What follows belongs to an exercise in optimizing a design on an open flow for small area; a production flow would make more cautious choices. RTL that was checked went through simulation tests only; none was proved equivalent to the original. Some runs may be left out. An edit can pass the tests and still lose a function that they never use. For run 2, only the layout was checked, not whether the RTL still works. Power is estimated from default activity; no workload was simulated.

**flow/design.v**
```verilog
module PE #(parameter W=8) (
    input logic clk, rst, stationaryCtrl,
    input logic [W-1:0] a_in,
    input logic [W-1:0] b_in,
    input logic [W-1:0] c_in,
    output logic [W-1:0] a_out,
    output logic [W-1:0] b_out,
    output logic [W-1:0] c_out
);
    logic [W-1:0] a, b, c;
    always_ff @(posedge clk) begin
        if (rst) begin
            a <= 0;
            b <= 0;
            c <= 0;
        end else begin
            a <= a_in;
            if (stationaryCtrl)
                b <= b_in;
            c <= c_in + a * b;
        end
    end
    assign a_out = a;
    assign b_out = b;
    assign c_out = c;
endmodule
module PEArray_inner #(
    parameter W = 8,
    parameter N = 4
)(
    input logic clk, rst, stationaryCtrl,
    input logic [N-1:0][W-1:0] a_in,
    input logic [N-1:0][W-1:0] b_in,
    input logic [N-1:0][W-1:0] c_in,
    output logic [N-1:0][W-1:0] c_out
);
    logic [N-1:0][N-1:0][W-1:0] a_ins, b_ins, c_ins;
    logic [N-1:0][N-1:0][W-1:0] a_outs, b_outs, c_outs;
    genvar i, j;
    for (i=0;i<N;i++)
        for (j=0;j<N;j++)
            PE#(.W(W)) pe( .a_in(a_ins[i][j]), .b_in(b_ins[i][j]), .c_in(c_ins[i][j]),
                .a_out(a_outs[i][j]), .b_out(b_outs[i][j]), .c_out(c_outs[i][j]), .*);
    for (j=0;j<N;j++) 
        assign a_ins[0][j] = a_in[j];
    for (i=1;i<N;i++) for (j=0;j<N;j++)
        assign a_ins[i][j] = a_outs[i-1][j];
    for (i=0;i<N;i++)
        assign b_ins[i][0] = b_in[i];
    for (i=0;i<N;i++) for (j=1;j<N;j++)
        assign b_ins[i][j] = b_outs[i][j-1];
    for (i=0;i<N;i++) begin
        assign c_ins[i][0] = c_in[i];
        assign c_out[i] = c_outs[i][N-1];
    end
    for (i=0;i<N;i++) for (j=1;j<N;j++)
        assign c_ins[i][j] = c_outs[i][j-1];
endmodule
module PEArray1 #(
    parameter W = 8,
    parameter N = 4
)(
    input logic clk, rst, stationaryCtrl,
    input logic [N-1:0][W-1:0] a_in,
    input logic [N-1:0][W-1:0] b_in,
    input logic [N-1:0][W-1:0] c_in,
    output logic [N-1:0][W-1:0] c_out
);
    PEArray_inner #(.W(W), .N(N)) pe(.*);
endmodule
```
**flow/config.mk**
```make
export PLATFORM = sky130hd
export DESIGN_NAME = PEArray1
export DESIGN_NICKNAME = PEArray1
export VERILOG_FILES = /design/flow/design.v
export SDC_FILE = /design/flow/constraint.sdc
export NUM_CORES = 4
export LEC_CHECK = 0
export CAP_MARGIN = 20
export CORE_MARGIN = 2
export CORE_UTILIZATION = 40
export SLEW_MARGIN = 20
```
**flow/constraint.sdc**
```tcl
create_clock -name core_clock -period 5.0 [get_ports {clk}]
set_input_delay 1.0000 -clock core_clock [delete_from_list [all_inputs] [get_ports {clk}]]
set_output_delay 1.0000 -clock core_clock [all_outputs]
set_load 0.01 [all_outputs]
```
**flow/run.sh**
```bash
#!/bin/bash
# synth_recipe.tcl (not shown) runs the flow's synth.tcl, then flattens the netlist and writes it again
# the make line also repeats each setting of config.mk as NAME=value (left out here)
make -C /OpenROAD-flow-scripts/flow DESIGN_CONFIG=/design/flow/config.mk WORK_HOME=/design/flow/orfs CLKGATE_MAP_FILE= SYNTH_SCRIPT=/design/flow/synth_recipe.tcl finish
```
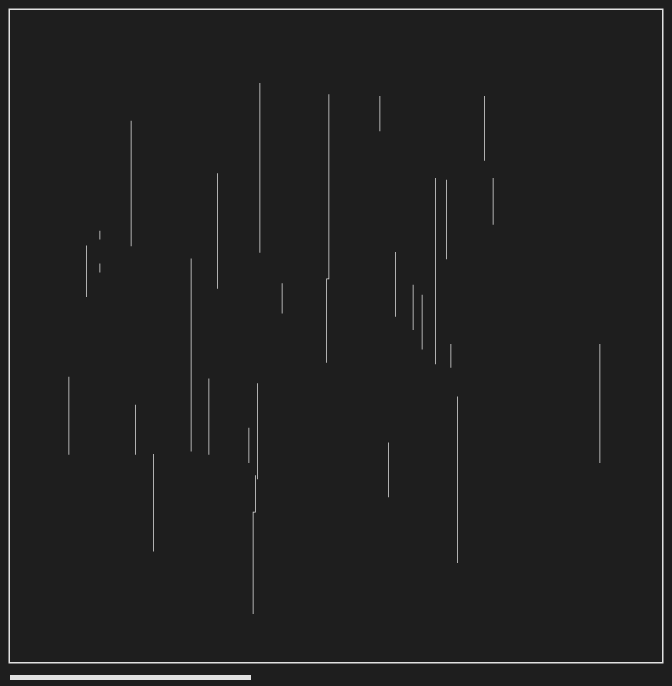
**Above:** run 1 (M4 wires).
The bar under the picture is 100 um long.
14 nets have wire on it. The longest straight run is 79.6 um. The wires run mostly vertical.
via count: 18.36k
WL final: 55.21 mm

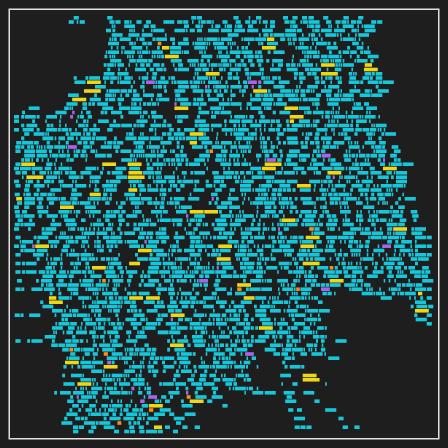
**Above:** run 1 (cell sizes after repair).
drive 1 or less: shown in cyan, cells 3,074, share 97%, most used inv_1. drive 2: shown in purple, cells 30, share 0.94%, most used clkinv_2. drive 3 to 4: shown in orange, cells 12, share 0.38%, most used buf_4. drive 6 and up: shown in yellow, cells 67, share 2.1%, most used clkbuf_16.

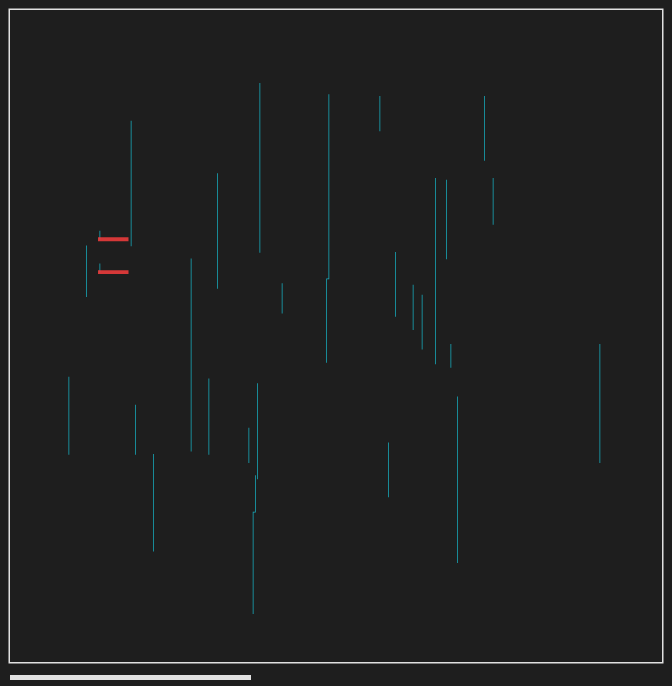
**Above:** run 1 (metal layers overlaid).
The bar under the picture is 100 um long. Two of the layers only.
met5: shown in red, wire length 22.1 um. met4: shown in cyan, wire length 1,020 um.
GRT Resource Usage Total: 0.1551
Routed WL per cell: 13.39 um

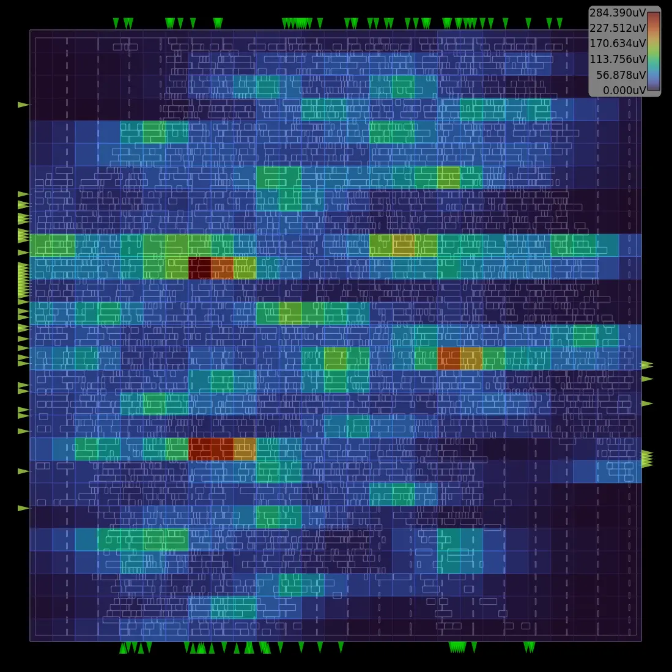
**Above:** run 1 (static IR drop).
Final Power: 7.772 mW
PwrDens: 242.1 nW/um2

==> results.json, run 1 <==
{
  "fin_util": 0.4585,
  "cp-start-kind": "primary input",
  "cp_slowest_cell": "fa_1",
  "synth_simple_gate_area_share": 0.1624,
  "wl_met3_mm": 1.510,
  "whs_ns": 0.4893,
  "seq_area_frac_synth": 0.2715,
  "nClkBuffers": 55,
  "min_to": "pe.genblk1[1].genblk1[0].pe.a[7]",
  "synth.area.top_cells": "dfxtp_1 27%, fa_1 20%, ha_1 12%, inv_1 7.6%, xnor2_1 6.7%",
  "synth_top_family_by_area": "adder cells",
  "grt_pass1_vias": 18740,
  "seq_power_mw": 3.36,
  "cts_setup_buffers": 0,
  "n_all_inverters": 574,
  "cts_made_buffers": 47,
  "rsz0062_at_grt": "no",
  "place_area_um2": 30470,
  "vias_per_cell": 4.454,
  "busiest_layer": "met2",
  "startpoint": "c_in[12]",
  "pwr-share-comb": 0.114,
  "yosys.cell_count.top_type": "inv_1",
  "ir_worst_vdd_uv": 231.4,
  "clkTransAtPathRegs_ns": 0.06,
  "clock-sinks": 384,
  "finalSetupViolations": 0,
  "reg_top3": "pe.genblk1.genblk1.pe.a: 128 flops, pe.genblk1.genblk1.pe.b: 128 flops, pe.genblk1.genblk1.pe.c: 128 flops",
  "ys_seq_elements": 384,
  "clock_path_buffers": 3,
  "tns_ns": 0,
  "use_met3": 0.02098,
  "finalHoldViolations": 0,
  "critPathMaxFanout": 2,
  "syn_inst": 3042,
  "dr.max_layer_used": "met5",
  "sequentialPowerShare": 0.432,
  "die_area_um2": 72920,
  "met2_length_mm": 27.80,
  "drive_gt1_frac": 0.03424,
  "cp.depth": 15,
  "fillers": 6881,
  "max_slew_margin": 0.3960,
  "reg2reg_from": "pe.genblk1[1].genblk1[0].pe.b[0]",
  "seq_area_frac": 0.2394,
  "grt_max_degree": 140,
  "boundaryPins": 131,
  "min_path_cells": 1,
  "power.switching_mw": 2.007,
  "run_status": "finished clean",
  "synth_edf_count": 0,
  "cts-resized-gates": 0,
  "cp_data_arrival_time_ns": 4.69,
  "worstMarginPinSlew_ns": 0.9060,
  "path_cells": "clkdlybuf4s50_1 -> inv_1 -> fa_1 -> inv_1 -> fa_1 -> ha_1 -> inv_1 -> fa_1 -> inv_1 -> fa_1 -> a21o_1 -> a21oi_1 -> xnor2_2 -> xnor2_1 -> nor2_1",
  "p_leak_nw": 15.34,
  "synth_flop_cell": "dfxtp_1",
  "yosys_warnings": 1,
  "rr_endpoint": "pe.genblk1[1].genblk1[0].pe.c[7]",
  "synth-compound-area-share": 0.01428,
  "root_buffer": "clkbuf_16",
  "antenna_left": 0,
  "pre_cts_ws_ns": 0.1578,
  "clk-power_mw": 3.53,
  "syn_area_um2": 28310,
  "nonClkBufAreaFrac": 0.04376,
  "seq_area_um2": 7687,
  "combinationalPower_mw": 0.884,
  "drcViolationCount": 0,
  "fmax_ghz": 0.2364,
  "finalClockSkew_ns": 0.01529,
  "initial_core_util": 0.4043,
  "cap_viol_max_count": 0,
  "min_path_type": "flip-flop to flip-flop",
  "critPathBufInv": 5,
  "multi_input_area_um2": 18050,
  "synthArstFlopShare": 0,
  "period_minus_slack_ns": 4.230,
  "setup_slack_ns": 0.7703,
  "insertedDiodeCount": 0,
  "finalWeightedCongestion": 0.8051,
  "cpPeakStageDelay_ns": 0.53,
  "synth_common_cells": "574 x inv_1, 384 x dfxtp_1, 376 x nand2_1, 288 x fa_1, 272 x ha_1",
  "cp_top_family": "adder cells",
  "worstHoldStart": "pe.genblk1[0].genblk1[0].pe.a[7]",
  "multi_input_cells": 2000,
  "synth_top_area_frac": 0.2715,
  "dr.first_iter.drc_count": 636,
  "ctsHtreeMaxLevel": 2,
  "grt_overflow": 0,
  "core_area_um2": 70030,
  "area_growth_pct": 13.41,
  "die_x_um": 270.0,
  "fin_nets": 3804,
  "layout.cells.non_filler": 4123,
  "use_met2": 0.2756,
  "syn_area_per_cell_um2": 9.306,
  "r2r_cells": 14,
  "port_buffers": 130,
  "critPathKind": "primary input to flip-flop",
  "power-top-group": "the clock network",
  "dieHeight_um": 270.0,
  "seq_cell_count": 384,
  "slew_violations": 0,
  "layout_commonest_cell": "inv_1",
  "clkLatencyLatePin_ns": 0.59,
  "clk_share": 0.05086,
  "crit_end": "pe.genblk1[1].genblk1[0].pe.c[7]",
  "internal-power_mw": 5.764,
  "cp-end-kind": "flip-flop",
  "grt_first_pass_wirelength_mm": 93.82,
  "met1Wirelength_mm": 24.85,
  "period_share": 0.8459,
  "postCtsHoldBufs": 0,
  "synth_nets": 3701,
  "drtPass1Iterations": 5,
  "rows": 97,
  "antenna_found_initial": 2,
  "netSwitchingFraction": 0.2583,
  "place_hpwl_mm": 42.77,
  "synth.largest_area_cell": "dfxtp_1",
  "cts_tree": "done",
  "synth_cell_types": 22,
  "yosys.area_share.xor_xnor": 0.09175,
  "synthAdderAreaFrac": 0.3239,
  "r2r_slack_ns": 1.01,
  "dominant_cells": "multi-input combinational cells",
  "multi_input_area_share": 0.5622
}
## Run 2: files that changed since run 1, shown whole
==> flow/design.v <==
module PE_fa (input logic x, y, z, output logic s, co);
  assign s = x ^ y ^ z;
  assign co = (x & y) | (x & z) | (y & z);
endmodule
module PE_x #(parameter INV = 0) (input logic x, c, rst, output logic d);
  assign d = ~rst & (x ^ c ^ INV[0]);
endmodule
module PE_xor (input logic x, y, output logic s);
  assign s = x ^ y;
endmodule
module PE #(parameter AR = 1) (
  input logic clk, rst, ld, hd,
  input logic [7:0] a_in, b_in, c_in,
  output logic [7:0] a, b, c
);
  logic [7:0] d;
  logic p1, p2, p3, p4, p5, p6, p7, p8, p9, p10, p11, p12, p13, p14, p15, p16, p17, p18, p19, p20, p21, p22, p23, p24, p25, p26, p27, p28, p29, p30, p31, p32, p33, p34, p35, p36, k37, s38, k39, k40, s41, k42, s43, k44, k45, s46, k47, s48, k49, s50, k51, k52, s53, k54, s55, k56, s57, k58, s59, k60, k61, s62, k63, s64, k65, s66, k67, s68, k69, s70, k71, k72, s73, k74, s75, k76, s77, k78, s79, k80, s81, k82, s83, k84, k85, x86, x87, x88, x89, x90, x91, x92, x93, x94, x95, x96, x97, x98, x99;
  always_ff @(posedge clk) begin
    if (AR) a <= rst ? 8'd0 : a_in;
    else    a <= a_in;
    b <= ({8{ld}} & b_in) | ({8{hd}} & b);
    c <= d;
  end
  assign p1 = ~(a[0] & b[0]);
  assign p2 = ~(a[0] & b[1]);
  assign p3 = ~(a[1] & b[0]);
  assign p4 = ~(a[0] & b[2]);
  assign p5 = ~(a[1] & b[1]);
  assign p6 = ~(a[2] & b[0]);
  assign p7 = ~(a[0] & b[3]);
  assign p8 = ~(a[1] & b[2]);
  assign p9 = ~(a[2] & b[1]);
  assign p10 = ~(a[3] & b[0]);
  assign p11 = ~(a[0] & b[4]);
  assign p12 = ~(a[1] & b[3]);
  assign p13 = ~(a[2] & b[2]);
  assign p14 = ~(a[3] & b[1]);
  assign p15 = ~(a[4] & b[0]);
  assign p16 = ~(a[0] & b[5]);
  assign p17 = ~(a[1] & b[4]);
  assign p18 = ~(a[2] & b[3]);
  assign p19 = ~(a[3] & b[2]);
  assign p20 = ~(a[4] & b[1]);
  assign p21 = ~(a[5] & b[0]);
  assign p22 = ~(a[0] & b[6]);
  assign p23 = ~(a[1] & b[5]);
  assign p24 = ~(a[2] & b[4]);
  assign p25 = ~(a[3] & b[3]);
  assign p26 = ~(a[4] & b[2]);
  assign p27 = ~(a[5] & b[1]);
  assign p28 = ~(a[6] & b[0]);
  assign p29 = ~(a[0] & b[7]);
  assign p30 = ~(a[1] & b[6]);
  assign p31 = ~(a[2] & b[5]);
  assign p32 = ~(a[3] & b[4]);
  assign p33 = ~(a[4] & b[3]);
  assign p34 = ~(a[5] & b[2]);
  assign p35 = ~(a[6] & b[1]);
  assign p36 = ~(a[7] & b[0]);
  PE_x #(.INV(1)) x0 (.x(p1), .c(c_in[0]), .rst(rst), .d(d[0]));
  assign k37 = ~(~p1 & c_in[0]);
  PE_fa f39 (.x(p2), .y(p3), .z(k37), .s(s38), .co(k39));
  PE_x #(.INV(1)) x1 (.x(s38), .c(c_in[1]), .rst(rst), .d(d[1]));
  assign k40 = ~(~s38 & c_in[1]);
  PE_fa f42 (.x(p4), .y(p5), .z(p6), .s(s41), .co(k42));
  PE_fa f44 (.x(s41), .y(k39), .z(k40), .s(s43), .co(k44));
  PE_x #(.INV(1)) x2 (.x(s43), .c(c_in[2]), .rst(rst), .d(d[2]));
  assign k45 = ~(~s43 & c_in[2]);
  PE_fa f47 (.x(p10), .y(p7), .z(p8), .s(s46), .co(k47));
  PE_fa f49 (.x(p9), .y(k42), .z(s46), .s(s48), .co(k49));
  PE_fa f51 (.x(s48), .y(k44), .z(k45), .s(s50), .co(k51));
  PE_x #(.INV(1)) x3 (.x(s50), .c(c_in[3]), .rst(rst), .d(d[3]));
  assign k52 = ~(~s50 & c_in[3]);
  PE_fa f54 (.x(p11), .y(p12), .z(p13), .s(s53), .co(k54));
  PE_fa f56 (.x(p14), .y(p15), .z(k47), .s(s55), .co(k56));
  PE_fa f58 (.x(s53), .y(s55), .z(k49), .s(s57), .co(k58));
  PE_fa f60 (.x(s57), .y(k51), .z(k52), .s(s59), .co(k60));
  PE_x #(.INV(1)) x4 (.x(s59), .c(c_in[4]), .rst(rst), .d(d[4]));
  assign k61 = ~(~s59 & c_in[4]);
  PE_fa f63 (.x(p16), .y(p17), .z(p18), .s(s62), .co(k63));
  PE_fa f65 (.x(p19), .y(p20), .z(p21), .s(s64), .co(k65));
  PE_fa f67 (.x(k54), .y(s62), .z(s64), .s(s66), .co(k67));
  PE_fa f69 (.x(k56), .y(s66), .z(k58), .s(s68), .co(k69));
  PE_fa f71 (.x(s68), .y(k60), .z(k61), .s(s70), .co(k71));
  PE_x #(.INV(1)) x5 (.x(s70), .c(c_in[5]), .rst(rst), .d(d[5]));
  assign k72 = ~(~s70 & c_in[5]);
  PE_fa f74 (.x(p22), .y(p23), .z(p24), .s(s73), .co(k74));
  PE_fa f76 (.x(p25), .y(p26), .z(p27), .s(s75), .co(k76));
  PE_fa f78 (.x(p28), .y(k63), .z(k65), .s(s77), .co(k78));
  PE_fa f80 (.x(s73), .y(s75), .z(s77), .s(s79), .co(k80));
  PE_fa f82 (.x(k67), .y(s79), .z(k69), .s(s81), .co(k82));
  PE_fa f84 (.x(s81), .y(k71), .z(k72), .s(s83), .co(k84));
  PE_x #(.INV(1)) x6 (.x(s83), .c(c_in[6]), .rst(rst), .d(d[6]));
  assign k85 = ~(~s83 & c_in[6]);
  PE_xor ux86 (.x(c_in[7]), .y(p29), .s(x86));
  PE_xor ux87 (.x(p30), .y(p31), .s(x87));
  PE_xor ux88 (.x(p32), .y(p33), .s(x88));
  PE_xor ux89 (.x(p34), .y(p35), .s(x89));
  PE_xor ux90 (.x(p36), .y(x86), .s(x90));
  PE_xor ux91 (.x(x87), .y(x88), .s(x91));
  PE_xor ux92 (.x(x89), .y(k74), .s(x92));
  PE_xor ux93 (.x(k76), .y(x90), .s(x93));
  PE_xor ux94 (.x(x91), .y(x92), .s(x94));
  PE_xor ux95 (.x(x93), .y(k78), .s(x95));
  PE_xor ux96 (.x(x94), .y(x95), .s(x96));
  PE_xor ux97 (.x(x96), .y(k80), .s(x97));
  PE_xor ux98 (.x(x97), .y(k82), .s(x98));
  PE_xor ux99 (.x(x98), .y(k84), .s(x99));
  PE_x #(.INV(1)) x7 (.x(x99), .c(k85), .rst(rst), .d(d[7]));
endmodule
module PEArray1 #(
    parameter W = 8,
    parameter N = 4
)(
    input logic clk, rst, stationaryCtrl,
    input logic [N-1:0][W-1:0] a_in,
    input logic [N-1:0][W-1:0] b_in,
    input logic [N-1:0][W-1:0] c_in,
    output logic [N-1:0][W-1:0] c_out
);
    logic [N-1:0][N-1:0][W-1:0] a, b, c;
    logic ld, hd;
    assign ld = stationaryCtrl & ~rst;
    assign hd = ~stationaryCtrl & ~rst;
    genvar i, j;
    for (i = 0; i < N; i++) begin : row
        for (j = 0; j < N; j++) begin : col
            PE #(.AR(i + j <= 2)) pe (
                .clk(clk), .rst(rst), .ld(ld), .hd(hd),
                .a_in(i == 0 ? a_in[j] : a[i == 0 ? 0 : i - 1][j]),
                .b_in(j == 0 ? b_in[i] : b[i][j == 0 ? 0 : j - 1]),
                .c_in(j == 0 ? c_in[i] : c[i][j == 0 ? 0 : j - 1]),
                .a(a[i][j]), .b(b[i][j]), .c(c[i][j]));
        end
        assign c_out[i] = c[i][N-1];
    end
endmodule
==> flow/config.mk <==
export PLATFORM = sky130hd
export DESIGN_NAME = PEArray1
export DESIGN_NICKNAME = PEArray1
export VERILOG_FILES = /design/flow/design.v
export SDC_FILE = /design/flow/constraint.sdc
export NUM_CORES = 4
export LEC_CHECK = 0
export CAP_MARGIN = 20
export CORE_MARGIN = 2
export CORE_UTILIZATION = 40
export SLEW_MARGIN = 20
export SYNTH_HIERARCHICAL = 1
export SYNTH_MINIMUM_KEEP_SIZE = 0
==> run 2 against run 1 <==
Compared with the run above: still clean on timing, DRC and antenna; via count down 18%; utilization increased by 3.0 points; power shrank 2.2%; register-to-register slack worse by 0.88 ns; sequential share of layout area increased by 4.1 points; die area is 19% lower; combinational power is 7.2% lower; synthesized cell count down 29%; maximum frequency is 13% lower; hold slack lost 0.13 ns; wire length down 8.5%; largest power group is now sequential cells; highest routed layer is now met4.
==> results.json, run 2 <==
{
  "core_area_um2": 56390,
  "worstMarginPinSlew_ns": 0.9538,
  "syn_area_um2": 22780,
  "cts-resized-gates": 5,
  "rr_endpoint": "row[3].col[1].pe.c[7]",
  "critPathMaxFanout": 7,
  "dr.first_iter.drc_count": 683,
  "root_buffer": "clkbuf_16",
  "wl_per_cell_um": 15.88,
  "netSwitchingFraction": 0.2437,
  "insertedDiodeCount": 1,
  "cp_slowest_cell": "fa_1",
  "use_met2": 0.3011,
  "crit_end": "row[3].col[1].pe.c[7]",
  "grt.total_usage": 0.1755,
  "power-top-group": "sequential cells",
  "dr.max_layer_used": "met4",
  "finalWeightedCongestion": 0.8455,
  "layout.cells.non_filler": 3181,
  "antenna_left": 0,
  "fmax_ghz": 0.2055,
  "whs_ns": 0.3605,
  "syn_area_per_cell_um2": 10.62,
  "ctsHtreeMaxLevel": 2,
  "multi_input_area_um2": 14840,
  "postCtsHoldBufs": 0,
  "cp.depth": 15,
  "r2r_cells": 15,
  "drt_wl_total_mm": 50.53,
  "cpPeakStageDelay_ns": 0.59,
  "seq_area_frac_synth": 0.3374,
  "critPathKind": "flip-flop to flip-flop",
  "finalSetupViolations": 0,
  "synth_simple_gate_area_share": 0.1608,
  "initial_core_util": 0.4040,
  "synth_top_family_by_area": "adder cells",
  "startpoint": "row[3].col[1].pe.a[0]",
  "critPathBufInv": 1,
  "cp_top_family": "adder cells",
  "clock_path_buffers": 3,
  "reg_top3": "row.col.pe.a: 128 flops, row.col.pe.b: 128 flops, row.col.pe.c: 128 flops",
  "grt_max_degree": 99,
  "multi_input_area_share": 0.5387,
  "drtPass1Iterations": 5,
  "pwr-share-comb": 0.108,
  "synth.area.top_cells": "dfxtp_1 34%, fa_1 30%, xor2_1 14%, nand2_1 9.5%, a22o_1 4.9%",
  "synth_cell_types": 13,
  "pre_cts_ws_ns": -0.7470,
  "worstHoldStart": "row[2].col[1].pe.a[7]",
  "use_met3": 0.02388,
  "max_slew_margin": 0.3626,
  "reg2reg_from": "row[3].col[1].pe.a[0]",
  "place_area_um2": 25790,
  "synth_edf_count": 0,
  "combinationalPower_mw": 0.820,
  "synth_common_cells": "576 x nand2_1, 384 x dfxtp_1, 352 x xor2_1, 336 x fa_1, 129 x nor2_1",
  "synth-compound-area-share": 0.04921,
  "nClkBuffers": 63,
  "sequentialPowerShare": 0.446,
  "syn_inst": 2146,
  "layout_commonest_cell": "nand2_1",
  "seq_area_um2": 7736,
  "met1Wirelength_mm": 23.26,
  "p_leak_nw": 8.191,
  "die_area_um2": 58880,
  "ir_worst_vdd_uv": 244.9,
  "period_minus_slack_ns": 4.866,
  "fillers": 5187,
  "slew_violations": 0,
  "synth_top_area_frac": 0.3374,
  "synth_nets": 2581,
  "clock-sinks": 384,
  "cts_made_buffers": 44,
  "wl_met3_mm": 1.647,
  "clkTransAtPathRegs_ns": 0.06,
  "grt_first_pass_wirelength_mm": 84.44,
  "period_share": 0.9731,
  "met2_length_mm": 24.64,
  "yosys.area_share.xor_xnor": 0.1353,
  "port_buffers": 130,
  "seq_power_mw": 3.39,
  "tns_ns": 0,
  "min_to": "row[3].col[1].pe.a[7]",
  "cts_tree": "done",
  "dieHeight_um": 242.7,
  "finalClockSkew_ns": 0.01829,
  "clkLatencyLatePin_ns": 0.57,
  "synthAdderAreaFrac": 0.2953,
  "drive_gt1_frac": 0.1221,
  "run_status": "finished clean",
  "cp-start-kind": "flip-flop",
  "antenna_found_initial": 1,
  "clk-power_mw": 3.39,
  "synth.largest_area_cell": "dfxtp_1",
  "vias_per_cell": 4.728,
  "seq_area_frac": 0.2809
}
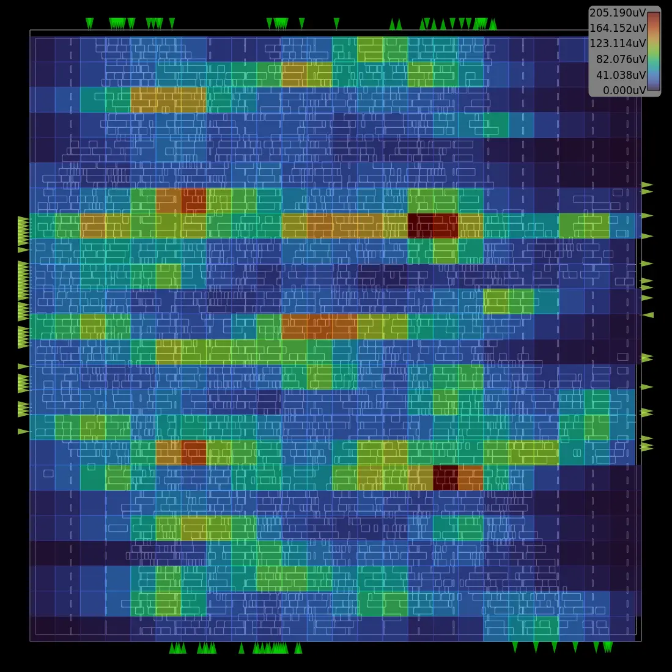
**Above:** run 2 (static IR drop).
PwrDens: 276.0 nW/um2
Final Power: 7.603 mW

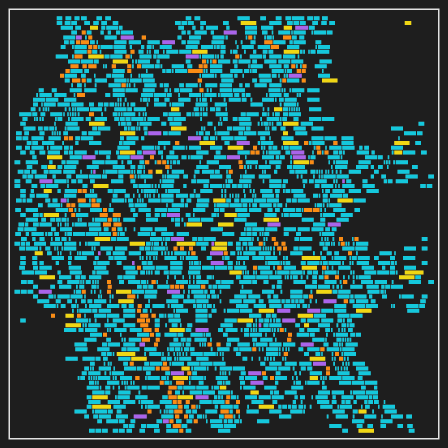
**Above:** run 2 (cell sizes after repair).
Setup WS post-layout: 0.1345 ns
Syn-to-layout area delta: 20.90%
Non-clk bufs: 277
post-route cell area: 27,540 um2

## Run 3: files that changed since run 2, shown whole
removed: flow/run.sh
==> flow/design.v <==
module PE_fa (input logic x, y, z, output logic s, co);
  assign s = x ^ y ^ z;
  assign co = (x & y) | (x & z) | (y & z);
endmodule
module PE_xor (input logic x, y, output logic s);
  assign s = x ^ y;
endmodule
module PE_nor (input logic x, y, output logic s);
  assign s = ~(x | y);
endmodule
module PE_ornb (input logic x, y, output logic s);
  assign s = x | ~y;
endmodule
module PE_x #(parameter INV = 0, COINV = 0) (
  input logic x, y, rst, rstn,
  output logic d
);
  if (COINV) begin : n
    assign d = ~(rstn & (x ^ y ^ INV[0]));
  end else begin : p
    assign d = ~rst & (x ^ y ^ INV[0]);
  end
endmodule
module PE #(parameter AR = 1, CINV = 0, COINV = 0) (
  input logic clk, rst, rstn, ld, hd,
  input logic [7:0] a_in, b_in, c_in,
  output logic [7:0] a, b, c
);
  logic [7:0] d, nc;
  logic p1, p2, p3, p4, p5, p6, p7, p8, p9, p10, p11, p12, p13, p14, p15, p16, p17, p18, p19, p20, p21, p22, p23, p24, p25, p26, p27, p28, p29, p30, p31, p32, p33, p34, p35, p36, f37, s38, k39, f40, s41, k42, s43, k44, f45, s46, k47, s48, k49, s50, k51, f52, s53, k54, s55, k56, s57, k58, s59, k60, f61, s62, k63, s64, k65, s66, k67, s68, k69, s70, k71, f72, s73, k74, s75, k76, s77, k78, s79, k80, s81, k82, s83, k84, f85, x86, x87, x88, x89, x90, x91, x92, x93, x94, x95, x96, x97, x98, x99;
  always_ff @(posedge clk) begin
    if (AR) a <= rst ? 8'd0 : a_in;
    else    a <= a_in;
    b <= ({8{ld}} & b_in) | ({8{hd}} & b);
    c <= d;
  end
  assign nc = CINV ? c_in : ~c_in;
  assign p1 = ~(a[0] & b[0]);
  assign p2 = ~(a[0] & b[1]);
  assign p3 = ~(a[1] & b[0]);
  assign p4 = ~(a[0] & b[2]);
  assign p5 = ~(a[1] & b[1]);
  assign p6 = ~(a[2] & b[0]);
  assign p7 = ~(a[0] & b[3]);
  assign p8 = ~(a[1] & b[2]);
  assign p9 = ~(a[2] & b[1]);
  assign p10 = ~(a[3] & b[0]);
  assign p11 = ~(a[0] & b[4]);
  assign p12 = ~(a[1] & b[3]);
  assign p13 = ~(a[2] & b[2]);
  assign p14 = ~(a[3] & b[1]);
  assign p15 = ~(a[4] & b[0]);
  assign p16 = ~(a[0] & b[5]);
  assign p17 = ~(a[1] & b[4]);
  assign p18 = ~(a[2] & b[3]);
  assign p19 = ~(a[3] & b[2]);
  assign p20 = ~(a[4] & b[1]);
  assign p21 = ~(a[5] & b[0]);
  assign p22 = ~(a[0] & b[6]);
  assign p23 = ~(a[1] & b[5]);
  assign p24 = ~(a[2] & b[4]);
  assign p25 = ~(a[3] & b[3]);
  assign p26 = ~(a[4] & b[2]);
  assign p27 = ~(a[5] & b[1]);
  assign p28 = ~(a[6] & b[0]);
  assign p29 = ~(a[0] & b[7]);
  assign p30 = ~(a[1] & b[6]);
  assign p31 = ~(a[2] & b[5]);
  assign p32 = ~(a[3] & b[4]);
  assign p33 = ~(a[4] & b[3]);
  assign p34 = ~(a[5] & b[2]);
  assign p35 = ~(a[6] & b[1]);
  assign p36 = ~(a[7] & b[0]);
  PE_x #(.INV(0), .COINV(COINV)) x0 (.x(nc[0]), .y(p1), .rst(rst), .rstn(rstn), .d(d[0]));
  PE_nor uf37 (.x(nc[0]), .y(p1), .s(f37));
  PE_fa f39 (.x(nc[1]), .y(p2), .z(p3), .s(s38), .co(k39));
  PE_x #(.INV(1), .COINV(COINV)) x1 (.x(s38), .y(f37), .rst(rst), .rstn(rstn), .d(d[1]));
  PE_ornb uf40 (.x(s38), .y(f37), .s(f40));
  PE_fa f42 (.x(nc[2]), .y(p4), .z(p5), .s(s41), .co(k42));
  PE_fa f44 (.x(p6), .y(k39), .z(s41), .s(s43), .co(k44));
  PE_x #(.INV(0), .COINV(COINV)) x2 (.x(s43), .y(f40), .rst(rst), .rstn(rstn), .d(d[2]));
  PE_nor uf45 (.x(s43), .y(f40), .s(f45));
  PE_fa f47 (.x(nc[3]), .y(p10), .z(p7), .s(s46), .co(k47));
  PE_fa f49 (.x(p8), .y(p9), .z(k42), .s(s48), .co(k49));
  PE_fa f51 (.x(s46), .y(k44), .z(s48), .s(s50), .co(k51));
  PE_x #(.INV(1), .COINV(COINV)) x3 (.x(s50), .y(f45), .rst(rst), .rstn(rstn), .d(d[3]));
  PE_ornb uf52 (.x(s50), .y(f45), .s(f52));
  PE_fa f54 (.x(nc[4]), .y(p11), .z(p12), .s(s53), .co(k54));
  PE_fa f56 (.x(p13), .y(p14), .z(p15), .s(s55), .co(k56));
  PE_fa f58 (.x(k47), .y(s53), .z(s55), .s(s57), .co(k58));
  PE_fa f60 (.x(k49), .y(s57), .z(k51), .s(s59), .co(k60));
  PE_x #(.INV(0), .COINV(COINV)) x4 (.x(s59), .y(f52), .rst(rst), .rstn(rstn), .d(d[4]));
  PE_nor uf61 (.x(s59), .y(f52), .s(f61));
  PE_fa f63 (.x(nc[5]), .y(p16), .z(p17), .s(s62), .co(k63));
  PE_fa f65 (.x(p18), .y(p19), .z(p20), .s(s64), .co(k65));
  PE_fa f67 (.x(p21), .y(k54), .z(k56), .s(s66), .co(k67));
  PE_fa f69 (.x(s62), .y(s64), .z(k58), .s(s68), .co(k69));
  PE_fa f71 (.x(s66), .y(s68), .z(k60), .s(s70), .co(k71));
  PE_x #(.INV(1), .COINV(COINV)) x5 (.x(s70), .y(f61), .rst(rst), .rstn(rstn), .d(d[5]));
  PE_ornb uf72 (.x(s70), .y(f61), .s(f72));
  PE_fa f74 (.x(nc[6]), .y(p22), .z(p23), .s(s73), .co(k74));
  PE_fa f76 (.x(p24), .y(p25), .z(p26), .s(s75), .co(k76));
  PE_fa f78 (.x(p27), .y(p28), .z(k63), .s(s77), .co(k78));
  PE_fa f80 (.x(k65), .y(s73), .z(s75), .s(s79), .co(k80));
  PE_fa f82 (.x(k67), .y(s77), .z(s79), .s(s81), .co(k82));
  PE_fa f84 (.x(k69), .y(s81), .z(k71), .s(s83), .co(k84));
  PE_x #(.INV(0), .COINV(COINV)) x6 (.x(s83), .y(f72), .rst(rst), .rstn(rstn), .d(d[6]));
  PE_nor uf85 (.x(s83), .y(f72), .s(f85));
  PE_xor ux86 (.x(nc[7]), .y(p29), .s(x86));
  PE_xor ux87 (.x(p30), .y(p31), .s(x87));
  PE_xor ux88 (.x(p32), .y(p33), .s(x88));
  PE_xor ux89 (.x(p34), .y(p35), .s(x89));
  PE_xor ux90 (.x(p36), .y(x86), .s(x90));
  PE_xor ux91 (.x(x87), .y(x88), .s(x91));
  PE_xor ux92 (.x(x89), .y(x90), .s(x92));
  PE_xor ux93 (.x(x91), .y(k74), .s(x93));
  PE_xor ux94 (.x(k76), .y(x92), .s(x94));
  PE_xor ux95 (.x(x93), .y(x94), .s(x95));
  PE_xor ux96 (.x(k78), .y(k80), .s(x96));
  PE_xor ux97 (.x(x95), .y(x96), .s(x97));
  PE_xor ux98 (.x(x97), .y(k82), .s(x98));
  PE_xor ux99 (.x(x98), .y(k84), .s(x99));
  PE_x #(.INV(1), .COINV(COINV)) x7 (.x(f85), .y(x99), .rst(rst), .rstn(rstn), .d(d[7]));
endmodule
module PEArray1 #(
    parameter W = 8,
    parameter N = 4
)(
    input logic clk, rst, stationaryCtrl,
    input logic [N-1:0][W-1:0] a_in,
    input logic [N-1:0][W-1:0] b_in,
    input logic [N-1:0][W-1:0] c_in,
    output logic [N-1:0][W-1:0] c_out
);
    logic [N-1:0][N-1:0][W-1:0] a, b, c;
    logic rstn, ld, hd;
    assign rstn = ~rst;
    assign ld = stationaryCtrl & ~rst;
    assign hd = ~stationaryCtrl & ~rst;
    genvar i, j;
    for (i = 0; i < N; i++) begin : row
        for (j = 0; j < N; j++) begin : col
            PE #(.AR(i + j <= 2), .CINV(j != 0), .COINV(j != N - 1)) pe (
                .clk(clk), .rst(rst), .rstn(rstn), .ld(ld), .hd(hd),
                .a_in(i == 0 ? a_in[j] : a[i == 0 ? 0 : i - 1][j]),
                .b_in(j == 0 ? b_in[i] : b[i][j == 0 ? 0 : j - 1]),
                .c_in(j == 0 ? c_in[i] : c[i][j == 0 ? 0 : j - 1]),
                .a(a[i][j]), .b(b[i][j]), .c(c[i][j]));
        end
        assign c_out[i] = c[i][N-1];
    end
endmodule
==> flow/flow/run.sh <==
#!/bin/bash
set -euo pipefail
export BUFFER_PORTS_ARGS="-buffer_cell sky130_fd_sc_hd__buf_1"
export CTS_ARGS="-sink_clustering_enable -repair_clock_nets -dont_use_dummy_load -sink_clustering_size 10 -sink_clustering_max_diameter 50 -buf_list sky130_fd_sc_hd__clkbuf_4"
bash standard.sh > standard.log 2>&1
==> flow/standard.sh <==
#!/bin/bash
# synth_recipe.tcl (not shown) runs the flow's synth.tcl, then flattens the netlist and writes it again
# the make line also repeats each setting of config.mk as NAME=value (left out here)
make -C /OpenROAD-flow-scripts/flow DESIGN_CONFIG=/design/flow/config.mk WORK_HOME=/design/flow/orfs CLKGATE_MAP_FILE= SYNTH_SCRIPT=/design/flow/synth_recipe.tcl "${@:-finish}"
==> run 3 against run 2 <==
Compared with the run above: global-route usage fell by 1.1 points; combinational power fell by 5.0%; utilization fell by 5.9 points; sequential power barely moved; via count fell by 3.9%; synthesized area fell by 0.10%; worst setup slack improved by 0.88 ns; critical endpoint is now row[1].col[0].pe.c[7].
==> results.json, run 3 <==
{
  "syn_area_per_cell_um2": 10.44,
  "ys_seq_elements": 384,
  "finalClockSkew_ns": 0.05579,
  "min_to": "row[0].col[3].pe.a[0]",
  "sequentialPowerShare": 0.601,
  "multi_input_area_um2": 14460,
  "reg_top3": "row.col.pe.a: 128 flops, row.col.pe.b: 128 flops, row.col.pe.c: 128 flops",
  "insertedDiodeCount": 3,
  "dr.first_iter.drc_count": 685,
  "syn_area_um2": 22760,
  "run_status": "finished clean",
  "synth-compound-area-share": 0.04926,
  "cpPeakStageDelay_ns": 0.58,
  "synth_simple_gate_area_share": 0.1545,
  "area_growth_pct": 6.218,
  "seq_cell_count": 384,
  "path_cells": "nand2_1 -> fa_1 -> fa_1 -> fa_1 -> fa_1 -> fa_1 -> fa_1 -> nor2_1 -> xnor2_1 -> nand2_1",
  "slew_violations": 0,
  "nNonClkBuffers": 138,
  "cp-end-kind": "flip-flop",
  "pwr-share-comb": 0.138,
  "cp_top_family": "adder cells",
  "place_hpwl_mm": 36.30,
  "power.switching_mw": 1.601,
  "whs_ns": 0.2851,
  "cts-resized-gates": 0,
  "die_x_um": 242.5,
  "grt_pass1_vias": 15550,
  "synth_common_cells": "672 x nand2_1, 384 x dfxtp_1, 336 x fa_1, 288 x xor2_1, 128 x a22o_1",
  "port_buffers": 130,
  "multi_input_cells": 1682,
  "final_cell_mix": "672 x nand2_1, 384 x dfxtp_1, 336 x fa_1, 288 x xor2_1, 129 x buf_1",
  "yosys_warnings": 11,
  "min_path_cells": 1,
  "clk-power_mw": 1.48,
  "antenna_found_initial": 2,
  "cp-start-kind": "flip-flop",
  "dieHeight_um": 242.5,
  "r2r_slack_ns": 1.02,
  "period_minus_slack_ns": 3.983,
  "rows": 87,
  "max_slew_margin": 0.3023,
  "pre_cts_ws_ns": 0.6107,
  "core_area_um2": 56280,
  "powerDensity_nw_per_um2": 234.1,
  "synthAdderAreaFrac": 0.2956,
  "cts_setup_buffers": 0,
  "finalWeightedCongestion": 0.8529,
  "die_area_um2": 58820,
  "p_total_mw": 5.659,
  "cts_tree": "done",
  "synth_flop_cell": "dfxtp_1",
  "internal-power_mw": 4.058,
  "setup_slack_ns": 1.017,
  "layout_commonest_cell": "nand2_1",
  "synth.area.top_cells": "dfxtp_1 34%, fa_1 30%, nand2_1 11%, xor2_1 11%, a22o_1 4.9%",
  "seq_area_frac": 0.3180,
  "wl_per_cell_um": 15.66,
  "layout.cells.non_filler": 3047,
  "cp_slowest_cell": "dfxtp_1",
  "fin_util": 0.4295,
  "period_share": 0.7966,
  "n_all_inverters": 33,
  "yosys.area_share.xor_xnor": 0.1355,
  "cp.depth": 10,
  "rsz0062_at_grt": "no",
  "busiest_layer": "met2",
  "cap_viol_max_count": 0,
  "combinationalPower_mw": 0.779,
  "synth_nets": 2614,
  "use_met2": 0.2765,
  "drive_gt1_frac": 0.02753,
  "vias": 14450,
  "dr.max_layer_used": "met4",
  "critPathBufInv": 0,
  "tns_ns": 0,
  "synth_cell_types": 13,
  "met1Wirelength_mm": 21.44,
  "nClkBuffers": 51,
  "grt_overflow": 0,
  "synth_top_area_frac": 0.3378,
  "finalHoldViolations": 0,
  "finalInstanceArea_um2": 24170,
  "multi_input_area_share": 0.5982,
  "netSwitchingFraction": 0.2829,
  "met2_length_mm": 22.74,
  "ctsHtreeMaxLevel": 2,
  "reg2reg_from": "row[1].col[0].pe.b[1]",
  "crit_end": "row[1].col[0].pe.c[7]",
  "seq_area_frac_synth": 0.3378,
  "syn_inst": 2179,
  "root_buffer": "clkbuf_4",
  "synth_edf_count": 0,
  "clock-sinks": 384,
  "clkTransAtPathRegs_ns": 0.10,
  "seq_power_mw": 3.40,
  "fmax_ghz": 0.2511,
  "clkLatencyLatePin_ns": 0.81,
  "worstMarginPinSlew_ns": 1.044,
  "rr_endpoint": "row[1].col[0].pe.c[7]",
  "fillers": 5431,
  "wl_met3_mm": 2.256,
  "ir_worst_vdd_uv": 137.3,
  "min_path_type": "primary input to flip-flop",
  "r2r_cells": 10,
  "drcViolationCount": 0,
  "clock_path_buffers": 3,
  "critPathKind": "flip-flop to flip-flop",
  "drtPass1Iterations": 5,
  "p_leak_nw": 6.718,
  "initial_core_util": 0.4044,
  "cp_data_arrival_time_ns": 4.67,
  "dominant_cells": "multi-input combinational cells",
  "worstHoldStart": "a_in[24]",
  "place_area_um2": 23780,
  "seq_area_um2": 7687,
  "fin_nets": 2725,
  "grt.total_usage": 0.1650,
  "synth.largest_area_cell": "dfxtp_1",
  "postCtsHoldBufs": 0,
  "vias_per_cell": 4.742,
  "grt_max_degree": 129,
  "boundaryPins": 131,
  "synth_top_family_by_area": "adder cells",
  "synthArstFlopShare": 0,
  "yosys.cell_count.top_type": "nand2_1",
  "startpoint": "row[1].col[0].pe.b[1]",
  "nonClkBufAreaFrac": 0.02334,
  "grt_first_pass_wirelength_mm": 79.43,
  "cts_made_buffers": 51,
  "clk_share": 0.01584
}
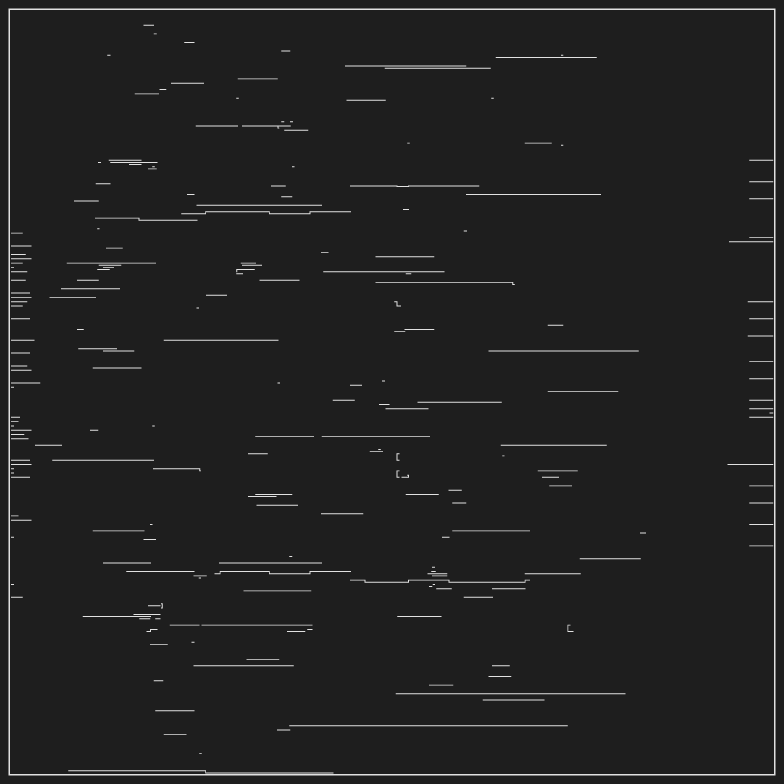
**Above:** run 3 (metal 3).
The wires run mostly horizontal. The longest straight run is 88.1 um.
grt met3 use: 0.03113
WL final: 47.71 mm

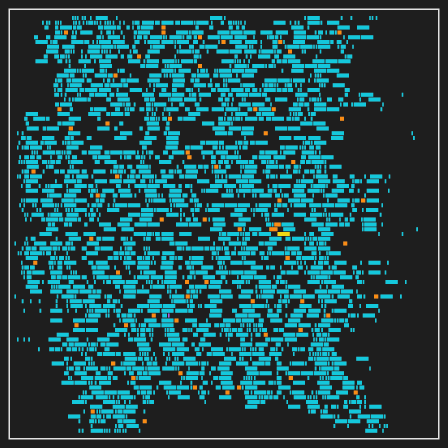
**Above:** run 3 (cell sizes after repair).
drive 6 and up: shown in yellow, cells 1, share 0.044%, most used buf_12. drive 3 to 4: shown in orange, cells 61, share 2.7%, most used clkbuf_4. drive 1 or less: shown in cyan, cells 2,225, share 97%, most used nand2_1. drive 2: shown in purple, cells 1, share 0.044%, most used inv_2.

==> inputs of run 4 (changes only) <==
==> flow/run.sh (new file) <==
#!/bin/bash
# synth_recipe.tcl (not shown) runs the flow's synth.tcl, then flattens the netlist and writes it again
# the make line also repeats each setting of config.mk as NAME=value (left out here)
make -C /OpenROAD-flow-scripts/flow DESIGN_CONFIG=/design/flow/config.mk WORK_HOME=/design/flow/orfs CLKGATE_MAP_FILE= SYNTH_SCRIPT=/design/flow/synth_recipe.tcl finish
removed: flow/flow/run.sh
removed: flow/standard.sh
==> run 4 against run 3 <==
Compared with the run above: flip-flop and latch count unchanged; power rose by 36%; synthesized cell count is the same; sequential power about the same; combinational power rose by 8.0%; wire length up 0.66%; first-iteration DRC count is 9.3% lower; hold slack gained 0.093 ns; die area unchanged; critical path type is now primary input to flip-flop.
==> results.json, run 4 <==
{
  "run_status": "finished clean",
  "cap_viol_max_count": 0,
  "setup_slack_ns": 0.8500,
  "syn_area_per_cell_um2": 10.44,
  "finalHoldViolations": 0,
  "max_slew_margin": 0.3339,
  "finalSetupViolations": 0,
  "drcViolationCount": 0,
  "cp-start-kind": "primary input",
  "rows": 87,
  "nClkBuffers": 57,
  "tns_ns": 0,
  "yosys.area_share.xor_xnor": 0.1355,
  "syn_inst": 2179,
  "drtPass1Iterations": 6,
  "min_path_type": "flip-flop to flip-flop",
  "fin_util": 0.4648,
  "cts_tree": "done",
  "pwr-share-comb": 0.109,
  "period_share": 0.8300,
  "seq_area_um2": 7687,
  "synth_top_family_by_area": "adder cells",
  "dieHeight_um": 242.5,
  "cp_top_family": "adder cells",
  "ctsHtreeMaxLevel": 2,
  "synth_nets": 2614,
  "nonClkBufAreaFrac": 0.05233,
  "wl_met3_mm": 1.779,
  "yosys_warnings": 11,
  "rr_endpoint": "row[1].col[1].pe.c[7]",
  "fin_nets": 2717,
  "core_area_um2": 56280,
  "synth.area.top_cells": "dfxtp_1 34%, fa_1 30%, nand2_1 11%, xor2_1 11%, a22o_1 4.9%",
  "period_minus_slack_ns": 4.150,
  "path_cells": "clkdlybuf4s50_1 -> inv_1 -> fa_1 -> fa_1 -> fa_1 -> fa_1 -> fa_1 -> fa_1 -> nor2_1 -> xnor2_1 -> nand2_1",
  "startpoint": "c_in[18]",
  "crit_end": "row[2].col[0].pe.c[7]",
  "synth_common_cells": "672 x nand2_1, 384 x dfxtp_1, 336 x fa_1, 288 x xor2_1, 128 x a22o_1",
  "synth_cell_types": 13,
  "ys_seq_elements": 384,
  "synth_top_area_frac": 0.3378,
  "finalClockSkew_ns": 0.01808,
  "final_cell_mix": "672 x nand2_1, 384 x dfxtp_1, 336 x fa_1, 288 x xor2_1, 129 x clkdlybuf4s50_1",
  "boundaryPins": 131,
  "min_path_cells": 0,
  "nNonClkBuffers": 136,
  "layout_commonest_cell": "nand2_1",
  "clock-sinks": 384,
  "cp-end-kind": "flip-flop",
  "cts_made_buffers": 45,
  "finalInstanceArea_um2": 26160,
  "dominant_cells": "multi-input combinational cells",
  "cp_slowest_cell": "fa_1",
  "synthAdderAreaFrac": 0.2956,
  "dr.first_iter.drc_count": 621,
  "critPathBufInv": 2,
  "yosys.cell_count.top_type": "nand2_1",
  "synth_flop_cell": "dfxtp_1",
  "rsz0062_at_grt": "no",
  "vias_per_cell": 4.671,
  "antenna_found_initial": 0,
  "cp.depth": 11,
  "root_buffer": "clkbuf_16",
  "cts_setup_buffers": 0,
  "synth_simple_gate_area_share": 0.1545,
  "r2r_slack_ns": 1.01,
  "slew_violations": 0,
  "pre_cts_ws_ns": 0.2280,
  "worstMarginPinSlew_ns": 0.9992,
  "worstHoldStart": "row[2].col[3].pe.a[7]",
  "reg_top3": "row.col.pe.a: 128 flops, row.col.pe.b: 128 flops, row.col.pe.c: 128 flops",
  "use_met3": 0.02803,
  "die_area_um2": 58820,
  "place_hpwl_mm": 36.27,
  "seq_area_frac": 0.2939,
  "met2_length_mm": 23.45,
  "reg2reg_from": "row[1].col[1].pe.a[0]",
  "fmax_ghz": 0.2410,
  "netSwitchingFraction": 0.2467,
  "grt_pass1_vias": 15790,
  "layout.cells.non_filler": 3072,
  "ir_worst_vdd_uv": 198.1,
  "fillers": 5293,
  "busiest_layer": "met2",
  "multi_input_cells": 1682,
  "insertedDiodeCount": 0,
  "cp_data_arrival_time_ns": 4.56,
  "whs_ns": 0.3776,
  "grt_first_pass_wirelength_mm": 80.54,
  "power-top-group": "the clock network",
  "p_total_mw": 7.687,
  "syn_area_um2": 22760,
  "port_buffers": 130,
  "grt_overflow": 0,
  "multi_input_area_share": 0.5529,
  "initial_core_util": 0.4044,
  "min_to": "row[3].col[3].pe.a[7]"
}
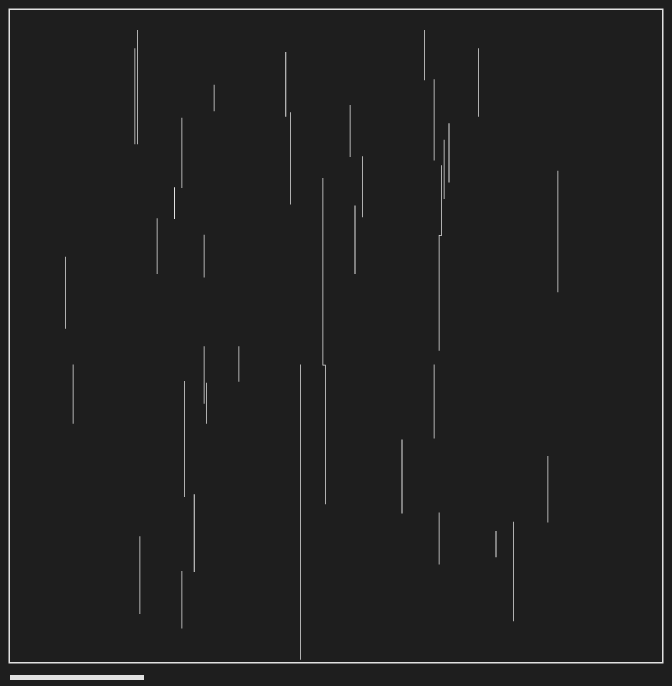
**Above:** run 4 (M4 wires).
The bar under the picture is 50 um long.
The wires run mostly vertical. The longest straight run is 110 um. 20 nets have wire on it.

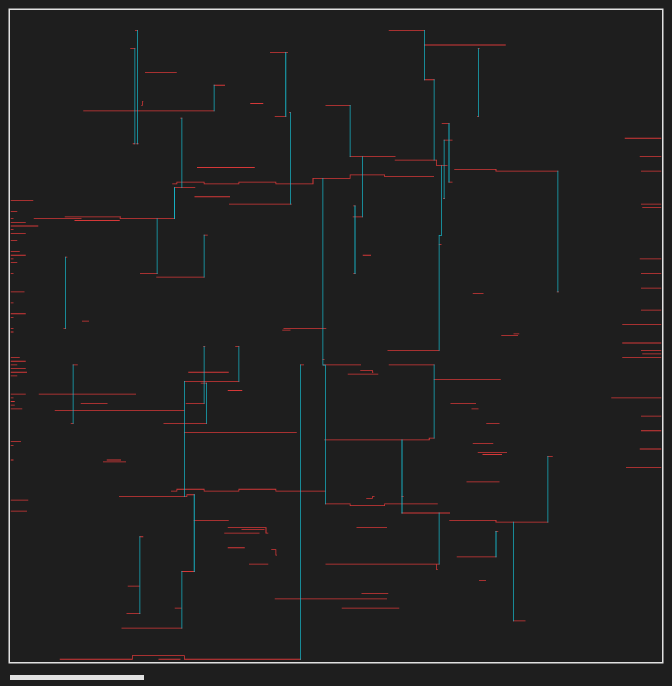
**Above:** run 4 (metal layers overlaid).
The bar under the picture is 50 um long. Two of the layers only.
met4: shown in cyan, wire length 1,110 um. met3: shown in red, wire length 1,780 um.
WL final: 48.02 mm
Routed WL per cell: 15.63 um
GRT Resource Usage Total: 0.1674

==> inputs of run 5 (changes only) <==
==> flow/flow/run.sh (new file) <==
#!/bin/bash
set -euo pipefail
export BUFFER_PORTS_ARGS="-buffer_cell sky130_fd_sc_hd__buf_1"
export CTS_ARGS="-sink_clustering_enable -repair_clock_nets -dont_use_dummy_load -sink_clustering_size 9 -sink_clustering_max_diameter 40 -buf_list sky130_fd_sc_hd__clkbuf_4"
bash standard.sh > standard.log 2>&1
==> flow/standard.sh (new file) <==
#!/bin/bash
# synth_recipe.tcl (not shown) runs the flow's synth.tcl, then flattens the netlist and writes it again
# the make line also repeats each setting of config.mk as NAME=value (left out here)
make -C /OpenROAD-flow-scripts/flow DESIGN_CONFIG=/design/flow/config.mk WORK_HOME=/design/flow/orfs CLKGATE_MAP_FILE= SYNTH_SCRIPT=/design/flow/synth_recipe.tcl "${@:-finish}"
removed: flow/run.sh
==> run 5 against run 4 <==
Compared with the run above: synthesized area stayed put; non-clock buffer count up 2; flip-flop and latch count unchanged; sequential share of layout area rose by 2.2 points; die area did not move; clock power down 52%; final cell count is 0.29% lower; highest routed layer unchanged.
==> results.json, run 5 <==
{
  "nNonClkBuffers": 138,
  "nClkBuffers": 69,
  "clkTransAtPathRegs_ns": 0.09,
  "syn_inst": 2179,
  "powerDensity_nw_per_um2": 239.8,
  "seq_area_frac_synth": 0.3378,
  "worstHoldStart": "a_in[25]",
  "use_met2": 0.2725,
  "fillers": 5410,
  "fmax_ghz": 0.2521,
  "synth_nets": 2614,
  "min_path_type": "primary input to flip-flop",
  "pre_cts_ws_ns": 0.6107,
  "area_growth_pct": 6.790,
  "cts_tree": "done",
  "drive_gt1_frac": 0.03513,
  "met2_length_mm": 22.57,
  "yosys.cell_count.top_type": "nand2_1",
  "layout.cells.non_filler": 3063,
  "slew_violations": 0,
  "ctsHtreeMaxLevel": 3,
  "period_minus_slack_ns": 3.966,
  "synth_edf_count": 0,
  "synth.area.top_cells": "dfxtp_1 34%, fa_1 30%, nand2_1 11%, xor2_1 11%, a22o_1 4.9%",
  "synth_top_family_by_area": "adder cells",
  "grt_pass1_vias": 15620,
  "seq_area_frac": 0.3163,
  "min_path_cells": 1,
  "critPathBufInv": 0,
  "rsz0062_at_grt": "no",
  "rows": 87,
  "rr_endpoint": "row[1].col[0].pe.c[7]",
  "synth-compound-area-share": 0.04926,
  "synth.largest_area_cell": "dfxtp_1",
  "worstMarginPinSlew_ns": 1.028,
  "clock_power_share": 0.282,
  "max_slew_margin": 0.3135,
  "clock-sinks": 384,
  "core_area_um2": 56280,
  "root_buffer": "clkbuf_4",
  "fin_nets": 2743,
  "cp_slowest_cell": "dfxtp_1",
  "finalClockSkew_ns": 0.06908,
  "dr.first_iter.drc_count": 613,
  "dr.max_layer_used": "met4",
  "sequentialPowerShare": 0.584,
  "cp-start-kind": "flip-flop",
  "finalInstanceArea_um2": 24300,
  "p_total_mw": 5.828,
  "ys_seq_elements": 384,
  "run_status": "finished clean",
  "place_area_um2": 23780,
  "drtPass1Iterations": 5,
  "synth_top_area_frac": 0.3378,
  "fin_util": 0.4318,
  "min_to": "row[0].col[3].pe.a[1]",
  "tns_ns": 0,
  "synth_flop_cell": "dfxtp_1",
  "startpoint": "row[1].col[0].pe.a[0]",
  "boundaryPins": 131,
  "insertedDiodeCount": 1,
  "seq_area_um2": 7687,
  "finalSetupViolations": 0,
  "n_all_inverters": 33,
  "port_buffers": 130,
  "power.switching_mw": 1.604,
  "yosys_warnings": 11,
  "layout_commonest_cell": "nand2_1",
  "synthAdderAreaFrac": 0.2956,
  "antenna_found_initial": 1,
  "internal-power_mw": 4.223,
  "cap_viol_max_count": 0,
  "path_cells": "nand2_1 -> fa_1 -> fa_1 -> fa_1 -> fa_1 -> fa_1 -> fa_1 -> nor2_1 -> xnor2_1 -> nand2_1",
  "cts_setup_buffers": 0,
  "clock_path_buffers": 3,
  "finalWeightedCongestion": 0.8529,
  "synth_cell_types": 13,
  "reg2reg_from": "row[1].col[0].pe.a[0]",
  "r2r_slack_ns": 1.03,
  "cp.depth": 10,
  "syn_area_um2": 22760,
  "yosys.area_share.xor_xnor": 0.1355,
  "power-top-group": "sequential cells",
  "clk_share": 0.02131,
  "grt_overflow": 0,
  "combinationalPower_mw": 0.779,
  "critPathKind": "flip-flop to flip-flop",
  "cp-end-kind": "flip-flop",
  "busiest_layer": "met2",
  "die_area_um2": 58820,
  "seq_cell_count": 384,
  "syn_area_per_cell_um2": 10.44,
  "multi_input_area_um2": 14460,
  "globalRouteMet1Util": 0.2116,
  "synthArstFlopShare": 0,
  "pwr-share-comb": 0.134,
  "whs_ns": 0.3178,
  "drcViolationCount": 0,
  "period_share": 0.7933,
  "multi_input_area_share": 0.5950,
  "cpPeakStageDelay_ns": 0.55,
  "cts-resized-gates": 0,
  "reg_top3": "row.col.pe.a: 128 flops, row.col.pe.b: 128 flops, row.col.pe.c: 128 flops",
  "vias_per_cell": 4.755,
  "ir_worst_vdd_uv": 123.2,
  "seq_power_mw": 3.41,
  "crit_end": "row[1].col[0].pe.c[7]",
  "dominant_cells": "multi-input combinational cells",
  "netSwitchingFraction": 0.2753,
  "final_cell_mix": "672 x nand2_1, 384 x dfxtp_1, 336 x fa_1, 288 x xor2_1, 129 x buf_1",
  "grt_max_degree": 129,
  "wl_met3_mm": 2.352,
  "initial_core_util": 0.4044,
  "die_x_um": 242.5,
  "place_hpwl_mm": 36.30,
  "p_leak_nw": 6.801,
  "dieHeight_um": 242.5,
  "critPathMaxFanout": 9,
  "finalHoldViolations": 0,
  "cp_data_arrival_time_ns": 4.60,
  "cts_made_buffers": 69,
  "synth_simple_gate_area_share": 0.1545,
  "postCtsHoldBufs": 0,
  "synth_common_cells": "672 x nand2_1, 384 x dfxtp_1, 336 x fa_1, 288 x xor2_1, 128 x a22o_1",
  "multi_input_cells": 1682,
  "antenna_left": 0,
  "met1Wirelength_mm": 21.30,
  "nonClkBufAreaFrac": 0.02322,
  "clk-power_mw": 1.64,
  "cp_top_family": "adder cells",
  "r2r_cells": 10,
  "clkLatencyLatePin_ns": 0.79,
  "grt_first_pass_wirelength_mm": 79.01,
  "setup_slack_ns": 1.034
}
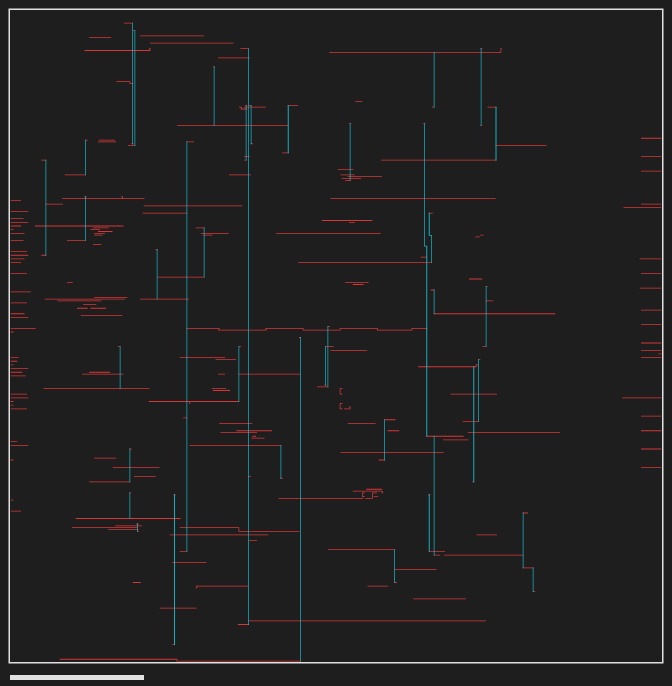
**Above:** run 5 (metal layers overlaid).
The bar under the picture is 50 um long. Two of the layers only.
WL final: 47.58 mm
Routed WL per cell: 15.53 um
GRT Resource Usage Total: 0.1650
via count: 14.57k

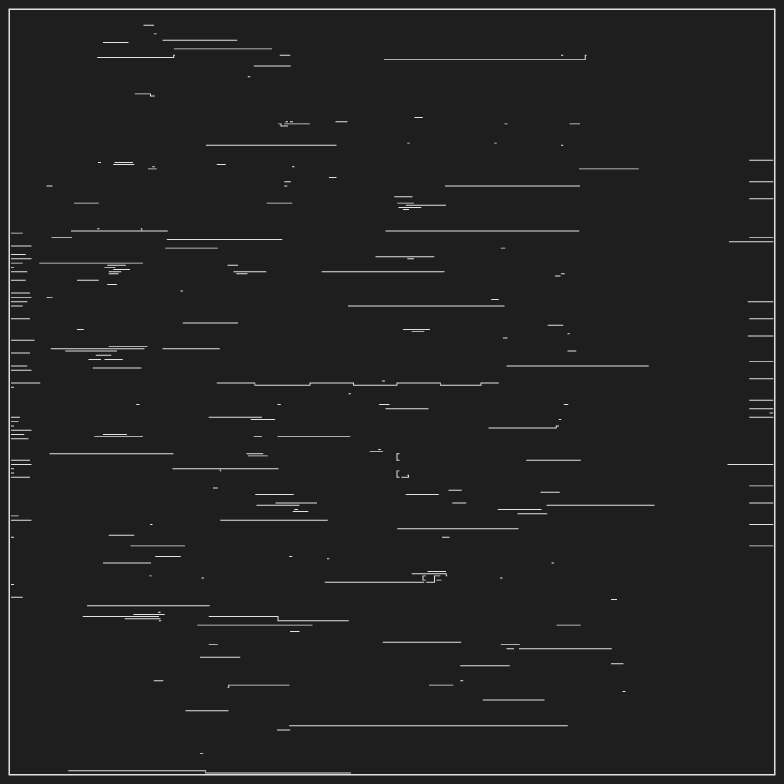
**Above:** run 5 (metal 3).
grt met3 use: 0.03157


==> screenshots <==
Metal 3.
shot_01.png
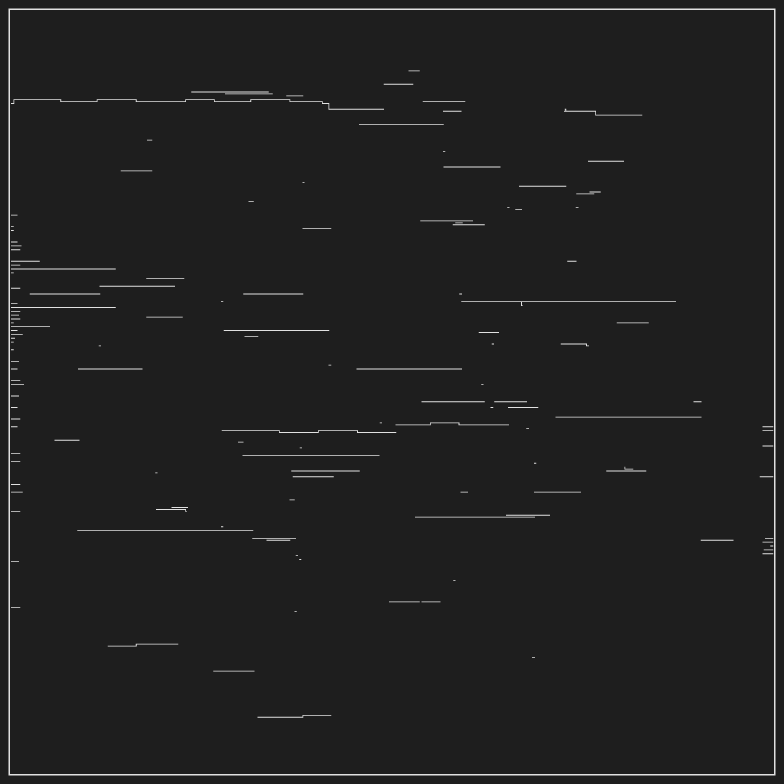
shot_02.png
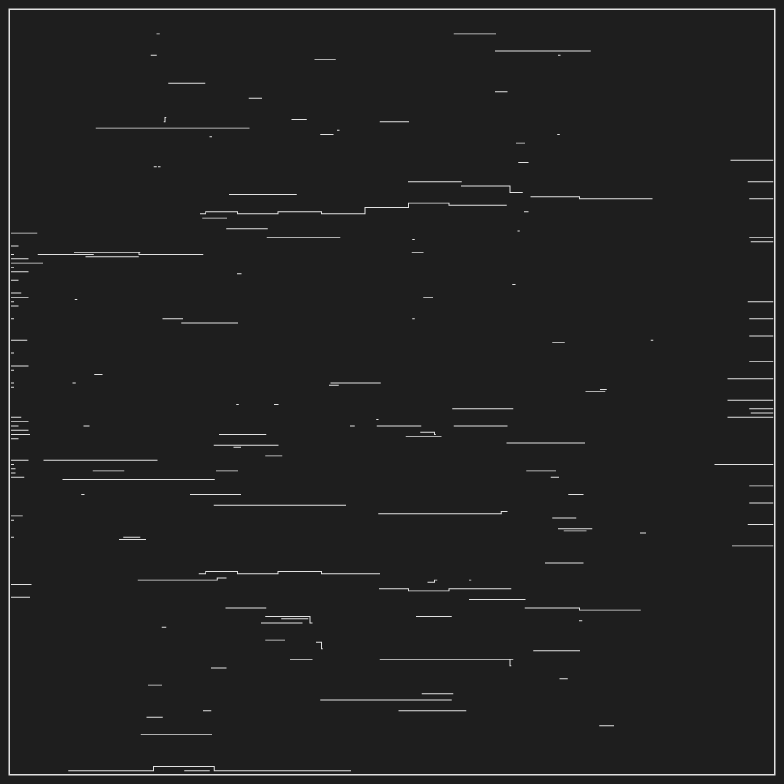
run 4: shot_02.png
run 1: shot_01.png

Key to shot_01.png:
The wires run mostly horizontal. The layer carries 1,510 um of wire.

-- what the ideal ports hide --
The results above use ideal ports. As a check the final layouts listed here were re-extracted and re-timed, cells and wires unchanged. Step 1 sets driving cells, clkbuf_16 on the clock port and buf_2 on the other inputs (assumed; they add their load-dependent delay and slew). Step 2 adds t to the input delays and takes it off the output delays; t is the mean of the earliest and latest rising clock arrival at the registers after step 1. Input paths then give back, and output paths get back, about the clock's delay inside the block. Three values: ideal, step 1, step 2; two values: the first two.
run	t, ns	setup slack, ns	slew at the worst register clock pin (ns)	cell pins on the clock port's net
run 1	0.643	0.770 / 0.809 / 0.166	0.06 / 0.06	1
run 2	0.620	0.134 / 0.134 / -0.443	0.06 / 0.06	1
run 3	0.826	1.017 / 1.017 / 0.664	0.12 / 0.12	1
run 4	0.614	0.850 / 0.870 / 0.256	0.06 / 0.06	1
run 5	0.796	1.034 / 1.034 / 0.658	0.10 / 0.10	1
Met with ideal ports but missed after step 2: setup timing in run 2. For run 1, which loses most, drivers alone change the setup slack by +0.039 ns; drivers and shift together by -0.604 ns.
